Context: an optimization exercise on an open-source flow, tuned for small area and a short achievable clock period. The choices shown serve that exercise and are no tape-out recipe. Function was checked by simulation only, so behaviour that the tests miss may differ from the original. Some runs may be left out. An edit can pass the tests and still lose a function that they never use. Power figures rest on the tool's default switching activity, not on a simulated workload.

**design/flow/design.v**
```verilog
module alu #(parameter WIDTH=32) (
    input  logic [WIDTH-1:0] op1, op2,       
    input  logic [3:0] alu_ctrl,             
    output logic [WIDTH-1:0] alu_result,     
    output logic zero,  
    output logic lessSigend,
    output logic lessUnsigend                     
);
    always @(*) begin
        case (alu_ctrl)
            4'b0000: alu_result = op1 + op2;                 
            4'b1000: alu_result = op1 - op2;                 
            4'b0111: alu_result = op1 & op2;                 
            4'b0110: alu_result = op1 | op2;                 
            4'b0100: alu_result = op1 ^ op2;                 
            4'b0001: alu_result = op1 << op2[4:0];                
            4'b0101: alu_result = op1 >> op2[4:0];                
            4'b1101: alu_result = $signed(op1) >>> op2[4:0];      
            4'b0010: alu_result = ($signed(op1) < $signed(op2)) ? 1 : 0;  
            4'b0011: alu_result = (op1 < op2) ? 1 : 0;        
            default: alu_result = '0;                        
        endcase
        if ($unsigned(op1) < $unsigned(op2)) begin
            lessUnsigend = 1;
        end else begin
            lessUnsigend = 0;
        end
        if ($signed(op1) < $signed(op2))
            lessSigend = 1;
        else 
            lessSigend = 0;
        zero = (alu_result == 0) ? 1'b1 : 1'b0;
    end
endmodule
module alu_control (
    input  logic [1:0] alu_op,      
    input  logic func7,   
    input  logic [2:0] func3,     
    output logic [3:0] alu_ctrl   
);
always @(*) begin
    case (alu_op)
        2'b00: begin  
            alu_ctrl = 4'b0000;  
        end
        2'b01: begin  
            alu_ctrl = 4'b1000;  
        end
        2'b10: begin  
            case ({func7, func3})
                4'b0000: alu_ctrl = 4'b0000;  
                4'b1000: alu_ctrl = 4'b1000;  
                4'b0111: alu_ctrl = 4'b0111;  
                4'b0110: alu_ctrl = 4'b0110;  
                default: alu_ctrl = {((func3 == 3'b000) | (func3 == 3'b101)) & func7, func3};  
            endcase
        end
        2'b11: begin  
            case (func3)
                3'b000: alu_ctrl = 4'b0000;                    
                3'b010: alu_ctrl = 4'b0010;                    
                3'b011: alu_ctrl = 4'b0011;                    
                3'b100: alu_ctrl = 4'b0100;                    
                3'b110: alu_ctrl = 4'b0110;                    
                3'b111: alu_ctrl = 4'b0111;                    
                3'b001: alu_ctrl = 4'b0001;                    
                3'b101: alu_ctrl = func7 ? 4'b1101 : 4'b0101;  
                default: alu_ctrl = 4'b0000;
            endcase
        end
        default: alu_ctrl = 4'b0000;
    endcase
end
endmodule
module main_control(
    input logic [6:0] opcode,
    output logic reg_write,
    output logic mem_write,
    output logic mem_to_reg,
    output logic [1:0] alu_op,
    output logic alu_src,
    output logic branch
);
    always @(*) begin
        case (opcode)
            7'b0110011: begin  
                reg_write = 1'b1; 
                mem_write = 1'b0; 
                mem_to_reg = 1'b0;
                alu_op = 2'b10;
                alu_src = 1'b0;
                branch = 1'b0;
            end 
            7'b0010011: begin  
                reg_write = 1'b1; 
                mem_write = 1'b0; 
                mem_to_reg = 1'b0;
                alu_op = 2'b11;
                alu_src = 1'b1;
                branch = 1'b0;
            end 
            7'b0000011: begin  
                reg_write = 1'b1; 
                mem_write = 1'b0; 
                mem_to_reg = 1'b1;
                alu_op = 2'b00;
                alu_src = 1'b1;
                branch = 1'b0;
            end 
            7'b0100011: begin  
                reg_write = 1'b0; 
                mem_write = 1'b1; 
                mem_to_reg = 1'b0;
                alu_op = 2'b00;
                alu_src = 1'b1;
                branch = 1'b0;
            end 
            7'b1100011: begin  
                reg_write = 1'b0; 
                mem_write = 1'b0; 
                mem_to_reg = 1'b0;
                alu_op = 2'b01;
                alu_src = 1'b0;
                branch = 1'b1;
            end 
            7'b1101111: begin  
                reg_write = 1'b1; 
                mem_write = 1'b0; 
                mem_to_reg = 1'b0;
                alu_op = 2'b00;
                alu_src = 1'b1;
                branch = 1'b1;
            end 
            7'b1100111: begin  
                reg_write = 1'b1; 
                mem_write = 1'b0; 
                mem_to_reg = 1'b0;
                alu_op = 2'b00;
                alu_src = 1'b1;
                branch = 1'b0;
            end
            7'b0010111: begin  
                reg_write = 1'b1; 
                mem_write = 1'b0; 
                mem_to_reg = 1'b0;
                alu_op = 2'b00;
                alu_src = 1'b1;
                branch = 1'b0;
            end
            7'b0110111: begin  
                reg_write = 1'b1; 
                mem_write = 1'b0; 
                mem_to_reg = 1'b0;
                alu_op = 2'b00;
                alu_src = 1'b1;
                branch = 1'b0;
            end 
            default: begin      
                reg_write = 1'b0; 
                mem_write = 1'b0; 
                mem_to_reg = 1'b0;
                alu_op = 2'b00;
                alu_src = 1'b0;
                branch = 1'b0;
            end            
        endcase
    end
endmodule
module branch_controller #(parameter WIDTH=32) (
    input logic zero,
    input logic lessUnsigend,
    input logic lessSigend,
    input logic [2:0]func3,
    input logic branch,   
    output logic pc_sel                 
);
    always_comb begin
        case (func3)
            3'b000: pc_sel = (zero & branch) ? 1 : 0;    
            3'b001: pc_sel = (!zero & branch) ? 1 : 0;   
            3'b100: pc_sel = (lessSigend & branch) ? 1 : 0;    
            3'b101: pc_sel = (!lessSigend & branch) ? 1 : 0;   
            3'b110: pc_sel = (lessUnsigend & branch) ? 1 : 0;    
            3'b111: pc_sel = (!lessUnsigend & branch) ? 1 : 0;   
        default: pc_sel = 0 ; 
        endcase
    end
endmodule
module control_unit #(parameter WIDTH = 32)
    (
    input logic [ WIDTH - 1 : 0 ] inst,
    input logic zero,
    input logic lessUnsigend,
    input logic lessSigend,  
    output logic reg_write,
    output logic mem_write,
    output logic mem_to_reg,
    output logic alu_src,
    output logic [3:0] alu_ctrl,
    output logic pc_sel    
);
    logic [2:0]func3;
    logic [6:0]func7;
    logic branch;
    assign func3 = inst[14:12];
    assign func7 = inst[31:25];
    logic [1:0] alu_op;
    main_control mc(
                .opcode(inst[6:0]),
                .reg_write(reg_write),
                .mem_write(mem_write),
                .mem_to_reg(mem_to_reg),
                .alu_op(alu_op),
                .alu_src(alu_src),
                .branch(branch)
    );
    alu_control aluctrl(
                .func3(func3),
                .func7(func7[5]),
                .alu_op(alu_op),
                .alu_ctrl(alu_ctrl)
    );
    branch_controller #(WIDTH) bctrl(
        .zero(zero),
        .lessUnsigend(lessUnsigend),
        .lessSigend(lessSigend),
        .func3(func3),
        .branch(branch),   
        .pc_sel(pc_sel)                 
    );
endmodule
module imm_gen #(parameter WIDTH = 32)(
    input [ WIDTH - 1 : 0 ] inst,
    output logic [ WIDTH - 1 : 0 ] imm
    );
    logic [6:0] opcode;
    assign opcode = inst[6:0]; 
    always @ (*) begin
    case(opcode)
        7'b0010011 : imm = {{20{inst[31]}},inst[31:20]};  
        7'b0000011 : imm = {{20{inst[31]}},inst[31:20]};  
        7'b1100111 : imm = {{20{inst[31]}},inst[31:20]};  
        7'b0100011 : imm = {{20{inst[31]}},inst[31:25],inst[11:7]};  
        7'b1100011 : imm = {{20{inst[31]}},inst[7],inst[30:25],inst[11:8],1'b0};  
        7'b1101111 : imm = {{12{inst[31]}}, inst[19:12], inst[20], inst[30:21], 1'b0};  
        7'b0110111 : imm = {inst[31:12],{12{1'b0}}};  
        7'b0010111 : imm = {inst[31:12],{12{1'b0}}};  
    default  : imm = '0;
    endcase
    end
endmodule
module alignment_unit (
    input logic [2:0] fun3,
    input logic [1:0] addr,
    input logic [31:0] raw_data,
    output logic [31:0] aligned_data
);
    logic [7:0] byte_data;
    logic [15:0] halfword_data;
    assign byte_data = (addr == 2'b00) ? raw_data[7:0] :
                       (addr == 2'b01) ? raw_data[15:8] :
                       (addr == 2'b10) ? raw_data[23:16] : raw_data[31:24];
    assign halfword_data = (addr[1] == 1'b0) ? raw_data[15:0] : raw_data[31:16];
    always_comb begin
        case (fun3)
            3'b000: aligned_data = {{24{byte_data[7]}}, byte_data};           
            3'b001: aligned_data = {{16{halfword_data[15]}}, halfword_data};  
            3'b100: aligned_data = {{24{1'b0}}, byte_data};                   
            3'b101: aligned_data = {{16{1'b0}}, halfword_data};               
            default: aligned_data = raw_data;                                 
        endcase
    end
endmodule
module data_mem #(parameter WIDTH = 32) (
    input logic mem_write,
    input logic [2:0] fun3,
    input logic [WIDTH-1:0] addr, wdata,
    input logic [WIDTH-1:0] raw_data,
    output logic [3:0] wstrb,
    output logic [WIDTH-1:0] wdata_o,
    output logic [WIDTH-1:0] rdata
);
    logic [3:0] wsel;
    always_comb begin
        case (fun3[1:0])
            2'b00: wsel = (addr[1:0] == 2'b00) ? 4'b0001 :
                          (addr[1:0] == 2'b01) ? 4'b0010 :
                          (addr[1:0] == 2'b10) ? 4'b0100 : 4'b1000;
            2'b01: wsel = (addr[1] == 1'b0) ? 4'b0011 : 4'b1100;
            default: wsel = 4'b1111;
        endcase
    end
    assign wstrb = mem_write ? wsel : 4'b0000;
    always_comb begin
        case (fun3[1:0])
            2'b00: wdata_o = {4{wdata[7:0]}};
            2'b01: wdata_o = {2{wdata[15:0]}};
            default: wdata_o = wdata;
        endcase
    end
    alignment_unit align_unit (
        .fun3(fun3),
        .addr(addr[1:0]),
        .raw_data(raw_data),
        .aligned_data(rdata)
    );
endmodule
module reg_file#( parameter REGF_WIDTH = 32 )(
    input clk,
    input reset_n,
    input reg_write,
    input [4:0] raddr1,
    input [4:0] raddr2,
    input [4:0] waddr,
    input [REGF_WIDTH-1:0] wdata,
    output logic [REGF_WIDTH - 1 : 0] rdata1,
    output logic [REGF_WIDTH - 1 : 0] rdata2
);
    logic [REGF_WIDTH -1:0] register_file [31:1];
    integer i;
    always_ff @(posedge clk, negedge reset_n) begin
        if (!reset_n) begin 
           for(i = 3; i < 32; i = i + 1)
            register_file[i] <= 0;
            register_file[1] <= 0;
            register_file[2] <= 4096;
        end
        else if (reg_write & (waddr !=0)) begin
        register_file[waddr] <= wdata;
        end
    end
    assign rdata1 = (raddr1 == 0) ? '0 : register_file[raddr1];
    assign rdata2 = (raddr2 == 0) ? '0 : register_file[raddr2];
endmodule
module program_counter #(
                         parameter n = 32 
                        )(
                        input logic clk,
                        input logic reset_n,
                        input logic [n-1:0] data_in,
                        output logic [n-1:0] data_o
                        );
        always@(posedge clk, negedge reset_n) begin
            if(!reset_n) begin
                data_o <= 0;
            end
            else begin
                data_o <= data_in;
            end
        end
endmodule                        
module data_path#(parameter n = 32)
                (                    
                    input logic clk,
                    input logic reset_n,
                    input logic ALUsrc,
                    input logic memToReg,
                    input logic mem_write,
                    input logic reg_write,
                    input logic [3:0] alu_ctrl,
                    output logic [n-1:0] inst,
                    output logic zero,
                    output logic lessUnsigend,
                    output logic lessSigend,
                    input logic pc_sel,
                    output logic [n-1:0] imem_addr,
                    input logic [n-1:0] imem_rdata,
                    output logic [n-1:0] dmem_addr,
                    output logic dmem_re,
                    output logic [3:0] dmem_wstrb,
                    output logic [n-1:0] dmem_wdata,
                    input logic [n-1:0] dmem_rdata
                );
    logic [n-1:0] data_o;
    logic [n-1:0] rdata;
    logic [n-1:0] imm;
    logic [$clog2(n)-1:0] raddr1; 
    logic [$clog2(n)-1:0] raddr2; 
    logic [$clog2(n)-1:0] waddr;
    logic [n-1:0] rdata1;
    logic [n-1:0] rdata2;
    logic [n-1:0] alu_result;
    logic [n-1:0] mux_output1;
    logic [n-1:0] mux_output2;
    logic [n-1:0] mux_output3;   
    logic [n-1:0] mux_output4; 
    logic [n-1:0] mux_output5; 
    logic [n-1:0] mux_output6;           
    logic PC_jump_sel;            
    logic PC_jalr_sel;
    logic aupic_sel;
    logic lui_sel;
    logic [n-1:0] mux_output7;
    assign lui_sel =      (~inst[6] &  inst[5] & 
                            inst[4] & ~inst[3] & 
                            inst[2] & inst[1] & inst[0]);
    assign aupic_sel =    (~inst[6] &  ~inst[5] & 
                            inst[4] & ~inst[3] & 
                            inst[2] & inst[1] & inst[0]);
    assign PC_jalr_sel =    (inst[6] &  inst[5] & 
                            ~inst[4] & ~inst[3] & 
                            inst[2] & inst[1] & inst[0]);
    assign PC_jump_sel =  (inst[6] &  inst[5] & 
                            ~inst[4] & inst[3] & 
                            inst[2] & inst[1] & inst[0]) ;
    assign mux_output7 =  (lui_sel) ? 
    imm : mux_output6;
    assign mux_output6 =  (aupic_sel) ? 
    (data_o + imm) : mux_output5;
    assign mux_output5 = (PC_jalr_sel | PC_jump_sel) ? 
    data_o + 4 : mux_output2;
    assign mux_output4 = (PC_jalr_sel) ? 
    ((imm + rdata1) & ~32'd1) : mux_output3;
    assign raddr1 = inst[19:15];
    assign raddr2 = inst[24:20];
    assign waddr = inst[11:7];
    assign mux_output1 = (ALUsrc)? imm: rdata2;
    assign mux_output2 = (memToReg)? rdata: alu_result;
    assign mux_output3 = (pc_sel | PC_jump_sel)? data_o + imm: data_o + 4;
    assign inst = imem_rdata;
    assign imem_addr = data_o;
    assign dmem_addr = alu_result;
    assign dmem_re = memToReg;
    data_mem #(n) d(
    .mem_write(mem_write),
    .addr(alu_result),
    .fun3(inst [14:12]),
    .wdata(rdata2),
    .raw_data(dmem_rdata),
    .wstrb(dmem_wstrb),
    .wdata_o(dmem_wdata),
    .rdata(rdata)
    );
    imm_gen #(n) i(
     .inst(inst),
     .imm(imm)
    );
    reg_file #(n) f(
    .clk(clk),
    .reset_n(reset_n),
    .reg_write(reg_write),
    .raddr1(raddr1),
    .raddr2(raddr2),
    .waddr(waddr),
    .wdata(mux_output7),
    .rdata1(rdata1),
    .rdata2(rdata2)
    );
    alu #(n) u(
    .op1(rdata1),
    .op2(mux_output1),
    .alu_ctrl(alu_ctrl),
    .alu_result(alu_result),
    .zero(zero),
    .lessSigend(lessSigend),
    .lessUnsigend(lessUnsigend)
    );
    program_counter #(n) p(
    .clk(clk),
    .reset_n(reset_n),
    .data_in(mux_output4),
    .data_o(data_o)
    );
endmodule
module rv32i_top #(parameter n = 32)
                (
                input logic clk,
                input logic reset_n,
                output logic [n-1:0] imem_addr,
                input logic [n-1:0] imem_rdata,
                output logic [n-1:0] dmem_addr,
                output logic dmem_re,
                output logic [3:0] dmem_wstrb,
                output logic [n-1:0] dmem_wdata,
                input logic [n-1:0] dmem_rdata
                );
                 logic zero;
                 logic lessUnsigend;
                 logic lessSigend;     
                 logic pc_sel;    
                 logic ALUsrc;
                 logic memToReg;
                 logic mem_write;
                 logic reg_write;
                 logic [3:0] alu_ctrl;
                 logic [n-1:0] inst;
    data_path#(n)
                dp(
                    .clk(clk),
                    .reset_n(reset_n),
                    .ALUsrc(ALUsrc),
                    .memToReg(memToReg),
                    .mem_write(mem_write),
                    .reg_write(reg_write),
                    .alu_ctrl(alu_ctrl),
                    .inst(inst),
                    .pc_sel(pc_sel),
                    .zero(zero),
                    .lessUnsigend(lessUnsigend),
                    .lessSigend(lessSigend),
                    .imem_addr(imem_addr),
                    .imem_rdata(imem_rdata),
                    .dmem_addr(dmem_addr),
                    .dmem_re(dmem_re),
                    .dmem_wstrb(dmem_wstrb),
                    .dmem_wdata(dmem_wdata),
                    .dmem_rdata(dmem_rdata)
                );
    control_unit #( n )cu(
                .inst(inst),
                .reg_write(reg_write),
                .mem_write(mem_write),
                .mem_to_reg(memToReg),
                .alu_src(ALUsrc),                
                .alu_ctrl(alu_ctrl),
                .zero(zero),
                .lessUnsigend(lessUnsigend),
                .lessSigend(lessSigend),
                .pc_sel(pc_sel)
    );
endmodule
```
**design/flow/run.sh**
```bash
#!/bin/bash
# synth_recipe.tcl (not shown) runs the flow's synth.tcl, then flattens the netlist and writes it again
# the make line also repeats each setting of config.mk as NAME=value (left out here)
make -C /OpenROAD-flow-scripts/flow DESIGN_CONFIG=/design/flow/config.mk WORK_HOME=/design/flow/orfs CLKGATE_MAP_FILE= SYNTH_SCRIPT=/design/flow/synth_recipe.tcl finish
```
**design/flow/config.mk**
```make
export PLATFORM = sky130hd
export DESIGN_NAME = rv32i_top
export DESIGN_NICKNAME = rv32i_top
export VERILOG_FILES = /design/flow/design.v
export SDC_FILE = /design/flow/constraint.sdc
export NUM_CORES = 4
export LEC_CHECK = 0
export ABC_CLOCK_PERIOD_IN_PS = 9000
export CAP_MARGIN = 20
export CORE_MARGIN = 2
export CORE_UTILIZATION = 30
export PLACE_DENSITY = 0.5
export SETUP_SLACK_MARGIN = 0.3
export SLEW_MARGIN = 20
```
**design/flow/constraint.sdc**
```tcl
create_clock -name core_clock -period 11.5 [get_ports {clk}]
set_input_delay 2.3000 -clock core_clock [delete_from_list [all_inputs] [get_ports {clk}]]
set_output_delay 2.3000 -clock core_clock [all_outputs]
set_load 0.01 [all_outputs]
```
==> summary.md, run 1 <==
| Metric | Value |
|---|---|
| First-pass GRT wire length | 605000 um |
| Critical path peak fanout | 26 |
| Worst Hold Depth | 2 |
| CP Capture Type | output pin |
| Iter 0 DRT Violations | 11800 |
| CP arrival | 8.99 ns |
| DRC Markers | 0 |
| Total track usage | 37.5% |
| Status | complete, no violations |
| Max-cap violation count | 0 |
| Initial antenna violation count | 36 |
| DR vias/cell | 6.54 |
| Combinational Power Share | 20.5% |
| Detailed Route WL | 444000 um |
| Die area | 0.228 mm^2 |
| Seq/Total Area, Yosys | 38.1% |
| WP buf/inv | 8 |
| Total internal power | 7.00 mW |
| Sw Pwr | 3.39 mW |
| Routed len/inst | 38.1 um |
| PD cells | 125 mW/mm^2 |
| Final GP Congestion | 1.04 |
| Clock Power Share | 41.7% |
| Die height | 477 um |
| First-pass detailed-route iteration total | 10 |
| RR Startpoint | dp.f.register_file[21][0] |
| Longest Clk Path Bufs | 3 |
| Top FF cell, synth | dfrtp_1 |
| Share of post-route cells with drive strength above 1 | 17.8% |
| RSZ-0062 raised after global routing | true |
| Clock sink count | 1024 |
| Cts bufs inserted | 121 |
| Clock latency (worst-skew pair) | 0.85 ns |
| Post-synth EDFFs | 0 |
| Post-DRT Antenna Nets | 0 |
| Vias in the first global route | 71300 |
| FF-to-FF path depth | 36 |
| Cell area after synthesis | 0.0673 mm^2 |
| Cell class contributing the biggest share of worst-path delay | compound AO/OA/AOI/OAI gates |
| CTS Hold Bufs | 0 |
| Fin. Hold Viols | 0 |
| Post-synthesis area per instance | 8.20 um^2 |
| Worst Hold Class | register to register |
| Crit path largest cell delay | 0.51 ns |
| Multi-input gate area | 0.0394 mm^2 |
| Seq pwr share | 37.9% |
| Start point of the worst min-delay path | dp.f.register_file[2][12] |
| Core occupancy in the finished layout | 37.3% |
| Post-route setup TNS | 0 ns |
| Overflow left after global routing | 0 |
| FFs w/ async S/R, synth | 100% |
| Final period utilization | 98.1% |
| Synth top area cells | dfrtp_1 38%, o21ai_0 7.2%, nand2_1 7.0% |
| Endpoint, Worst Hold | dp.f.register_file[2][12] |
| RR Endpoint | dp.f.register_file[8][23] |
## run 1: worst reg2reg max path, delay by kind of cell (launching register included)
kind,cells,cell delay [ns]
compound gates,13,2.93
mux,2,0.64
simple gates,7,1.48
flops,1,0.50
fa+ha+maj,2,0.62
buf+inv,12,2.18
## run 1: what timing repair did
item | 4_1_cts | 5_1_grt
buffers inserted | 29 | 24
gates cloned | 1 | 0
setup endpoints to repair | 23 | 19
pin swaps | 26 | 26
resized for setup | 96 | 62
## run 1: sequential cells by signal, summed over array words and instances (netlist names)
name / flops
dp.f.register_file: 992
dp.p.data_o: 32
## run 1: worst max path at each step
stage	start	depth (start not counted)	slack (ns)	endpoint
finish	imem_rdata[15]	25	0.21	dmem_addr[29]
global route	imem_rdata[24]	31	0.17	dmem_addr[29]
CTS	imem_rdata[24]	30	0.30	dmem_addr[23]
detailed placement	imem_rdata[24]	28	-0.71	dmem_addr[29]
global placement	imem_rdata[24]	28	-0.71	dmem_addr[29]
floorplan	imem_rdata[5]	30	0.49	dmem_wstrb[0]
## run 1: final cells by class
cell class | count | area share (%)
multi-input combinational | 6261 | 47.5
antenna | 24 | 0.0724
tap | 2975 | 4.49
timing repair buffer | 997 | 11.1
clock inverter | 63 | 1.15
clock buffer | 165 | 4.14
inverter | 144 | 0.651
sequential | 1024 | 30.9
## run 1: placed cells by master, fill, tap and decap left out, drive strengths merged, types with 91 or more instances in the layout
cell type / n
ha: 161
inv: 147
a22oi: 442
o21ai: 974
mux2: 181
dfrtp: 1023
clkbuf: 169
nand4: 163
and3: 376
a211oi: 91
nand3: 442
nand2: 1250
a21oi: 348
nor2: 376
a2111oi: 125
buf: 837
nor3: 129
clkdlybuf4s50: 151
## run 1: cells by family (layout without fill, tap and decap cells)
kind of cell / count (synthesis) / in the layout / synth area share, %
fa+ha+maj: 165 / 165 / 3.11
compound gates: 2699 / 2699 / 26.3
other cells: 0 / 24 / 0
xor+xnor: 89 / 89 / 1.16
buf+inv: 917 / 1369 / 5.29
simple gates: 3034 / 3034 / 21.5
mux: 274 / 274 / 4.51
flops: 1024 / 1024 / 38.1
## run 1: per-layer routing
layer	share of wire (%)	up-vias	track usage, %
li1	-	31200	-
met1	39	37600	47.7
met2	41	5747	54.6
met3	11	1602	11.0
met4	8.3	32	25.4
met5	0.058	-	0
## run 1: power groups by stage
stage	Sequential [mW]	Combinational, mW	Clock (mW)
after floorplan	3.92	0.932	0
after CTS	3.93	2.05	4.36
after global placement	3.99	2.02	0
final	3.93	2.12	4.33
after detailed placement	3.99	2.02	0
after global routing	3.94	2.21	4.49
## run 1: stage by stage
| step | std cells | hold slack [ns] | area, um^2 | setup slack, ns | power (mW) |
|---|---|---|---|---|---|
| finish | 11700 | 0.505 | 83000 | 0.214 | 10.4 |
| global route | 11600 | 0.523 | 82900 | 0.172 | 10.6 |
| CTS | 11600 | 0.499 | 82400 | 0.301 | 10.3 |
| detailed placement | 11300 | 0.489 | 77400 | -0.711 | 6.01 |
| global placement | 11300 | 0.478 | 77400 | -0.713 | 6.01 |
| floorplan | 8202 | 0.458 | 67300 | 0.491 | 4.85 |
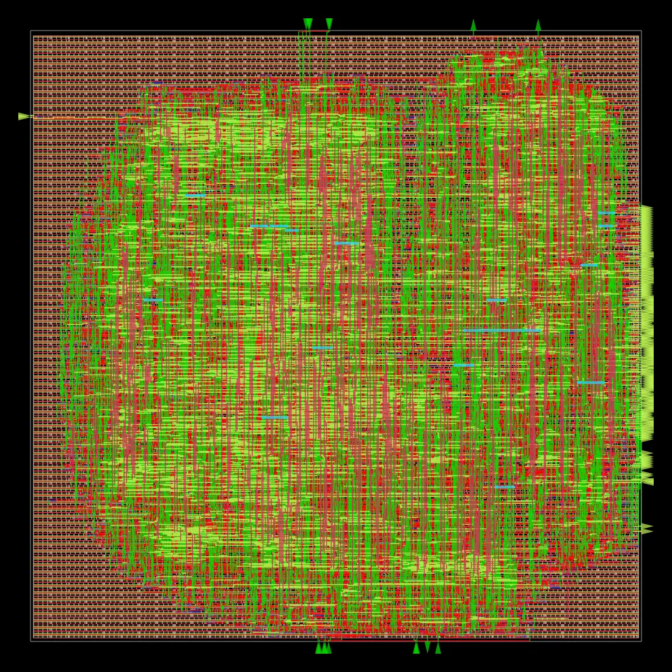
Figure 1: run 1, routing view.
routed length on met2: 184000 um
met3 WL: 50800 um
top sig layer: met5
Met1 Wirelength: 172000 um

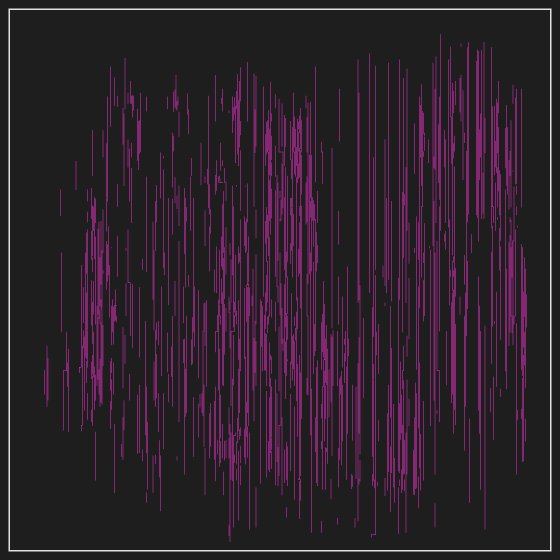
Figure 2: run 1, signal wires on met4.
longest straight run = 229 um
nets with wire on the layer = 425
main direction = vertical
wire length on this layer = 36.9 mm
share of all routed wire = 8.3%

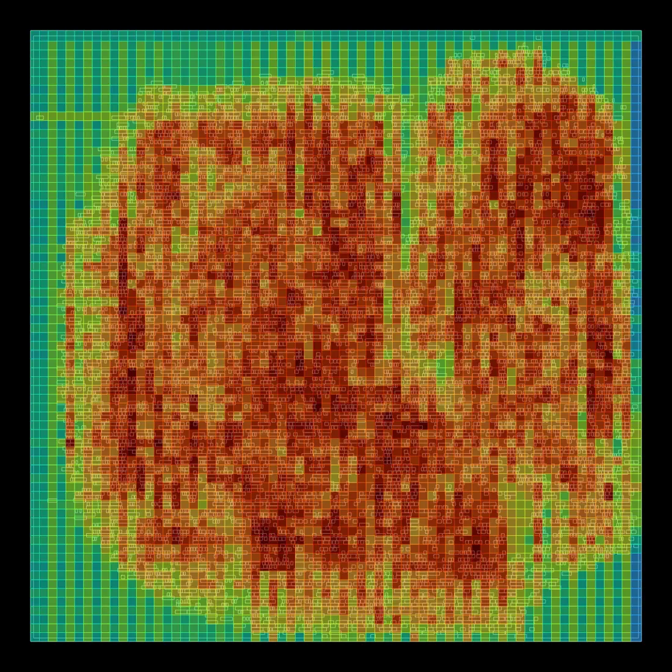
Figure 3: run 1, congestion heat map.
GR Util met3: 11.0%
met1 usage: 47.7%
GRT met2 Usage: 54.6%

--- run 2: outline of the changes from run 1 ---
design/flow/design.v: 521 -> 1966 lines; modules unchanged: 0
  dp_mux2i: new, 6 lines
  dp_shifter: new, 27 lines
  rf_ao222n: new, 6 lines
  rf_ao22n: new, 6 lines
  rf_nand3: new, 3 lines
  rf_nand2: new, 3 lines
  rf_nor2: new, 3 lines
  rf_and2p: new, 3 lines
  rf_and3p: new, 3 lines
  rf_decode: new, 22 lines
  rf_wmux: new, 6 lines
  rf_read: new, 35 lines
  ks_nand2: new, 3 lines
  ks_nor2: new, 3 lines
  ks_xor2: new, 3 lines
  ks_xnor2: new, 3 lines
  ks_inv: new, 3 lines
  ks_maj3: new, 3 lines
  ks_a21oi: new, 3 lines
  ks_o21ai: new, 3 lines
  ks_adder32: new, 694 lines
  ks_addc32: new, 475 lines
  ks_adder32p: new, 472 lines
  rv32i_top: edited, 57 -> 178 lines
  removed: alu, alu_control, main_control, branch_controller, control_unit, imm_gen, alignment_unit, data_mem, reg_file, program_counter, data_path
==> module rf_ao222n as of run 2 <==
module rf_ao222n (
    input  logic a1, a2, b1, b2, c1, c2,
    output logic y
);
    assign y = ~((a1 & a2) | (b1 & b2) | (c1 & c2));
endmodule
==> module ks_inv as of run 2 <==
module ks_inv (input logic a, output logic y);
    assign y = ~a;
endmodule
==> module rf_and2p as of run 2 <==
module rf_and2p #(parameter logic [1:0] INV = 2'b00) (input logic a, b, output logic y);
    assign y = (a ^ INV[0]) & (b ^ INV[1]);
endmodule
==> module dp_shifter as of run 2 <==
module dp_shifter (
    input  logic [31:0] a,
    input  logic [4:0]  sh_rs2,
    input  logic [4:0]  sh_imm,
    input  logic        use_rs2,
    input  logic        left,
    input  logic        fill,
    output logic [31:0] y
);
    logic [31:0] l0, l1, l2, l3, l4, l5;
    logic fill_n;
    logic [4:0] sh;
    assign sh = use_rs2 ? sh_rs2 : sh_imm;
    assign fill_n = ~fill;
    genvar i;
    generate
        for (i = 0; i < 32; i = i + 1) begin : g
            dp_mux2i ur (.a0(a[i]), .a1(a[31-i]), .s(left), .y(l0[i]));
            dp_mux2i u0 (.a0(l0[i]), .a1((i + 1 < 32) ? l0[i+1] : fill_n), .s(sh[0]), .y(l1[i]));
            dp_mux2i u1 (.a0(l1[i]), .a1((i + 2 < 32) ? l1[i+2] : fill), .s(sh[1]), .y(l2[i]));
            dp_mux2i u2 (.a0(l2[i]), .a1((i + 4 < 32) ? l2[i+4] : fill_n), .s(sh[2]), .y(l3[i]));
            dp_mux2i u3 (.a0(l3[i]), .a1((i + 8 < 32) ? l3[i+8] : fill), .s(sh[3]), .y(l4[i]));
            dp_mux2i u4 (.a0(l4[i]), .a1((i + 16 < 32) ? l4[i+16] : fill_n), .s(sh[4]), .y(l5[i]));
        end
    endgenerate
    assign y = l5;
endmodule
==> module rf_nor2 as of run 2 <==
module rf_nor2 (input logic a, b, output logic y);
    assign y = ~(a | b);
endmodule
==> module rf_decode as of run 2 <==
module rf_decode (
    input  logic [4:0]  addr,
    input  logic [31:1] valid,
    output logic [31:1] sel,
    output logic        x2_rst
);
    logic [7:0] lo;
    logic [3:0] hi;
    genvar j, k;
    generate
        for (j = 0; j < 8; j = j + 1) begin : g_lo
            rf_and3p #(.INV(~j[2:0])) u (.a(addr[0]), .b(addr[1]), .c(addr[2]), .y(lo[j]));
        end
        for (j = 0; j < 4; j = j + 1) begin : g_hi
            rf_and2p #(.INV(~j[1:0])) u (.a(addr[3]), .b(addr[4]), .y(hi[j]));
        end
        for (k = 1; k < 32; k = k + 1) begin : g_sel
            rf_and3p #(.INV(3'b000)) u (.a(valid[k]), .b(lo[k % 8]), .c(hi[k / 8]), .y(sel[k]));
        end
    endgenerate
    rf_and3p #(.INV(3'b001)) ux2 (.a(valid[2]), .b(lo[2]), .c(hi[0]), .y(x2_rst));
endmodule
==> module rv32i_top as of run 2 <==
module rv32i_top #(parameter n = 32)
                (
                input  logic clk,
                input  logic reset_n,
                output logic [n-1:0] imem_addr,
                input  logic [n-1:0] imem_rdata,
                output logic [n-1:0] dmem_addr,
                output logic dmem_re,
                output logic [3:0] dmem_wstrb,
                output logic [n-1:0] dmem_wdata,
                input  logic [n-1:0] dmem_rdata
                );
    logic [31:0] inst;
    logic [31:0] pc;
    assign inst = imem_rdata;
    assign imem_addr = pc;
    logic [6:0] op;
    logic [2:0] f3;
    assign op = inst[6:0];
    assign f3 = inst[14:12];
    logic is_r, is_i, is_load, is_store, is_branch, is_jal, is_jalr, is_lui, is_auipc;
    assign is_r      = (op == 7'b0110011);
    assign is_i      = (op == 7'b0010011);
    assign is_load   = (op == 7'b0000011);
    assign is_store  = (op == 7'b0100011);
    assign is_branch = (op == 7'b1100011);
    assign is_jal    = (op == 7'b1101111);
    assign is_jalr   = (op == 7'b1100111);
    assign is_lui    = (op == 7'b0110111);
    assign is_auipc  = (op == 7'b0010111);
    logic reg_write;
    assign reg_write = is_r | is_i | is_load | is_jal | is_jalr | is_lui | is_auipc;
    logic [31:0] rs1v, rs2v, wdata;
    logic [4:0]  rs1, rs2, rd;
    assign rs1 = inst[19:15];
    assign rs2 = inst[24:20];
    assign rd  = inst[11:7];
    logic [32*32-1:0] rf_q, rf_d;
    logic [31:1] valid, wen, wen_n, sel1, sel2;
    assign rf_q[31:0] = '0;
    assign rf_d[31:0] = '0;
    genvar k, b;
    generate
        for (k = 1; k < 32; k = k + 1) begin : g_reg
            assign wen[k]   = reg_write & (rd == k);
            assign wen_n[k] = ~wen[k];
            for (b = 0; b < 32; b = b + 1) begin : g_bit
                rf_wmux u (.we(wen[k]), .we_n(wen_n[k]), .d(wdata[b]), .q(rf_q[32*k + b]), .y(rf_d[32*k + b]));
            end
            always_ff @(posedge clk)
                rf_q[32*k +: 32] <= rf_d[32*k +: 32];
            always_ff @(posedge clk, negedge reset_n)
                if (!reset_n) valid[k] <= 1'b0;
                else if (wen[k]) valid[k] <= 1'b1;
        end
    endgenerate
    logic x2_rst1, x2_rst2;
    rf_decode dec1 (.addr(rs1), .valid(valid), .sel(sel1), .x2_rst(x2_rst1));
    rf_decode dec2 (.addr(rs2), .valid(valid), .sel(sel2), .x2_rst(x2_rst2));
    rf_read rp1 (.sel(sel1), .x2_rst(x2_rst1), .q(rf_q), .rdata(rs1v));
    rf_read rp2 (.sel(sel2), .x2_rst(x2_rst2), .q(rf_q), .rdata(rs2v));
    logic [31:0] immI, immB, immU, immJ, imm_ls, imm_pc;
    assign immI = {{20{inst[31]}}, inst[31:20]};
    assign immB = {{20{inst[31]}}, inst[7], inst[30:25], inst[11:8], 1'b0};
    assign immU = {inst[31:12], 12'd0};
    assign immJ = {{12{inst[31]}}, inst[19:12], inst[20], inst[30:21], 1'b0};
    assign imm_ls = {{20{inst[31]}}, inst[31:25], (inst[5] & ~inst[2]) ? inst[11:7] : inst[24:20]};
    assign imm_pc = ~inst[2] ? immB : inst[3] ? immJ : immU;
    logic use_rs2, sub, cout, ltu, lts, eq;
    logic [31:0] opb, opbx, sum;
    assign use_rs2 = inst[5] & ~inst[2] & (inst[4] | inst[6]);
    assign sub  = (inst[4] & (f3[2:1] == 2'b01)) |
                  (use_rs2 & (~inst[4] | ((f3 == 3'b000) & inst[30])));
    assign opb  = use_rs2 ? rs2v : imm_ls;
    assign opbx = opb ^ {32{sub}};
    ks_addc32 alu_add (.ci(sub), .a(rs1v), .b(opbx), .s(sum), .co(cout));
    assign ltu  = ~cout;
    assign lts  = (rs1v[31] ^ opb[31]) ? rs1v[31] : ltu;
    assign eq   = (sum == 32'd0);
    logic [31:0] addr;
    ks_adder32 addr_add (.a(rs1v), .b(imm_ls), .s(addr));
    logic [31:0] op2;
    assign op2 = opb;
    logic [31:0] sh_r;
    dp_shifter shifter (
        .a(rs1v), .sh_rs2(rs2v[4:0]), .sh_imm(inst[24:20]), .use_rs2(use_rs2), .left(~f3[2]),
        .fill(inst[30] & rs1v[31] & f3[2]), .y(sh_r)
    );
    assign dmem_addr = addr;
    assign dmem_re   = is_load;
    always_comb begin
        case (f3[1:0])
            2'b00:   dmem_wstrb = {4{is_store}} & (4'b0001 << addr[1:0]);
            2'b01:   dmem_wstrb = {4{is_store}} & (addr[1] ? 4'b1100 : 4'b0011);
            default: dmem_wstrb = {4{is_store}};
        endcase
        case (f3[1:0])
            2'b00:   dmem_wdata = {4{rs2v[7:0]}};
            2'b01:   dmem_wdata = {2{rs2v[15:0]}};
            default: dmem_wdata = rs2v;
        endcase
    end
    logic [7:0]  ld_byte;
    logic [15:0] ld_half;
    logic [31:0] ld_data;
    always_comb begin
        case (addr[1:0])
            2'b00: ld_byte = dmem_rdata[7:0];
            2'b01: ld_byte = dmem_rdata[15:8];
            2'b10: ld_byte = dmem_rdata[23:16];
            default: ld_byte = dmem_rdata[31:24];
        endcase
        ld_half = addr[1] ? dmem_rdata[31:16] : dmem_rdata[15:0];
        case (f3)
            3'b000: ld_data = {{24{ld_byte[7]}}, ld_byte};
            3'b001: ld_data = {{16{ld_half[15]}}, ld_half};
            3'b100: ld_data = {24'd0, ld_byte};
            3'b101: ld_data = {16'd0, ld_half};
            default: ld_data = dmem_rdata;
        endcase
    end
    logic [31:0] pc4, pcimm, npc;
    logic taken;
    assign pc4   = pc + 32'd4;
    ks_adder32p pc_add (.a(pc), .b(imm_pc), .s(pcimm));
    always_comb begin
        case (f3)
            3'b000: taken = eq;
            3'b001: taken = ~eq;
            3'b100: taken = lts;
            3'b101: taken = ~lts;
            3'b110: taken = ltu;
            3'b111: taken = ~ltu;
            default: taken = 1'b0;
        endcase
    end
    assign npc = is_jalr ? {addr[31:1], 1'b0} :
                 ((is_branch & taken) | is_jal) ? pcimm : pc4;
    always_ff @(posedge clk, negedge reset_n)
        if (!reset_n) pc[31:1] <= 31'd0;
        else pc[31:1] <= npc[31:1];
    assign pc[0] = 1'b0;    
    logic alu_op, s_sum, s_shl, s_shr, s_and, s_xor, s_lt, s_ld, s_pc4, s_lui, s_auipc;
    assign alu_op  = inst[4] & ~inst[2];
    assign s_sum   = alu_op & (f3 == 3'b000);
    assign s_shl   = alu_op & (f3 == 3'b001);
    assign s_shr   = alu_op & (f3 == 3'b101);
    assign s_lt    = alu_op & (f3[2:1] == 2'b01);
    assign s_and   = alu_op & (f3[2:1] == 2'b11);                  
    assign s_xor   = alu_op & f3[2] & ~f3[0];                      
    assign s_ld    = ~inst[4] & ~inst[2];
    assign s_pc4   = ~inst[4] & inst[2];
    assign s_lui   = inst[4] & inst[2] & inst[5];
    assign s_auipc = inst[4] & inst[2] & ~inst[5];
    logic [31:0] t_and, t_xor, wb_y0, wb_y1, wb_y2;
    assign t_and = rs1v & op2;
    assign t_xor = rs1v ^ op2;
    genvar wb;
    generate
        for (wb = 0; wb < 32; wb = wb + 1) begin : g_wb
            rf_ao222n u0 (.a1(s_sum), .a2(sum[wb]), .b1(s_shl), .b2(sh_r[31-wb]),
                          .c1(s_shr), .c2(sh_r[wb]), .y(wb_y0[wb]));
            rf_ao222n u1 (.a1(s_and), .a2(t_and[wb]), .b1(s_xor), .b2(t_xor[wb]),
                          .c1(s_ld), .c2(ld_data[wb]), .y(wb_y1[wb]));
            if (wb >= 12) begin : g_u
                rf_ao222n u2 (.a1(s_pc4), .a2(pc4[wb]), .b1(s_auipc), .b2(pcimm[wb]),
                              .c1(s_lui), .c2(inst[wb]), .y(wb_y2[wb]));
            end else if (wb == 0) begin : g_lt
                rf_ao222n u2 (.a1(s_pc4), .a2(pc4[wb]), .b1(s_auipc), .b2(pcimm[wb]),
                              .c1(s_lt), .c2(f3[0] ? ltu : lts), .y(wb_y2[wb]));
            end else begin : g_l
                rf_ao22n u2 (.a1(s_pc4), .a2(pc4[wb]), .b1(s_auipc), .b2(pcimm[wb]),
                             .y(wb_y2[wb]));
            end
            assign wdata[wb] = ~(wb_y0[wb] & wb_y1[wb] & wb_y2[wb]);
        end
    endgenerate
endmodule
==> module rf_ao22n as of run 2 <==
module rf_ao22n (
    input  logic a1, a2, b1, b2,
    output logic y
);
    assign y = ~((a1 & a2) | (b1 & b2));
endmodule
==> module dp_mux2i as of run 2 <==
module dp_mux2i (
    input  logic a0, a1, s,
    output logic y
);
    assign y = ~(s ? a1 : a0);
endmodule
==> module rf_nand2 as of run 2 <==
module rf_nand2 (input logic a, b, output logic y);
    assign y = ~(a & b);
endmodule
==> module ks_xnor2 as of run 2 <==
module ks_xnor2 (input logic a, b, output logic y);
    assign y = ~(a ^ b);
endmodule
==> module ks_o21ai as of run 2 <==
module ks_o21ai (input logic a1, a2, b1, output logic y);
    assign y = ~((a1 | a2) & b1);
endmodule
==> module rf_nand3 as of run 2 <==
module rf_nand3 (input logic a, b, c, output logic y);
    assign y = ~(a & b & c);
endmodule
==> module rf_and3p as of run 2 <==
module rf_and3p #(parameter logic [2:0] INV = 3'b000) (input logic a, b, c, output logic y);
    assign y = (a ^ INV[0]) & (b ^ INV[1]) & (c ^ INV[2]);
endmodule
==> module ks_nor2 as of run 2 <==
module ks_nor2 (input logic a, b, output logic y);
    assign y = ~(a | b);
endmodule
==> module rf_read as of run 2 <==
module rf_read (
    input  logic [31:1]   sel,
    input  logic          x2_rst,
    input  logic [32*32-1:0] q,      
    output logic [31:0]   rdata
);
    genvar b, g;
    generate
        for (b = 0; b < 32; b = b + 1) begin : g_bit
            logic [10:0] y;
            for (g = 0; g < 10; g = g + 1) begin : g_grp
                rf_ao222n u (
                    .a1(sel[3*g+1]), .a2(q[32*(3*g+1) + b]),
                    .b1(sel[3*g+2]), .b2(q[32*(3*g+2) + b]),
                    .c1(sel[3*g+3]), .c2(q[32*(3*g+3) + b]),
                    .y(y[g])
                );
            end
            if (b == 12) begin : g_x2
                assign y[10] = ~((sel[31] & q[32*31 + b]) | x2_rst);
            end else begin : g_one
                assign y[10] = ~(sel[31] & q[32*31 + b]);
            end
            logic [3:0] t;
            logic [1:0] u;
            rf_nand3 n0 (.a(y[0]), .b(y[1]), .c(y[2]), .y(t[0]));
            rf_nand3 n1 (.a(y[3]), .b(y[4]), .c(y[5]), .y(t[1]));
            rf_nand3 n2 (.a(y[6]), .b(y[7]), .c(y[8]), .y(t[2]));
            rf_nand2 n3 (.a(y[9]), .b(y[10]), .y(t[3]));
            rf_nor2  o0 (.a(t[0]), .b(t[1]), .y(u[0]));
            rf_nor2  o1 (.a(t[2]), .b(t[3]), .y(u[1]));
            rf_nand2 f  (.a(u[0]), .b(u[1]), .y(rdata[b]));
        end
    endgenerate
endmodule
==> module ks_maj3 as of run 2 <==
module ks_maj3 (input logic a, b, c, output logic y);
    assign y = (a & b) | (a & c) | (b & c);
endmodule
==> module ks_xor2 as of run 2 <==
module ks_xor2 (input logic a, b, output logic y);
    assign y = a ^ b;
endmodule
==> module rf_wmux as of run 2 <==
module rf_wmux (
    input  logic we, we_n, d, q,
    output logic y
);
    assign y = (we & d) | (we_n & q);
endmodule
==> module ks_a21oi as of run 2 <==
module ks_a21oi (input logic a1, a2, b1, output logic y);
    assign y = ~((a1 & a2) | b1);
endmodule
==> module ks_nand2 as of run 2 <==
module ks_nand2 (input logic a, b, output logic y);
    assign y = ~(a & b);
endmodule
==> design/flow/config.mk (replaced) <==
export PLATFORM = sky130hd
export DESIGN_NAME = rv32i_top
export DESIGN_NICKNAME = rv32i_top
export VERILOG_FILES = /design/flow/design.v
export SDC_FILE = /design/flow/constraint.sdc
export NUM_CORES = 4
export LEC_CHECK = 0
export CAP_MARGIN = 20
export CORE_MARGIN = 2
export CORE_UTILIZATION = 50
export CTS_BUF_LIST = sky130_fd_sc_hd__clkbuf_16
export CTS_CLUSTER_DIAMETER = 100
export CTS_CLUSTER_SIZE = 24
export PLACE_DENSITY = 0.65
export SETUP_SLACK_MARGIN = 3.6
export SLEW_MARGIN = 20
export SYNTH_HIERARCHICAL = 1
export TNS_END_PERCENT = 5
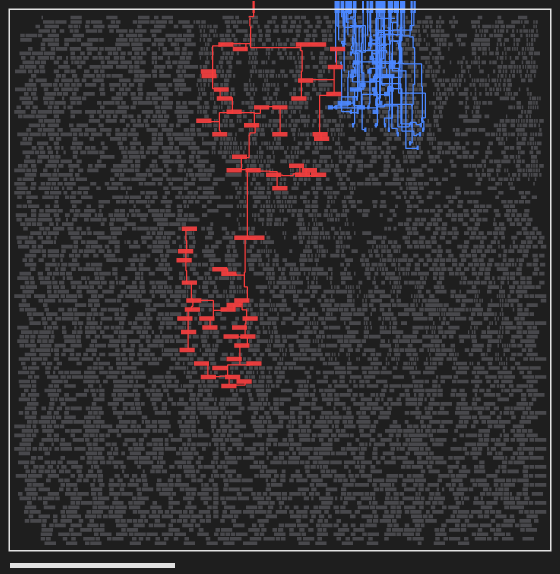
Figure 4: run 2, wires at chosen ports, followed through buffers.
Bar = 100 um.
red -> reset_n  # bits 1, direction input, edge top, end cells 62, buffers 2, wire 764 um
blue -> dmem_rdata  # bits 32, direction input, edge top, end cells 55, buffers 32, wire 2290 um
Top Ports: 167
I/O Buffers: 165

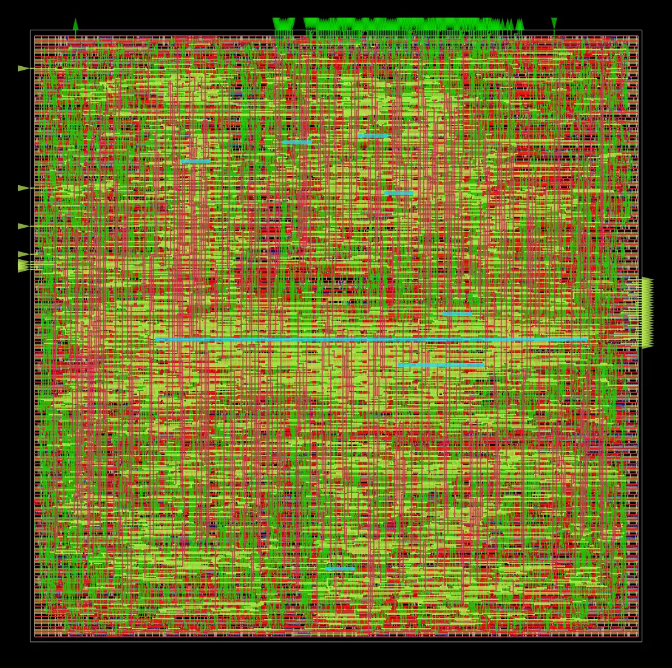
Figure 5: run 2, routing view.
met3 WL: 40900 um
via count: 56100
Detailed Route WL: 269000 um
routed len/inst: 37.5 um

==> run 2 against run 1 <==
Still clean. Flip-flop and latch count is 30 higher. Via count fell by 26%. Total power shrank 21%. Sequential share of layout area is 3.5 points higher. Critical path depth fell by 9. Largest power group is now registers.
==> summary.md, run 2 <==
| Metric | Value |
|---|---|
| Cell area after synthesis | 0.0521 mm^2 |
| Post-route setup TNS | 0 ns |
| Longest Clk Path Bufs | 3 |
| Clock latency (worst-skew pair) | 0.72 ns |
| Critical path peak fanout | 11 |
| Post-synth EDFFs | 0 |
| First-pass GRT wire length | 376000 um |
| Top reg by flops | rf_q |
| Largest regs | rf_q: 992 flops, pc: 31 flops, valid: 31 flops |
| Iter 0 DRT Violations | 12800 |
| Final GP Congestion | 1.08 |
| CP Capture Type | output pin |
| Seq pwr share | 50.4% |
| Seq/Total Area, Yosys | 41.1% |
| Synth top area cells | dfxtp_1 38%, a22o_1 17%, a222oi_1 14% |
| Share of post-route cells with drive strength above 1 | 18.4% |
| RR Endpoint | rf_q[749] |
| Die area | 0.107 mm^2 |
| PD cells | 131 mW/mm^2 |
| Sw Pwr | 2.82 mW |
| Final period utilization | 70.8% |
| Worst slack, placed | 1.07 ns |
| Top FF cell, synth | dfxtp_1 |
| Die height | 327 um |
| Max-cap violation count | 0 |
| Status | complete, no violations |
| Vias in the first global route | 50900 |
| RSZ-0062 raised after global routing | true |
| FF-to-FF path depth | 17 |
| Total track usage | 47.7% |
| Most frequent cells in the layout | 992 x a22o_1, 992 x dfxtp_1, 725 x a222oi_1 |
| Overflow left after global routing | 0 |
| Fin. Hold Viols | 0 |
| Max reg flops | 992 |
| Final WS setup | 3.36 ns |
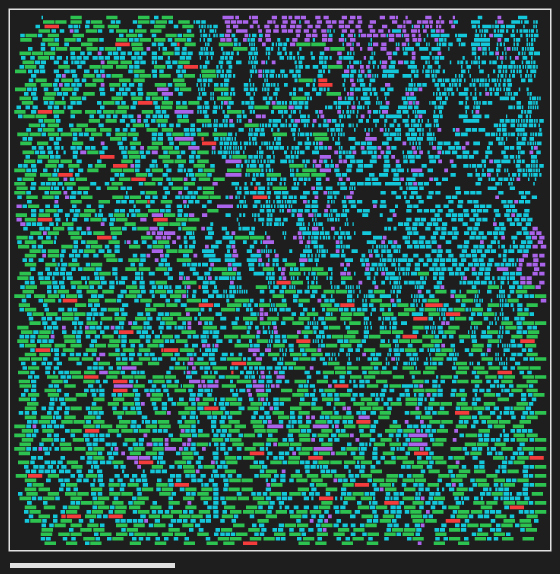
Figure 6: run 2, placement by cell class.
Bar = 100 um.
red -> clock drivers and dummy loads  # cells 62, share of their area 2.3%
green -> flip-flops  # cells 1054, share of their area 35%
purple -> other buffers and delay cells  # cells 543, share of their area 8.3%
cyan -> all other logic  # cells 4115, share of their area 54%

-- run 2: cell types whose count changed after synthesis, moves of 163 or more --
cell / change
a22o_1: +964
dfxtp_1: +992
and3_1: -303
a22oi_1: -434
a222oi_1: +684
nand3_1: -200
o21ai_0: -918
o21ai_1: +163
nand2_1: -718
dfrtp_1: -961
a21oi_1: -312
clkbuf_1: -623
-- run 2: cells by family after synthesis --
kind of cell             Yosys count  share of synthesized area (%)
XOR/XNOR                         251                           4.22
AND/OR/NAND/NOR                 1298                           11.1
buffers and inverters            151                           1.27
multiplexers                     233                           4.57
flip-flops                      1054                           41.1
adder cells (fa/ha/maj)           34                          0.814
other                              1                        0.00720
AO/OA/AOI/OAI                   2211                           36.9
-- run 2: area by class of cell --
class                      count  area (um^2)  share of cell area, %
multi-input combinational   4034        32400                   52.0
sequential                  1054        21400                   34.4
timing repair buffer         543         5020                   8.06
tap                         1380         1730                   2.77
clock buffer                  52         1300                   2.09
inverter                      81          308                  0.494
clock inverter                10         83.8                  0.135
antenna                        7         17.5                 0.0281
-- run 2: worst max-delay path: cells and delay by family --
| family | cells | cell delay [ns] |
|---|---|---|
| compound gates | 5 | 1.23 |
| xor+xnor | 1 | 0.24 |
| simple gates | 7 | 1.37 |
| buf+inv | 3 | 0.65 |
-- run 2: power by group through the flow --
stage | clock [mW] | sequential (mW) | combinational, mW
6_report | 2.08 | 4.11 | 1.96
3_5_place_dp | 0 | 4.17 | 1.82
4_1_cts | 2.07 | 4.10 | 1.86
3_3_place_gp | 0 | 4.17 | 1.80
5_1_grt | 2.19 | 4.13 | 2.02
2_1_floorplan | 0 | 4.11 | 1.05
-- run 2: per-module statistics from Yosys, one instance, submodules excluded, a selection --
module      area (um^2)  copies in the design  cells
rv32i_top         26300                     1   1857
rf_read             155                     2     35
dp_shifter         60.1                     1      6
ks_maj3            11.3                     1      1
rf_ao222n          10.0                   725      1
dp_mux2i           10.0                   192      1
ks_a21oi           8.76                   114      1
ks_xnor2           8.76                   138      1
ks_xor2            8.76                    52      1
ks_o21ai           5.00                   165      1
ks_nand2           3.75                   167      1
rf_nand2           3.75                   128      1
rf_nor2            3.75                   128      1
ks_nor2            3.75                   144      1
ks_inv             3.75                    63      1
-- run 2: layer usage --
layer	vias to the layer above	routed length (um)	GRT usage, %
met5	-	356	0
met4	16	24100	34.2
met3	1077	40900	17.8
met2	4906	108000	67.4
met1	27100	95800	59.4
li1	23000	-	-
-- run 2: how the worst min path moves through the flow --
| stage | from | end | slack [ns] | cells after the start |
|---|---|---|---|---|
| floorplan | valid[10] | valid[10] | 0.43 | 1 |
| global placement | valid[15] | valid[15] | 0.45 | 1 |
| detailed placement | valid[14] | valid[14] | 0.46 | 1 |
| CTS | valid[29] | valid[29] | 0.48 | 1 |
| global route | valid[31] | valid[31] | 0.50 | 1 |
| finish | valid[31] | valid[31] | 0.49 | 1 |
-- run 2: metrics by stage --
stage	hold slack (ns)	cells	total power, mW	area, um^2	util, %
after floorplan	0.434	5238	5.16	52100	-
after global placement	0.447	6964	5.98	57400	55.5
after detailed placement	0.456	6964	5.99	57400	55.5
after CTS	0.481	7133	8.03	61600	59.5
after global routing	0.502	7154	8.34	62300	60.2
final	0.486	7161	8.16	62300	60.2
-- run 2: what timing repair did --
| item | CTS | global route |
|---|---|---|
| setup endpoints to repair | 1091 | 611 |
| hold buffers | 0 | 0 |
| gates resized for setup | 610 | 110 |
| pin swaps | 158 | 71 |
| gates cloned | 10 | 1 |
| setup buffers | 97 | 16 |
## Run 3: what changed since run 2
--- a/design/flow/design.v
+++ b/design/flow/design.v
@@ -91,5 +91,7 @@
     input  logic          x2_rst,
     input  logic [32*32-1:0] q,      
-    output logic [31:0]   rdata
+    output logic [31:0]   rdata,
+    output logic [31:0]   u0,        
+    output logic [31:0]   u1
 );
     genvar b, g;
@@ -119,4 +121,6 @@
             rf_nor2  o1 (.a(t[2]), .b(t[3]), .y(u[1]));
             rf_nand2 f  (.a(u[0]), .b(u[1]), .y(rdata[b]));
+            assign u0[b] = u[0];
+            assign u1[b] = u[1];
         end
     endgenerate
@@ -140,4 +144,10 @@
     assign y = (a & b) | (a & c) | (b & c);
 endmodule
+module ks_a21o (input logic a1, a2, b1, output logic y);
+    assign y = (a1 & a2) | b1;
+endmodule
+module ks_and3 (input logic a, b, c, output logic y);
+    assign y = a & b & c;
+endmodule
 module ks_a21oi (input logic a1, a2, b1, output logic y);
     assign y = ~((a1 & a2) | b1);
@@ -146,5 +156,5 @@
     assign y = ~((a1 | a2) & b1);
 endmodule
-module ks_adder32 (input logic [31:0] a, b, output logic [31:0] s);
+module ks_adder32 (input logic [31:0] au0, au1, bn, input logic [31:0] a, b, output logic [31:0] s);
     logic g0_0;
     logic pn0_0;
@@ -478,98 +488,98 @@
     logic g5_31;
     ks_xnor2 u1 (.a(a[0]), .b(b[0]), .y(pn0_0));
-    ks_nand2 u2 (.a(a[0]), .b(b[0]), .y(g0_0));
+    ks_a21o u2 (.a1(au0[0]), .a2(au1[0]), .b1(bn[0]), .y(g0_0));
     ks_xnor2 u3 (.a(a[1]), .b(b[1]), .y(pn0_1));
-    ks_nand2 u4 (.a(a[1]), .b(b[1]), .y(g0_1));
-    ks_nor2 u5 (.a(a[1]), .b(b[1]), .y(tn0_1));
+    ks_a21o u4 (.a1(au0[1]), .a2(au1[1]), .b1(bn[1]), .y(g0_1));
+    ks_and3 u5 (.a(au0[1]), .b(au1[1]), .c(bn[1]), .y(tn0_1));
     ks_xnor2 u6 (.a(a[2]), .b(b[2]), .y(pn0_2));
-    ks_nand2 u7 (.a(a[2]), .b(b[2]), .y(g0_2));
-    ks_nor2 u8 (.a(a[2]), .b(b[2]), .y(tn0_2));
+    ks_a21o u7 (.a1(au0[2]), .a2(au1[2]), .b1(bn[2]), .y(g0_2));
+    ks_and3 u8 (.a(au0[2]), .b(au1[2]), .c(bn[2]), .y(tn0_2));
     ks_xnor2 u9 (.a(a[3]), .b(b[3]), .y(pn0_3));
-    ks_nand2 u10 (.a(a[3]), .b(b[3]), .y(g0_3));
-    ks_nor2 u11 (.a(a[3]), .b(b[3]), .y(tn0_3));
+    ks_a21o u10 (.a1(au0[3]), .a2(au1[3]), .b1(bn[3]), .y(g0_3));
+    ks_and3 u11 (.a(au0[3]), .b(au1[3]), .c(bn[3]), .y(tn0_3));
     ks_xnor2 u12 (.a(a[4]), .b(b[4]), .y(pn0_4));
-    ks_nand2 u13 (.a(a[4]), .b(b[4]), .y(g0_4));
-    ks_nor2 u14 (.a(a[4]), .b(b[4]), .y(tn0_4));
+    ks_a21o u13 (.a1(au0[4]), .a2(au1[4]), .b1(bn[4]), .y(g0_4));
+    ks_and3 u14 (.a(au0[4]), .b(au1[4]), .c(bn[4]), .y(tn0_4));
     ks_xnor2 u15 (.a(a[5]), .b(b[5]), .y(pn0_5));
-    ks_nand2 u16 (.a(a[5]), .b(b[5]), .y(g0_5));
-    ks_nor2 u17 (.a(a[5]), .b(b[5]), .y(tn0_5));
+    ks_a21o u16 (.a1(au0[5]), .a2(au1[5]), .b1(bn[5]), .y(g0_5));
+    ks_and3 u17 (.a(au0[5]), .b(au1[5]), .c(bn[5]), .y(tn0_5));
     ks_xnor2 u18 (.a(a[6]), .b(b[6]), .y(pn0_6));
-    ks_nand2 u19 (.a(a[6]), .b(b[6]), .y(g0_6));
-    ks_nor2 u20 (.a(a[6]), .b(b[6]), .y(tn0_6));
+    ks_a21o u19 (.a1(au0[6]), .a2(au1[6]), .b1(bn[6]), .y(g0_6));
+    ks_and3 u20 (.a(au0[6]), .b(au1[6]), .c(bn[6]), .y(tn0_6));
     ks_xnor2 u21 (.a(a[7]), .b(b[7]), .y(pn0_7));
-    ks_nand2 u22 (.a(a[7]), .b(b[7]), .y(g0_7));
-    ks_nor2 u23 (.a(a[7]), .b(b[7]), .y(tn0_7));
+    ks_a21o u22 (.a1(au0[7]), .a2(au1[7]), .b1(bn[7]), .y(g0_7));
+    ks_and3 u23 (.a(au0[7]), .b(au1[7]), .c(bn[7]), .y(tn0_7));
     ks_xnor2 u24 (.a(a[8]), .b(b[8]), .y(pn0_8));
-    ks_nand2 u25 (.a(a[8]), .b(b[8]), .y(g0_8));
-    ks_nor2 u26 (.a(a[8]), .b(b[8]), .y(tn0_8));
+    ks_a21o u25 (.a1(au0[8]), .a2(au1[8]), .b1(bn[8]), .y(g0_8));
+    ks_and3 u26 (.a(au0[8]), .b(au1[8]), .c(bn[8]), .y(tn0_8));
     ks_xnor2 u27 (.a(a[9]), .b(b[9]), .y(pn0_9));
-    ks_nand2 u28 (.a(a[9]), .b(b[9]), .y(g0_9));
-    ks_nor2 u29 (.a(a[9]), .b(b[9]), .y(tn0_9));
+    ks_a21o u28 (.a1(au0[9]), .a2(au1[9]), .b1(bn[9]), .y(g0_9));
+    ks_and3 u29 (.a(au0[9]), .b(au1[9]), .c(bn[9]), .y(tn0_9));
     ks_xnor2 u30 (.a(a[10]), .b(b[10]), .y(pn0_10));
-    ks_nand2 u31 (.a(a[10]), .b(b[10]), .y(g0_10));
-    ks_nor2 u32 (.a(a[10]), .b(b[10]), .y(tn0_10));
+    ks_a21o u31 (.a1(au0[10]), .a2(au1[10]), .b1(bn[10]), .y(g0_10));
+    ks_and3 u32 (.a(au0[10]), .b(au1[10]), .c(bn[10]), .y(tn0_10));
     ks_xnor2 u33 (.a(a[11]), .b(b[11]), .y(pn0_11));
-    ks_nand2 u34 (.a(a[11]), .b(b[11]), .y(g0_11));
-    ks_nor2 u35 (.a(a[11]), .b(b[11]), .y(tn0_11));
+    ks_a21o u34 (.a1(au0[11]), .a2(au1[11]), .b1(bn[11]), .y(g0_11));
+    ks_and3 u35 (.a(au0[11]), .b(au1[11]), .c(bn[11]), .y(tn0_11));
     ks_xnor2 u36 (.a(a[12]), .b(b[12]), .y(pn0_12));
-    ks_nand2 u37 (.a(a[12]), .b(b[12]), .y(g0_12));
-    ks_nor2 u38 (.a(a[12]), .b(b[12]), .y(tn0_12));
+    ks_a21o u37 (.a1(au0[12]), .a2(au1[12]), .b1(bn[12]), .y(g0_12));
+    ks_and3 u38 (.a(au0[12]), .b(au1[12]), .c(bn[12]), .y(tn0_12));
     ks_xnor2 u39 (.a(a[13]), .b(b[13]), .y(pn0_13));
-    ks_nand2 u40 (.a(a[13]), .b(b[13]), .y(g0_13));
-    ks_nor2 u41 (.a(a[13]), .b(b[13]), .y(tn0_13));
+    ks_a21o u40 (.a1(au0[13]), .a2(au1[13]), .b1(bn[13]), .y(g0_13));
+    ks_and3 u41 (.a(au0[13]), .b(au1[13]), .c(bn[13]), .y(tn0_13));
     ks_xnor2 u42 (.a(a[14]), .b(b[14]), .y(pn0_14));
-    ks_nand2 u43 (.a(a[14]), .b(b[14]), .y(g0_14));
-    ks_nor2 u44 (.a(a[14]), .b(b[14]), .y(tn0_14));
+    ks_a21o u43 (.a1(au0[14]), .a2(au1[14]), .b1(bn[14]), .y(g0_14));
+    ks_and3 u44 (.a(au0[14]), .b(au1[14]), .c(bn[14]), .y(tn0_14));
     ks_xnor2 u45 (.a(a[15]), .b(b[15]), .y(pn0_15));
-    ks_nand2 u46 (.a(a[15]), .b(b[15]), .y(g0_15));
-    ks_nor2 u47 (.a(a[15]), .b(b[15]), .y(tn0_15));
+    ks_a21o u46 (.a1(au0[15]), .a2(au1[15]), .b1(bn[15]), .y(g0_15));
+    ks_and3 u47 (.a(au0[15]), .b(au1[15]), .c(bn[15]), .y(tn0_15));
     ks_xnor2 u48 (.a(a[16]), .b(b[16]), .y(pn0_16));
-    ks_nand2 u49 (.a(a[16]), .b(b[16]), .y(g0_16));
-    ks_nor2 u50 (.a(a[16]), .b(b[16]), .y(tn0_16));
+    ks_a21o u49 (.a1(au0[16]), .a2(au1[16]), .b1(bn[16]), .y(g0_16));
+    ks_and3 u50 (.a(au0[16]), .b(au1[16]), .c(bn[16]), .y(tn0_16));
     ks_xnor2 u51 (.a(a[17]), .b(b[17]), .y(pn0_17));
-    ks_nand2 u52 (.a(a[17]), .b(b[17]), .y(g0_17));
-    ks_nor2 u53 (.a(a[17]), .b(b[17]), .y(tn0_17));
+    ks_a21o u52 (.a1(au0[17]), .a2(au1[17]), .b1(bn[17]), .y(g0_17));
+    ks_and3 u53 (.a(au0[17]), .b(au1[17]), .c(bn[17]), .y(tn0_17));
     ks_xnor2 u54 (.a(a[18]), .b(b[18]), .y(pn0_18));
-    ks_nand2 u55 (.a(a[18]), .b(b[18]), .y(g0_18));
-    ks_nor2 u56 (.a(a[18]), .b(b[18]), .y(tn0_18));
+    ks_a21o u55 (.a1(au0[18]), .a2(au1[18]), .b1(bn[18]), .y(g0_18));
+    ks_and3 u56 (.a(au0[18]), .b(au1[18]), .c(bn[18]), .y(tn0_18));
     ks_xnor2 u57 (.a(a[19]), .b(b[19]), .y(pn0_19));
-    ks_nand2 u58 (.a(a[19]), .b(b[19]), .y(g0_19));
-    ks_nor2 u59 (.a(a[19]), .b(b[19]), .y(tn0_19));
+    ks_a21o u58 (.a1(au0[19]), .a2(au1[19]), .b1(bn[19]), .y(g0_19));
+    ks_and3 u59 (.a(au0[19]), .b(au1[19]), .c(bn[19]), .y(tn0_19));
     ks_xnor2 u60 (.a(a[20]), .b(b[20]), .y(pn0_20));
-    ks_nand2 u61 (.a(a[20]), .b(b[20]), .y(g0_20));
-    ks_nor2 u62 (.a(a[20]), .b(b[20]), .y(tn0_20));
+    ks_a21o u61 (.a1(au0[20]), .a2(au1[20]), .b1(bn[20]), .y(g0_20));
+    ks_and3 u62 (.a(au0[20]), .b(au1[20]), .c(bn[20]), .y(tn0_20));
     ks_xnor2 u63 (.a(a[21]), .b(b[21]), .y(pn0_21));
-    ks_nand2 u64 (.a(a[21]), .b(b[21]), .y(g0_21));
-    ks_nor2 u65 (.a(a[21]), .b(b[21]), .y(tn0_21));
+    ks_a21o u64 (.a1(au0[21]), .a2(au1[21]), .b1(bn[21]), .y(g0_21));
+    ks_and3 u65 (.a(au0[21]), .b(au1[21]), .c(bn[21]), .y(tn0_21));
     ks_xnor2 u66 (.a(a[22]), .b(b[22]), .y(pn0_22));
-    ks_nand2 u67 (.a(a[22]), .b(b[22]), .y(g0_22));
-    ks_nor2 u68 (.a(a[22]), .b(b[22]), .y(tn0_22));
+    ks_a21o u67 (.a1(au0[22]), .a2(au1[22]), .b1(bn[22]), .y(g0_22));
+    ks_and3 u68 (.a(au0[22]), .b(au1[22]), .c(bn[22]), .y(tn0_22));
     ks_xnor2 u69 (.a(a[23]), .b(b[23]), .y(pn0_23));
-    ks_nand2 u70 (.a(a[23]), .b(b[23]), .y(g0_23));
-    ks_nor2 u71 (.a(a[23]), .b(b[23]), .y(tn0_23));
+    ks_a21o u70 (.a1(au0[23]), .a2(au1[23]), .b1(bn[23]), .y(g0_23));
+    ks_and3 u71 (.a(au0[23]), .b(au1[23]), .c(bn[23]), .y(tn0_23));
     ks_xnor2 u72 (.a(a[24]), .b(b[24]), .y(pn0_24));
-    ks_nand2 u73 (.a(a[24]), .b(b[24]), .y(g0_24));
-    ks_nor2 u74 (.a(a[24]), .b(b[24]), .y(tn0_24));
+    ks_a21o u73 (.a1(au0[24]), .a2(au1[24]), .b1(bn[24]), .y(g0_24));
+    ks_and3 u74 (.a(au0[24]), .b(au1[24]), .c(bn[24]), .y(tn0_24));
     ks_xnor2 u75 (.a(a[25]), .b(b[25]), .y(pn0_25));
-    ks_nand2 u76 (.a(a[25]), .b(b[25]), .y(g0_25));
-    ks_nor2 u77 (.a(a[25]), .b(b[25]), .y(tn0_25));
+    ks_a21o u76 (.a1(au0[25]), .a2(au1[25]), .b1(bn[25]), .y(g0_25));
+    ks_and3 u77 (.a(au0[25]), .b(au1[25]), .c(bn[25]), .y(tn0_25));
     ks_xnor2 u78 (.a(a[26]), .b(b[26]), .y(pn0_26));
-    ks_nand2 u79 (.a(a[26]), .b(b[26]), .y(g0_26));
-    ks_nor2 u80 (.a(a[26]), .b(b[26]), .y(tn0_26));
+    ks_a21o u79 (.a1(au0[26]), .a2(au1[26]), .b1(bn[26]), .y(g0_26));
+    ks_and3 u80 (.a(au0[26]), .b(au1[26]), .c(bn[26]), .y(tn0_26));
     ks_xnor2 u81 (.a(a[27]), .b(b[27]), .y(pn0_27));
-    ks_nand2 u82 (.a(a[27]), .b(b[27]), .y(g0_27));
-    ks_nor2 u83 (.a(a[27]), .b(b[27]), .y(tn0_27));
+    ks_a21o u82 (.a1(au0[27]), .a2(au1[27]), .b1(bn[27]), .y(g0_27));
+    ks_and3 u83 (.a(au0[27]), .b(au1[27]), .c(bn[27]), .y(tn0_27));
     ks_xnor2 u84 (.a(a[28]), .b(b[28]), .y(pn0_28));
-    ks_nand2 u85 (.a(a[28]), .b(b[28]), .y(g0_28));
-    ks_nor2 u86 (.a(a[28]), .b(b[28]), .y(tn0_28));
+    ks_a21o u85 (.a1(au0[28]), .a2(au1[28]), .b1(bn[28]), .y(g0_28));
+    ks_and3 u86 (.a(au0[28]), .b(au1[28]), .c(bn[28]), .y(tn0_28));
     ks_xnor2 u87 (.a(a[29]), .b(b[29]), .y(pn0_29));
-    ks_nand2 u88 (.a(a[29]), .b(b[29]), .y(g0_29));
-    ks_nor2 u89 (.a(a[29]), .b(b[29]), .y(tn0_29));
+    ks_a21o u88 (.a1(au0[29]), .a2(au1[29]), .b1(bn[29]), .y(g0_29));
+    ks_and3 u89 (.a(au0[29]), .b(au1[29]), .c(bn[29]), .y(tn0_29));
     ks_xnor2 u90 (.a(a[30]), .b(b[30]), .y(pn0_30));
-    ks_nand2 u91 (.a(a[30]), .b(b[30]), .y(g0_30));
-    ks_nor2 u92 (.a(a[30]), .b(b[30]), .y(tn0_30));
+    ks_a21o u91 (.a1(au0[30]), .a2(au1[30]), .b1(bn[30]), .y(g0_30));
+    ks_and3 u92 (.a(au0[30]), .b(au1[30]), .c(bn[30]), .y(tn0_30));
     ks_xnor2 u93 (.a(a[31]), .b(b[31]), .y(pn0_31));
-    ks_nand2 u94 (.a(a[31]), .b(b[31]), .y(g0_31));
-    ks_nor2 u95 (.a(a[31]), .b(b[31]), .y(tn0_31));
+    ks_a21o u94 (.a1(au0[31]), .a2(au1[31]), .b1(bn[31]), .y(g0_31));
+    ks_and3 u95 (.a(au0[31]), .b(au1[31]), .c(bn[31]), .y(tn0_31));
     ks_o21ai u96 (.a1(tn0_1), .a2(g0_0), .b1(g0_1), .y(g1_1));
     ks_o21ai u97 (.a1(tn0_2), .a2(g0_1), .b1(g0_2), .y(g1_2));
@@ -1846,6 +1856,7 @@
     rf_decode dec1 (.addr(rs1), .valid(valid), .sel(sel1), .x2_rst(x2_rst1));
     rf_decode dec2 (.addr(rs2), .valid(valid), .sel(sel2), .x2_rst(x2_rst2));
-    rf_read rp1 (.sel(sel1), .x2_rst(x2_rst1), .q(rf_q), .rdata(rs1v));
-    rf_read rp2 (.sel(sel2), .x2_rst(x2_rst2), .q(rf_q), .rdata(rs2v));
+    logic [31:0] rs1_u0, rs1_u1;
+    rf_read rp1 (.sel(sel1), .x2_rst(x2_rst1), .q(rf_q), .rdata(rs1v), .u0(rs1_u0), .u1(rs1_u1));
+    rf_read rp2 (.sel(sel2), .x2_rst(x2_rst2), .q(rf_q), .rdata(rs2v), .u0(), .u1());
     logic [31:0] immI, immB, immU, immJ, imm_ls, imm_pc;
     assign immI = {{20{inst[31]}}, inst[31:20]};
@@ -1867,5 +1878,5 @@
     assign eq   = (sum == 32'd0);
     logic [31:0] addr;
-    ks_adder32 addr_add (.a(rs1v), .b(imm_ls), .s(addr));
+    ks_adder32 addr_add (.au0(rs1_u0), .au1(rs1_u1), .bn(~imm_ls), .a(rs1v), .b(imm_ls), .s(addr));
     logic [31:0] op2;
     assign op2 = opb;
==> design/flow/flow/run.sh (new file) <==
#!/bin/bash
# Layout flow: the standard flow (standard.sh, unchanged synthesis and
# steps), except that buffer_ports gives every input and output port a
# sky130_fd_sc_hd__buf_2 instead of its default pick (clkdlybuf4s50_1, a slow
# delay buffer). The full make output goes to standard.log in the work folder;
# ORFS keeps its per-step logs under orfs/logs.
set -euo pipefail
export BUFFER_PORTS_ARGS="-buffer_cell sky130_fd_sc_hd__buf_2"
bash standard.sh > standard.log 2>&1
==> design/flow/standard.sh (new file) <==
#!/bin/bash
# synth_recipe.tcl (not shown) runs the flow's synth.tcl, then flattens the netlist and writes it again
# the make line also repeats each setting of config.mk as NAME=value (left out here)
make -C /OpenROAD-flow-scripts/flow DESIGN_CONFIG=/design/flow/config.mk WORK_HOME=/design/flow/orfs CLKGATE_MAP_FILE= SYNTH_SCRIPT=/design/flow/synth_recipe.tcl "${@:-finish}"
removed: design/flow/run.sh
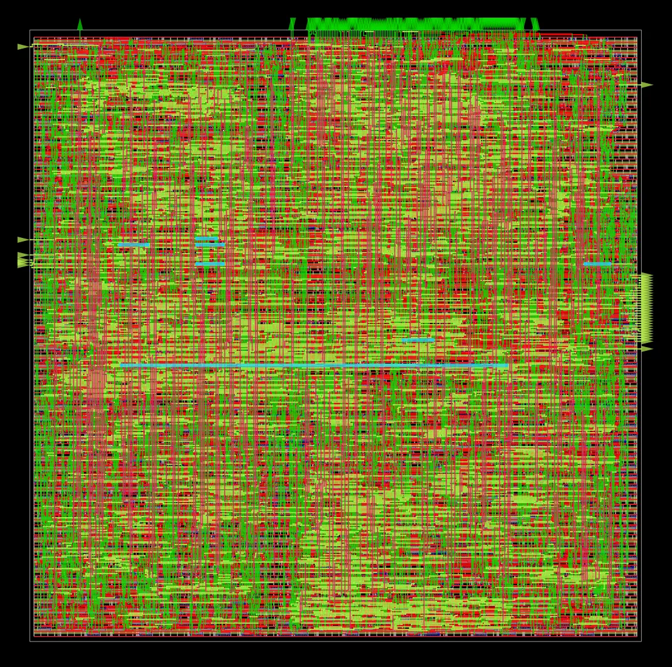
Figure 7: run 3, routing view.
met3 WL: 38800 um
routed len/inst: 37.8 um
total track usage: 47.0%
Met1 Wirelength: 96400 um
routed length on met2: 107000 um

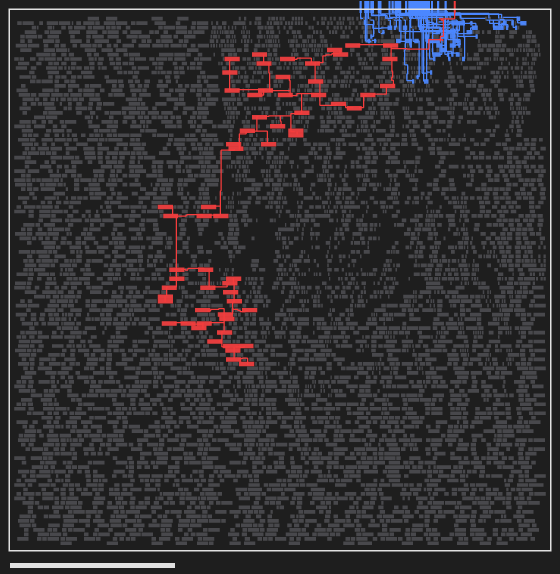
Figure 8: run 3, wires at chosen ports, followed through buffers.
Bar = 100 um.
red -> reset_n  # bits 1, direction input, edge top, end cells 62, buffers 2, wire 741 um
blue -> dmem_rdata  # bits 32, direction input, edge top, end cells 55, buffers 32, wire 1430 um

==> run 3 against run 2 <==
Combinational power is 4% lower. Maximum frequency is 0.27% lower. Area after synthesis is 0.45% higher. Via count is 0.49% lower. Non-clock buffer count is 124 lower. Clock-buffer cell count stayed put. Synthesized cell count is 0.13% higher. Worst setup slack worse by 0.022 ns. Final cell count is 1.7% lower. Sequential power hardly changed. Largest power group unchanged.
==> summary.md, run 3 <==
| Metric | Value |
|---|---|
| Status | complete, no violations |
| Largest regs | rf_q: 992 flops, pc: 31 flops, valid: 31 flops |
| Final instance area | 0.0605 mm^2 |
| Clock sink count | 1054 |
| Initial antenna violation count | 14 |
| DR vias/cell | 7.93 |
| I/O Buffers | 165 |
| Most frequent cells in the layout | 992 x a22o_1, 992 x dfxtp_1, 725 x a222oi_1 |
| Final period utilization | 70.9% |
| Top reg by flops | rf_q |
| Top Ports | 167 |
| Vias in the first global route | 49600 |
| Fin Hold WS | 0.480 ns |
| Max-cap violation count | 0 |
| Cell area after synthesis | 0.0524 mm^2 |
| First-pass GRT wire length | 371000 um |
| Overflow left after global routing | 0 |
| Post-Layout Cell Count | 7042 |
| Max reg flops | 992 |
| Cts bufs inserted | 52 |
| Worst slack, placed | 1.38 ns |
| Final WS setup | 3.34 ns |
| Crit path largest cell delay | 0.55 ns |
| Total Power | 8.11 mW |
| Synth top area cells | dfxtp_1 38%, a22o_1 17%, a222oi_1 14% |
| DRC Markers | 0 |
| RSZ-0062 raised after global routing | true |
| CP arrival | 5.86 ns |
| Via count | 55800 |
| Top FF cell, synth | dfxtp_1 |
| Core occupancy in the finished layout | 58.4% |
| Detailed Route WL | 266000 um |
| Post-DRT Antenna Nets | 0 |
| FFs w/ async S/R, synth | 5.88% |
| Die height | 328 um |
| Iter 0 DRT Violations | 13600 |
| Dpl cells | 6907 |
| Final GP Congestion | 1.10 |
| CP Capture Type | output pin |
| Longest Clk Path Bufs | 3 |
| Placed cell area | 0.0565 mm^2 |
| Post-route setup TNS | 0 ns |
| Critical path peak fanout | 32 |
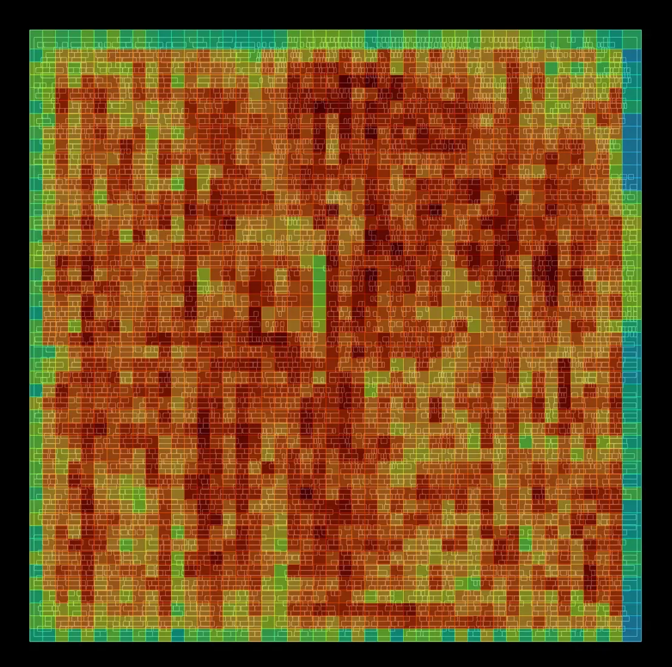
Figure 9: run 3, congestion heat map.
met1 usage: 61.0%
GRT met2 Usage: 66.9%

[run 3: cells by family (layout without fill, tap and decap cells)]
kind of cell	Yosys count	after routing	share of synthesized area, %
AOI/OAI and AO/OA	2226	2227	37.3
xor gates and xnor gates	250	250	4.18
adders and majority gates	34	34	0.810
buffers and inverters	180	591	1.42
DFF	1054	1054	40.9
muxes	232	232	4.52
other	1	10	0.00716
and+or+nand+nor	1263	1264	10.9
[run 3: cell type report]
| cell class | count | area [um^2] |
|---|---|---|
| Antenna cell | 4 | 10.0 |
| Clock buffer | 52 | 1300 |
| Clock inverter | 12 | 139 |
| Fill cell | 9202 | 43100 |
| Inverter | 108 | 413 |
| Multi-Input combinational cell | 4013 | 32400 |
| Sequential cell | 1054 | 21400 |
| Tap cell | 1380 | 1730 |
| Timing Repair Buffer | 419 | 3160 |
[run 3: worst paths after layout]
kind / from / slack, ns / endpoint / cells after the start
worst max register to register: valid[13] / 5.00 / rf_q[736] / 18
min in group asynchronous: reset_n / 1.82 / pc[29] / 2
worst max-delay path: imem_rdata[17] / 3.34 / dmem_addr[15] / 12
worst min register to register: valid[31] / 0.48 / valid[31] / 1
max in group asynchronous: reset_n / 9.01 / valid[24] / 2
worst min-delay path: valid[31] / 0.48 / valid[31] / 1
[run 3: per-module statistics from Yosys, one instance, submodules excluded, excerpt]
module      copies in the design  cells inside  flops+latches  area (um^2)
rf_read                        2            35              0          155
ks_nand2                     136             1              0         3.75
dp_mux2i                     192             1              0         10.0
ks_inv                        63             1              0         3.75
rf_ao222n                    725             1              0         10.0
ks_nor2                      114             1              0         3.75
dp_shifter                     1             6              0         60.1
rf_wmux                      992             1              0         8.76
rf_nand2                     128             1              0         3.75
ks_maj3                        1             1              0         11.3
ks_a21o                       31             1              0         7.51
ks_xnor2                     138             1              0         8.76
[run 3: what timing repair did]
item,in CTS,in global routing
resized for setup,410,79
gates cloned,3,1
setup endpoints to repair,958,563
pin swaps,102,55
endpoints found under the hold margin,0,0
buffers inserted,38,21
[run 3: report_power, final]
group	switching, mW	total (mW)	internal (mW)	leakage (nW)
sequential	0.264	4.12	3.86	8.82
clock	1.27	2.10	0.833	0.722
combinational	1.30	1.89	0.585	14.6
total	2.83	8.11	5.28	24.2
[run 3: per-layer routing]
layer | wire, um | GRT usage, % | vias up
met5 | 287 | 0 | -
met4 | 23700 | 32.4 | 14
met3 | 38800 | 13.8 | 978
met2 | 107000 | 66.9 | 4853
met1 | 96400 | 61.0 | 27200
li1 | - | - | 22800
[run 3: worst max-delay path, delay by kind of cell]
| family | cells | cell delay (ns) |
|---|---|---|
| buffers and inverters | 4 | 0.75 |
| and+or+nand+nor | 5 | 1.48 |
| AOI/OAI and AO/OA | 1 | 0.35 |
| xor gates and xnor gates | 2 | 0.94 |
## Run 4: what changed since run 3
--- a/design/flow/config.mk
+++ b/design/flow/config.mk
@@ -10,8 +10,8 @@
 export CORE_UTILIZATION = 50
 export CTS_BUF_LIST = sky130_fd_sc_hd__clkbuf_16
-export CTS_CLUSTER_DIAMETER = 100
-export CTS_CLUSTER_SIZE = 24
-export PLACE_DENSITY = 0.65
-export SETUP_SLACK_MARGIN = 3.6
+export CTS_CLUSTER_DIAMETER = 80
+export CTS_CLUSTER_SIZE = 20
+export PLACE_DENSITY = 0.75
+export SETUP_SLACK_MARGIN = 3.8
 export SLEW_MARGIN = 20
 export SYNTH_HIERARCHICAL = 1
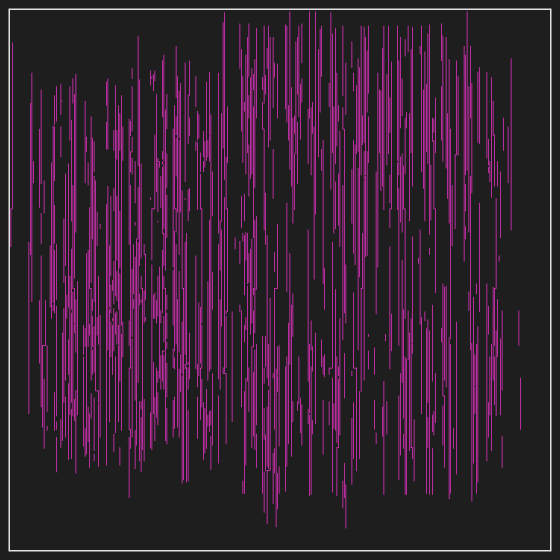
Figure 10: run 4, signal wires on met4.
nets with wire on the layer = 492
main direction = vertical
share of all routed wire = 10%

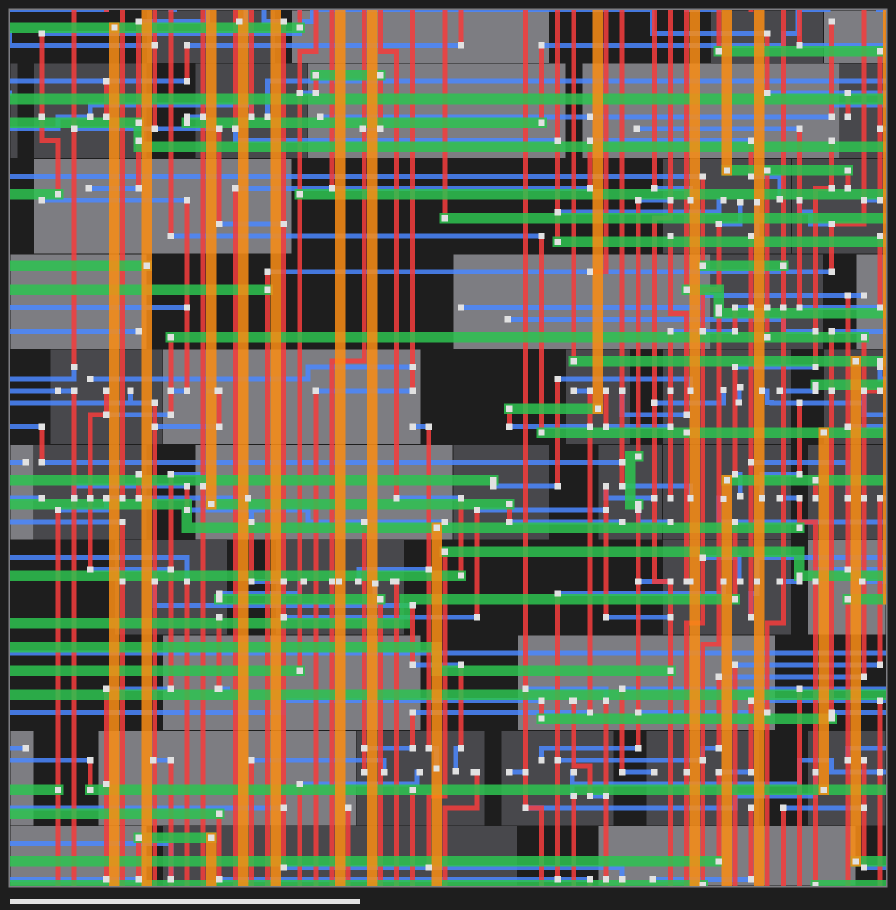
Figure 11: run 4, a small window of the routed layout.
Bar = 10 um. Window x 233 to 258, y 69 to 94 um. Cells in grey, sequential cells in the stronger grey; small squares are vias.
red -> met2
orange -> met4
green -> met3
blue -> met1
cells with their middle in the window = 37
netlist names of flops here include = rf_q (13)
most frequent = a22o_1 (13), dfxtp_1 (13), a222oi_1 (7)
sequential cells in the window = 13

==> run 4 against run 3 <==
Global-route usage barely moved. Utilization is 2.0 points higher. Final cell count grew 1.5%. Critical path depth up 5. Area after synthesis unchanged. Clock skew is 0.013 ns lower. Sequential share of layout area shrank 1.2 points. Critical endpoint is now dmem_addr[18]. Largest cell class unchanged. Highest routed layer unchanged.
==> summary.md, run 4 <==
| Metric | Value |
|---|---|
| Worst Hold Depth | 1 |
| Combinational Power Share | 23.2% |
| First-pass GRT wire length | 373000 um |
| Status | complete, no violations |
| Fin. Hold Viols | 0 |
| Final period utilization | 70.6% |
| Fin Hold WS | 0.491 ns |
| Most frequent cells in the layout | 992 x a22o_1, 992 x dfxtp_1, 725 x a222oi_1 |
| Critical path peak fanout | 10 |
| Top reg by flops | rf_q |
| Post-DRT Antenna Nets | 0 |
| Top Ports | 167 |
| PD cells | 133 mW/mm^2 |
| Total internal power | 5.44 mW |
| DRC Markers | 0 |
| Die area | 0.107 mm^2 |
| Vias in the first global route | 51400 |
| Endpoint, Worst Hold | valid[28] |
| Initial antenna violation count | 14 |
| Synth top area cells | dfxtp_1 38%, a22o_1 17%, a222oi_1 14% |
| I/O Buffers | 165 |
| Post-synth EDFFs | 0 |
| RR Startpoint | valid[16] |
| Share of post-route cells with drive strength above 1 | 21.2% |
| CP arrival | 5.82 ns |
| First-pass detailed-route iteration total | 22 |
| Layout fillers | 8888 |
| Switching portion of total power | 34.6% |
| Start point of the worst min-delay path | valid[28] |
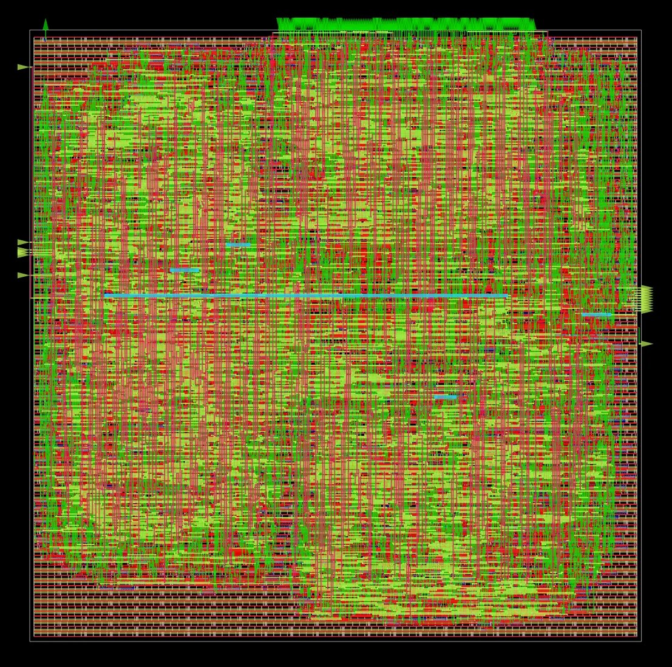
Figure 12: run 4, routing view.
total track usage: 47.0%
met3 WL: 43100 um
routed len/inst: 37.5 um
via count: 57100

==> run 4: cell counts after synthesis <==
Identical to the previous run, type by type.
==> run 4: power groups by stage <==
stage / Combinational (mW) / Sequential [mW] / Clock, mW
5_1_grt: 1.98 / 4.14 / 2.37
3_5_place_dp: 1.72 / 4.19 / 0
4_1_cts: 1.77 / 4.11 / 2.24
6_report: 1.93 / 4.13 / 2.26
3_3_place_gp: 1.69 / 4.19 / 0
2_1_floorplan: 1.05 / 4.12 / 0
==> run 4: kinds of logic after synthesis <==
kind of cell	Yosys count	share of synthesized area, %
AND/OR/NAND/NOR	1263	10.9
buffers and inverters	180	1.42
flip-flops	1054	40.9
multiplexers	232	4.52
AO/OA/AOI/OAI	2226	37.3
adder cells (fa/ha/maj)	34	0.810
other	1	0.00716
XOR/XNOR	250	4.18
==> run 4: per-layer routing <==
| metal | share of wire (%) | track usage [%] |
|---|---|---|
| met5 | 0.098 | 1.64 |
| met1 | 34 | 58.3 |
| met4 | 10 | 35.2 |
| met2 | 40 | 66.2 |
| met3 | 16 | 17.4 |
==> run 4: how the worst max path moves through the flow <==
stage                     slack [ns]       endpoint           start  depth (start not counted)
final                           3.38  dmem_addr[18]  imem_rdata[16]                         17
after global routing            3.44  dmem_addr[18]  imem_rdata[16]                         17
after CTS                       3.66  dmem_addr[31]  imem_rdata[16]                         17
after detailed placement        1.39         pc[20]  imem_rdata[20]                         26
after global placement          1.38         pc[20]  imem_rdata[21]                         26
after floorplan                 3.93      rf_q[100]   imem_rdata[3]                          8
==> run 4: stage by stage <==
stage          utilization, %  cell area, um^2
3_3_place_gp             54.4            56300
2_1_floorplan               -            52400
4_1_cts                  59.0            61200
3_5_place_dp             54.4            56400
6_report                 60.4            62600
5_1_grt                  60.4            62600
==> run 4: per-module statistics from Yosys (local to each module, per instance), a selection <==
module	area, um^2	flip-flops and latches	times used
dp_mux2i	10.0	0	192
ks_xnor2	8.76	0	138
ks_xor2	8.76	0	52
rf_ao222n	10.0	0	725
rf_nand3	5.00	0	192
rf_read	155	0	2
==> run 4: layout make-up <==
| type | instances | area, um^2 | share of cell area (%) |
|---|---|---|---|
| inverters | 108 | 413 | 0.660 |
| flip-flops and latches | 1054 | 21400 | 34.2 |
| diodes | 6 | 15.0 | 0.0240 |
| repair buffers | 509 | 4370 | 6.98 |
| clock inverters | 15 | 123 | 0.196 |
| well taps | 1380 | 1730 | 2.76 |
| clock buffers | 61 | 1530 | 2.44 |
| multi-input cells | 4017 | 33000 | 52.7 |
==> run 4: timing repair <==
action,in CTS,in global routing
pin swaps,189,151
cloned,15,8
gates resized for setup,533,194
setup buffers,78,43
endpoints found under the setup margin,1081,812
==> run 4: critical path, cell delays in order <==
cell      delay, ns
buf_12         0.13
nor3b_4        0.15
buf_6          0.13
and3_4         0.19
buf_12         0.14
buf_16         0.14
a222oi_1       0.63
nand3_1        0.25
nor2_4         0.26
and3_4         0.26
nor2_2         0.06
a21oi_2        0.19
o21ai_2        0.13
a21oi_2        0.12
o21ai_1        0.15
xnor2_2        0.34
buf_2          0.21
## Run 5: what changed since run 4
--- a/design/flow/config.mk
+++ b/design/flow/config.mk
@@ -8,5 +8,5 @@
 export CAP_MARGIN = 20
 export CORE_MARGIN = 2
-export CORE_UTILIZATION = 50
+export CORE_UTILIZATION = 55
 export CTS_BUF_LIST = sky130_fd_sc_hd__clkbuf_16
 export CTS_CLUSTER_DIAMETER = 80
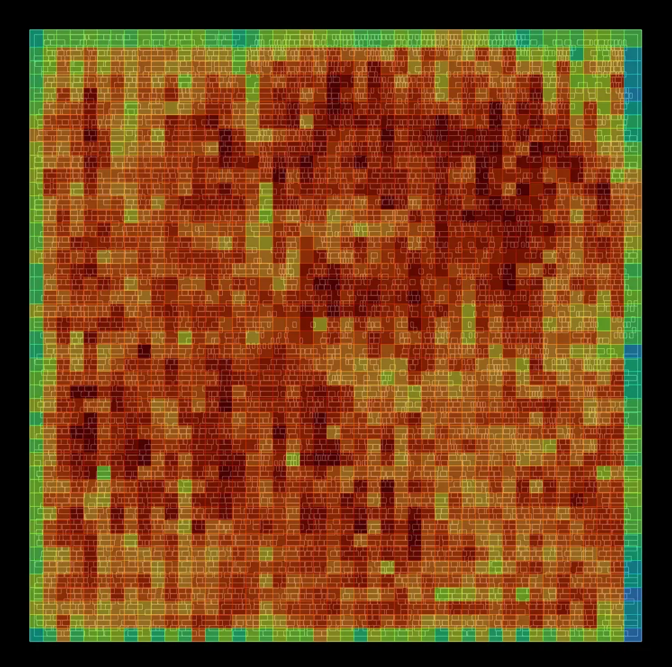
Figure 13: run 5, congestion heat map.
routed len/inst: 37.8 um
met1 usage: 63.9%

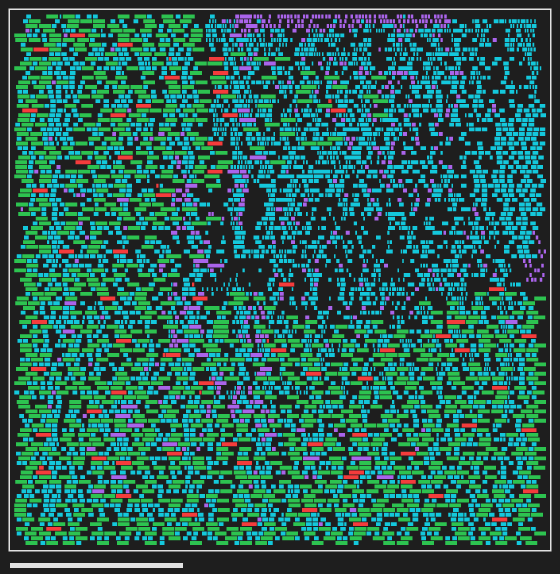
Figure 14: run 5, placement by cell class.
Bar = 100 um.
red -> clock drivers and dummy loads  # cells 72, share of their area 2.7%
purple -> other buffers and delay cells  # cells 473, share of their area 6.4%
green -> flip-flops  # cells 1054, share of their area 36%
cyan -> all other logic  # cells 4121, share of their area 55%
Seq/total area: 34.7%
# rows: 113
core occupancy in the finished layout: 65.1%
core area: 0.0947 mm^2

==> run 5 against run 4 <==
Synthesized cell count unchanged. Total power decreased by 0.37%. Critical endpoint is now dmem_addr[29]. Worst setup slack improved by 0.026 ns. Sequential power about the same. Worst hold slack got worse by 0.0080 ns. Largest cell class unchanged. Clock power about the same. Non-clock buffer count decreased by 36. Flip-flop and latch count unchanged. Utilization increased by 4.7 points. Still clean on timing, DRC and antenna.
==> summary.md, run 5 <==
| Metric | Value |
|---|---|
| Top Ports | 167 |
| Fin. Hold Viols | 0 |
| Iter 0 DRT Violations | 14200 |
| Worst Hold Class | register to register |
| Synth top area cells | dfxtp_1 38%, a22o_1 17%, a222oi_1 14% |
| Cell area after synthesis | 0.0524 mm^2 |
| Top reg by flops | rf_q |
| Status | complete, no violations |
| Die area | 0.0977 mm^2 |
| DRC Markers | 0 |
| Share of post-route cells with drive strength above 1 | 19.8% |
| Die height | 313 um |
| I/O Buffers | 165 |
| Top FF cell, synth | dfxtp_1 |
| Max reg flops | 992 |
| Clock latency (worst-skew pair) | 0.74 ns |
| FFs w/ async S/R, synth | 5.88% |
| Final period utilization | 70.4% |
| First-pass detailed-route iteration total | 14 |
| Post-DRT Antenna Nets | 0 |
| Worst slack, placed | 1.30 ns |
| Seq/Total Area, Yosys | 40.9% |
| Total track usage | 51.0% |
| DR vias/cell | 8.13 |
| Most frequent cells in the layout | 992 x a22o_1, 992 x dfxtp_1, 725 x a222oi_1 |
| Largest regs | rf_q: 992 flops, pc: 31 flops, valid: 31 flops |
| Max-cap violation count | 0 |
| Initial antenna violation count | 10 |
| First-pass GRT wire length | 370000 um |
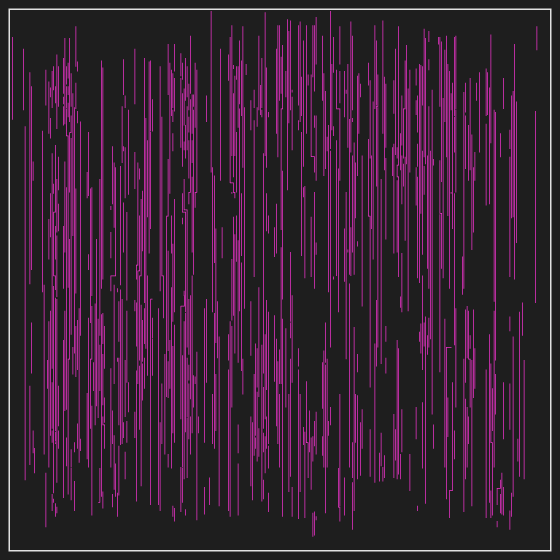
Figure 15: run 5, signal wires on met4.
wire length on this layer = 26.7 mm
nets with wire on the layer = 470
main direction = vertical
longest straight run = 205 um
share of all routed wire = 10%
via count: 56900
Detailed Route WL: 264000 um

-- run 5: cell counts after synthesis --
Identical to the previous run, type by type.
-- run 5: final cells by class --
cell class | count | area, um^2
Clock buffer | 63 | 1580
Antenna cell | 6 | 15.0
Tap cell | 1265 | 1580
Inverter | 108 | 413
Timing Repair Buffer | 473 | 3840
Multi-Input combinational cell | 4013 | 32700
Fill cell | 7864 | 33100
Sequential cell | 1054 | 21400
Clock inverter | 9 | 67.6
-- run 5: per-module statistics from Yosys (local to each module, per instance), a selection --
| module | area (um^2) | times used |
|---|---|---|
| rf_nand3 | 5.00 | 192 |
| rf_read | 155 | 2 |
| rf_ao22n | 12.5 | 11 |
| ks_a21oi | 8.76 | 114 |
| ks_o21ai | 5.00 | 165 |
| ks_xnor2 | 8.76 | 138 |
| rf_ao222n | 10.0 | 725 |
| ks_maj3 | 11.3 | 1 |
-- run 5: through the flow --
step	total power, mW	std cells	cell area, um^2
2_1_floorplan	5.17	5245	52400
3_3_place_gp	5.89	6796	56200
3_5_place_dp	5.91	6796	56200
4_1_cts	8.11	6955	60800
5_1_grt	8.45	6985	61600
6_report	8.29	6991	61600
-- run 5: critical path, stage by stage --
cell and delay [ns]:
buf_12 0.11, buf_4 0.12, nor3_4 0.04, buf_12 0.13, and3_4 0.21, buf_8 0.17, a222oi_1 0.53, nand3_2 0.27
nor2_4 0.32, and3_4 0.29, o21ai_4 0.10, a21oi_4 0.20, o21ai_2 0.10, a21oi_2 0.19, o21ai_2 0.14, xnor2_2 0.33
buf_2 0.20
-- run 5: worst paths after layout --
path / depth (start not counted) / startpoint / endpoint
worst max register to register: 24 / valid[12] / pc[21]
worst max-delay path: 17 / imem_rdata[17] / dmem_addr[29]
worst min-delay path: 1 / valid[11] / valid[11]
worst min register to register: 1 / valid[11] / valid[11]
min in group asynchronous: 2 / reset_n / pc[16]
max in group asynchronous: 2 / reset_n / valid[21]
-- run 5: cells by family (layout without fill, tap and decap cells) --
kind of cell	Yosys count	in the layout	share of synthesized area (%)
XOR/XNOR	250	250	4.18
buffers and inverters	180	653	1.42
adder cells (fa/ha/maj)	34	34	0.810
multiplexers	232	232	4.52
other	1	12	0.00716
AO/OA/AOI/OAI	2226	2226	37.3
AND/OR/NAND/NOR	1263	1265	10.9
flip-flops	1054	1054	40.9
-- run 5: timing repair --
action	in CTS	in global routing
buffers inserted	80	22
hold buffers	0	0
pin swaps	183	85
cloned	7	6
resized for setup	528	89
setup endpoints to repair	849	257
-- run 5: power breakdown --
group / total, mW / switching, mW / leakage (nW) / internal [mW]
combinational: 1.91 / 1.31 / 15.1 / 0.599
sequential: 4.13 / 0.271 / 8.82 / 3.86
clock: 2.25 / 1.27 / 0.829 / 0.975
-- run 5: metal layers --
layer	GRT usage (%)	wire, um	part of all wire [%]	vias to the layer above
li1	-	-	-	22900
met1	63.9	90800	34	27000
met2	71.4	104000	39	5623
met3	18.9	43100	16	1287
met4	37.8	26700	10	8
met5	0.242	73	0.028	-
## Run 6: what changed since run 5
--- a/design/flow/design.v
+++ b/design/flow/design.v
@@ -1878,5 +1878,12 @@
     assign eq   = (sum == 32'd0);
     logic [31:0] addr;
-    ks_adder32 addr_add (.au0(rs1_u0), .au1(rs1_u1), .bn(~imm_ls), .a(rs1v), .b(imm_ls), .s(addr));
+    logic [31:0] rs1a;
+    genvar ra;
+    generate
+        for (ra = 0; ra < 32; ra = ra + 1) begin : g_rs1a
+            rf_nand2 u (.a(rs1_u0[ra]), .b(rs1_u1[ra]), .y(rs1a[ra]));
+        end
+    endgenerate
+    ks_adder32 addr_add (.au0(rs1_u0), .au1(rs1_u1), .bn(~imm_ls), .a(rs1a), .b(imm_ls), .s(addr));
     logic [31:0] op2;
     assign op2 = opb;
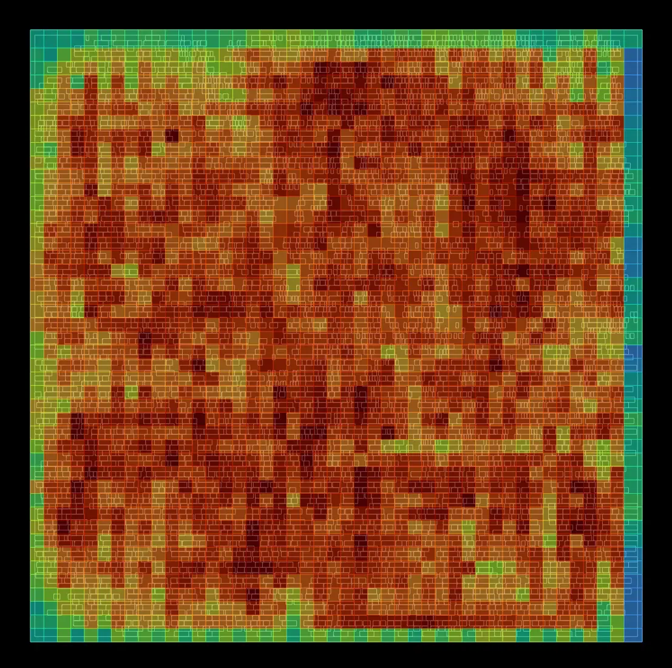
Figure 16: run 6, congestion heat map.
GRT Max-Usage Layer: met2
routed len/inst: 37.4 um

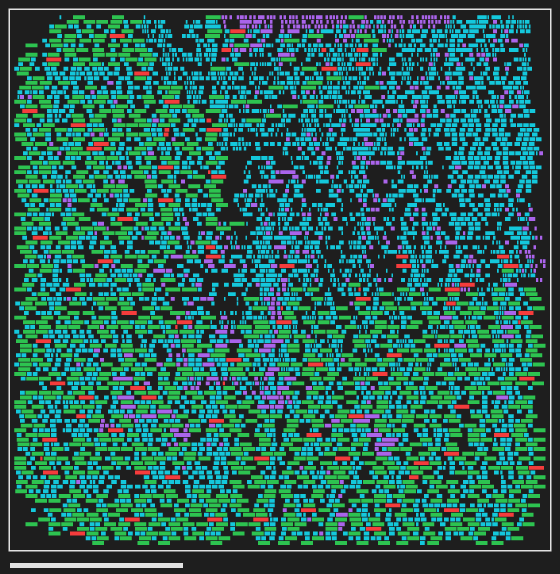
Figure 17: run 6, placement by cell class.
Bar = 100 um.
green -> flip-flops  # cells 1054, share of their area 35%
cyan -> all other logic  # cells 4160, share of their area 55%
red -> clock drivers and dummy loads  # cells 85, share of their area 3.0%
purple -> other buffers and delay cells  # cells 551, share of their area 7.6%
Seq/total area: 33.9%
core occupancy in the finished layout: 66.8%
final instance area: 0.0632 mm^2

==> run 6 against run 5 <==
Now fails the layout checks on slew limit. Worst hold slack worse by 0.00095 ns. Global-route usage down 0.62 points. Final area up 2.6%. Flip-flop and latch count unchanged. Highest routed layer unchanged. Clock skew up 0.016 ns. Final cell count up 1.8%.
==> summary.md, run 6 <==
| Metric | Value |
|---|---|
| Status | finished with violations |
| Layout Check Fails | slew limit |
| Final period utilization | 69.6% |
| Detailed Route WL | 266000 um |
| Post-synthesis area per instance | 9.95 um^2 |
| RR Startpoint | valid[17] |
| Top reg by flops | rf_q |
| Die area | 0.0979 mm^2 |
| Worst Hold Class | register to register |
| Post-synthesis compound-gate area fraction | 37.2% |
| DRC Markers | 0 |
| Start point of the worst min-delay path | valid[28] |
| Seq/Total Area, Yosys | 40.8% |
| Fin. Hold Viols | 0 |
| Longest Clk Path Bufs | 3 |
| Max-slew violation count | 4 |
| Combinational Power Share | 23.0% |
| Vias in the first global route | 51400 |
| RSZ-0062 raised after global routing | true |
| Overflow left after global routing | 0 |
| Top FF cell, synth | dfxtp_1 |
| Worst Hold Depth | 1 |
| Xor/xnor share of the synthesized area | 4.17% |
| First-pass GRT wire length | 367000 um |
| Clock sink count | 1054 |
| CTS Hold Bufs | 0 |
| Switching portion of total power | 34.6% |
| Seq pwr share | 48.6% |
| Iter 0 DRT Violations | 14600 |
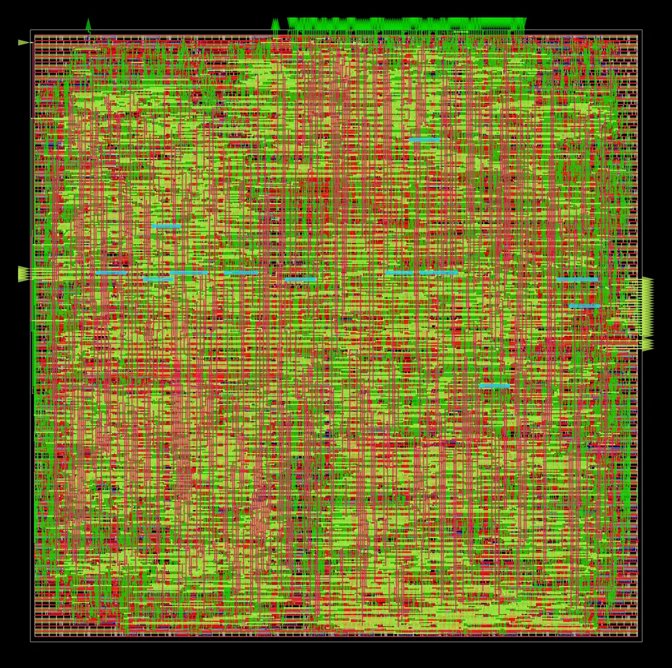
Figure 18: run 6, routing view.
Met1 Wirelength: 91200 um
routed length on met2: 103000 um
via count: 57700
met3 WL: 44300 um
total track usage: 50.4%

run 6: power groups by stage:
stage	Combinational (mW)	Sequential [mW]	Clock [mW]
after global placement	1.70	4.18	0
after CTS	1.78	4.10	2.40
after detailed placement	1.72	4.18	0
after global routing	2.01	4.14	2.52
after floorplan	1.05	4.12	0
final	1.96	4.12	2.41
run 6: per-stage QoR:
step | hold WS [ns] | utilization (%) | worst slack (ns) | instance area (um^2) | instances
floorplan | 0.434 | - | 3.93 | 52500 | 5277
global placement | 0.447 | 59.5 | 1.21 | 56400 | 6836
detailed placement | 0.455 | 59.5 | 1.02 | 56400 | 6836
CTS | 0.475 | 64.6 | 3.74 | 61200 | 7018
global route | 0.484 | 66.7 | 3.56 | 63200 | 7115
finish | 0.482 | 66.8 | 3.50 | 63200 | 7118
run 6: worst max path at each step:
stage                         startpoint  depth (start not counted)            end
after floorplan            imem_rdata[3]                          8      rf_q[100]
after global placement    imem_rdata[24]                         27         pc[14]
after detailed placement  imem_rdata[24]                         27         pc[15]
after CTS                 imem_rdata[17]                         17  dmem_addr[31]
after global routing      imem_rdata[19]                         16  dmem_addr[25]
final                     imem_rdata[16]                         12   dmem_addr[3]
run 6: logic make-up (layout without fill, tap and decap cells):
| kind of cell | count (synthesis) | after routing |
|---|---|---|
| AO/OA/AOI/OAI | 2226 | 2226 |
| AND/OR/NAND/NOR | 1295 | 1304 |
| flip-flops | 1054 | 1054 |
| XOR/XNOR | 250 | 250 |
| multiplexers | 232 | 232 |
| buffers and inverters | 180 | 744 |
| adder cells (fa/ha/maj) | 34 | 34 |
| other | 1 | 9 |
run 6: critical path, delay by kind of cell:
family | cells | cell delay (ns)
compound gates | 2 | 0.68
xor+xnor | 1 | 0.68
buf+inv | 3 | 0.61
simple gates | 6 | 1.42
run 6: what timing repair did:
action | 4_1_cts | 5_1_grt
buffers inserted | 88 | 80
resized for setup | 508 | 234
setup endpoints to repair | 1086 | 456
gates cloned | 9 | 14
pin swaps | 186 | 215
run 6: modules after synthesis, one instance, submodules excluded, a selection:
module / cells inside / flip-flops and latches
rf_ao22n: 1 / 0
ks_a21o: 1 / 0
ks_nor2: 1 / 0
rv32i_top: 1864 / 1054
dp_mux2i: 1 / 0
rf_wmux: 1 / 0
ks_o21ai: 1 / 0
ks_and3: 1 / 0
run 6: area by class of cell:
| type | count | area (um^2) |
|---|---|---|
| inverter | 108 | 410 |
| multi-input combinational | 4052 | 33300 |
| clock buffer | 66 | 1650 |
| sequential | 1054 | 21400 |
| tap | 1265 | 1580 |
| timing repair buffer | 551 | 4670 |
| antenna | 3 | 7.51 |
| fill | 7649 | 31500 |
| clock inverter | 19 | 204 |
run 6: metal layers:
metal / vias to the layer above / part of all wire (%) / routed length (um) / track usage [%]
li1: 23200 / - / - / -
met1: 27400 / 34 / 91200 / 63.9
met2: 5706 / 39 / 103000 / 69.8
met3: 1341 / 17 / 44300 / 18.8
met4: 24 / 10 / 27500 / 37.0
met5: - / 0.066 / 177 / 0
## Run 7: what changed since run 6
--- a/design/flow/config.mk
+++ b/design/flow/config.mk
@@ -8,10 +8,10 @@
 export CAP_MARGIN = 20
 export CORE_MARGIN = 2
-export CORE_UTILIZATION = 55
+export CORE_UTILIZATION = 50
 export CTS_BUF_LIST = sky130_fd_sc_hd__clkbuf_16
-export CTS_CLUSTER_DIAMETER = 80
-export CTS_CLUSTER_SIZE = 20
-export PLACE_DENSITY = 0.75
-export SETUP_SLACK_MARGIN = 3.8
+export CTS_CLUSTER_DIAMETER = 100
+export CTS_CLUSTER_SIZE = 24
+export PLACE_DENSITY = 0.65
+export SETUP_SLACK_MARGIN = 3.6
 export SLEW_MARGIN = 20
 export SYNTH_HIERARCHICAL = 1
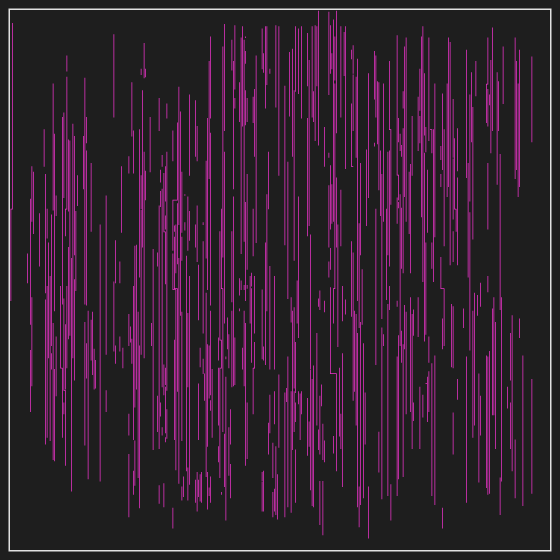
Figure 19: run 7, signal wires on met4.
wire length on this layer = 23.1 mm
nets with wire on the layer = 396
share of all routed wire = 8.7%
longest straight run = 156 um
main direction = vertical
Detailed Route WL: 266000 um
via count: 56200

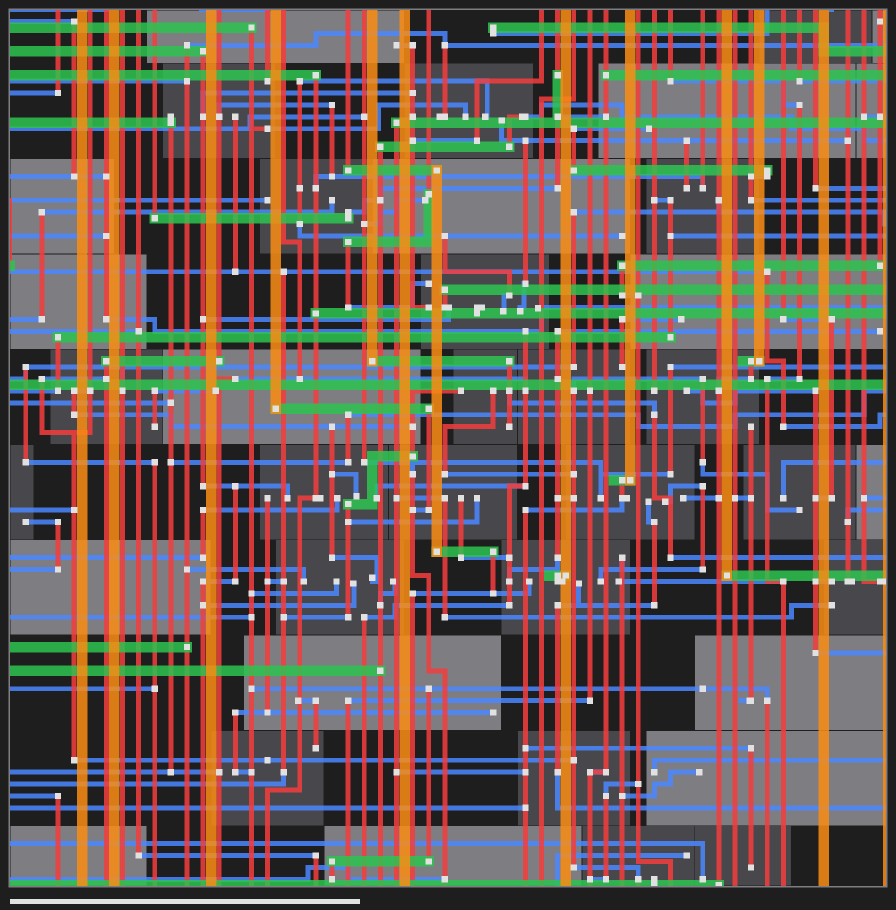
Figure 20: run 7, a small window of the routed layout.
Bar = 10 um. Window x 233 to 258, y 69 to 94 um. Cells in grey, sequential cells in the stronger grey; small squares are vias.
red -> met2
green -> met3
blue -> met1
orange -> met4
sequential cells in the window = 12
cells with their middle in the window = 32
netlist names of flops here include = rf_q (12)
most frequent = dfxtp_1 (12), a22o_1 (11), a222oi_1 (6)

==> run 7 against run 6 <==
First-iteration DRC count is 6.2% lower. Sequential power hardly changed. Non-clock buffer count is 100 lower. Largest power group unchanged. Now clean on timing, DRC and antenna. Register-to-register slack worse by 0.20 ns. Area after synthesis stayed put. Final cell count is 0.13% lower. Largest cell class unchanged.
==> summary.md, run 7 <==
| Metric | Value |
|---|---|
| DRC Markers | 0 |
| Placed cell area | 0.0566 mm^2 |
| Longest Clk Path Bufs | 3 |
| Die area | 0.108 mm^2 |
| Final GP Congestion | 1.07 |
| Top Ports | 167 |
| Post-synthesis area per instance | 9.95 um^2 |
| Max reg flops | 992 |
| Status | complete, no violations |
| Worst Hold Class | register to register |
| Max-slew violation count | 0 |
| Seq/Total Area, Yosys | 40.8% |
| Switching portion of total power | 35.0% |
| Layout fillers | 9109 |
| # rows | 118 |
| Seq pwr share | 50.8% |
| Overflow left after global routing | 0 |
| Vias in the first global route | 50100 |
| Cell class contributing the biggest share of worst-path delay | compound AO/OA/AOI/OAI gates |
| Fin Hold WS | 0.484 ns |
| Combinational Power Share | 23.5% |
| Top FF cell, synth | dfxtp_1 |
| Max stage delay cell, worst path | a222oi_1 |
| Iter 0 DRT Violations | 13700 |
| CP arrival | 5.93 ns |
| I/O Buffers | 165 |
| Synth top area cells | dfxtp_1 38%, a22o_1 17%, a222oi_1 14% |
| Initial antenna violation count | 10 |
| WP buf/inv | 5 |
| FFs w/ async S/R, synth | 5.88% |
| Post-route setup TNS | 0 ns |
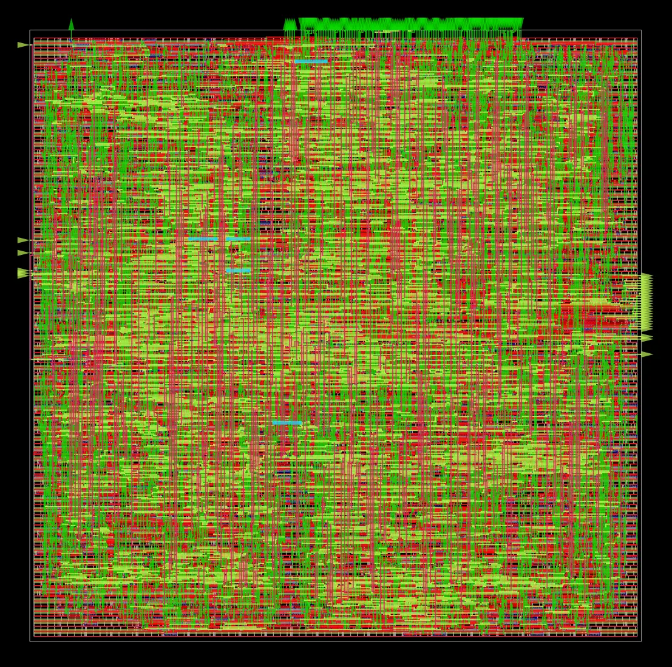
Figure 21: run 7, routing view.
total track usage: 46.7%
routed len/inst: 37.4 um
Met1 Wirelength: 95300 um

[run 7: metal layers]
layer / vias up / wire length, um / global-route usage [%]
li1: 23000 / - / -
met1: 27200 / 95300 / 59.8
met2: 4987 / 108000 / 67.8
met3: 1048 / 39200 / 14.2
met4: 10 / 23100 / 30.7
met5: - / 65 / 0.0887
[run 7: what timing repair did]
| item | in CTS | in global routing |
|---|---|---|
| setup buffers | 63 | 24 |
| pin swaps | 73 | 73 |
| gates resized for setup | 301 | 146 |
| setup endpoints to repair | 1064 | 501 |
| gates cloned | 3 | 2 |
| hold buffers | 0 | 0 |
[run 7: kinds of logic (layout without fill, tap and decap cells)]
| group | count (synthesis) | in the layout | synth area share [%] |
|---|---|---|---|
| simple gates | 1295 | 1300 | 11.1 |
| xor+xnor | 250 | 250 | 4.17 |
| flops | 1054 | 1054 | 40.8 |
| compound gates | 2226 | 2226 | 37.2 |
| mux | 232 | 232 | 4.51 |
| buf+inv | 180 | 623 | 1.42 |
| other cells | 1 | 10 | 0.00715 |
| fa+ha+maj | 34 | 34 | 0.808 |
[run 7: through the flow]
step           std cells  total power [mW]  setup slack, ns  util, %
2_1_floorplan       5277              5.17             3.93        -
3_3_place_gp        6942              5.92            0.993     54.5
3_5_place_dp        6942              5.94            0.926     54.5
4_1_cts             7072              7.97             3.51     57.6
5_1_grt             7106              8.32             3.31     58.6
6_report            7109              8.13             3.27     58.6
[run 7: per-module statistics from Yosys, one instance, submodules excluded, a selection]
module / flip-flops and latches / times used / cells / area (um^2)
ks_o21ai: 0 / 165 / 1 / 5.00
rf_wmux: 0 / 992 / 1 / 8.76
ks_a21o: 0 / 31 / 1 / 7.51
dp_shifter: 0 / 1 / 6 / 60.1
rf_ao22n: 0 / 11 / 1 / 12.5
rf_ao222n: 0 / 725 / 1 / 10.0
ks_maj3: 0 / 1 / 1 / 11.3
ks_inv: 0 / 63 / 1 / 3.75
[run 7: worst register-to-register path: cells and delay by family (launching register included)]
family                 cells  cell delay, ns
multiplexers               5            1.23
AO/OA/AOI/OAI              3            1.70
AND/OR/NAND/NOR            6            2.51
buffers and inverters      2            0.61
flip-flops                 1            0.49
[run 7: layout make-up]
class	instances	area (um^2)	area share, %
Multi-Input combinational cell	4048	32500	53.4
Sequential cell	1054	21400	35.2
Timing Repair Buffer	451	3350	5.50
Tap cell	1380	1730	2.84
Clock buffer	52	1300	2.14
Inverter	108	413	0.679
Clock inverter	12	111	0.183
Antenna cell	4	10.0	0.0165
[run 7: power groups by stage]
stage,Clock [mW],Combinational [mW],Sequential (mW)
after CTS,2.08,1.78,4.11
after floorplan,0,1.05,4.12
final,2.09,1.91,4.12
after global routing,2.21,1.97,4.14
after detailed placement,0,1.75,4.19
after global placement,0,1.74,4.19
[run 7: final timing paths]
kind,endpoint,from,slack [ns],cells after the start
min reg2reg,valid[16],valid[16],0.48,1
max reg2reg,rf_q[449],valid[13],4.87,16
min in group asynchronous,pc[18],reset_n,1.77,2
max in group asynchronous,valid[29],reset_n,9.10,2
max,dmem_addr[14],imem_rdata[18],3.27,16
min,valid[16],valid[16],0.48,1

-- separate check: timing with driven ports --
Ports are ideal in the flow. The routed layouts listed here were re-timed in OpenROAD. Step 1 sets driving cells, clkbuf_16 on the clock port and buf_2 on the other inputs (assumed; they add their load-dependent delay and slew). Step 2 moves the port delays by t, midway between the first and last clock arrival at a register: inputs arrive t later, outputs are due t later. That takes back most of the time a late clock gives input paths. a / b / c = ideal ports / drivers / drivers and shift; a / b = the first two.
run | t, ns | setup WS [ns] | hold WS [ns] | latest minus earliest clock arrival (ns) | pins driven straight from the clock port
run 1 | 0.900 | 0.214 / 0.022 / 0.022 | 0.505 / 0.505 / 0.505 | 0.096 / 0.096 | 1
run 2 | 0.776 | 3.363 / 3.169 / 2.829 | 0.486 / 0.486 / 0.486 | 0.035 / 0.035 | 1
run 3 | 0.767 | 3.341 / 3.273 / 2.613 | 0.480 / 0.480 / 0.480 | 0.058 / 0.058 | 1
run 4 | 0.799 | 3.382 / 3.298 / 2.753 | 0.491 / 0.491 / 0.491 | 0.045 / 0.045 | 1
run 5 | 0.797 | 3.408 / 3.258 / 2.730 | 0.483 / 0.483 / 0.483 | 0.044 / 0.044 | 1
run 6 | 0.744 | 3.497 / 3.279 / 2.681 | 0.482 / 0.482 / 0.482 | 0.060 / 0.059 | 1
run 7 | 0.782 | 3.267 / 3.231 / 2.609 | 0.484 / 0.484 / 0.484 | 0.041 / 0.041 | 1
The setup slack of run 6, which loses most, moves by -0.218 ns with the drivers and by -0.816 ns with both steps.
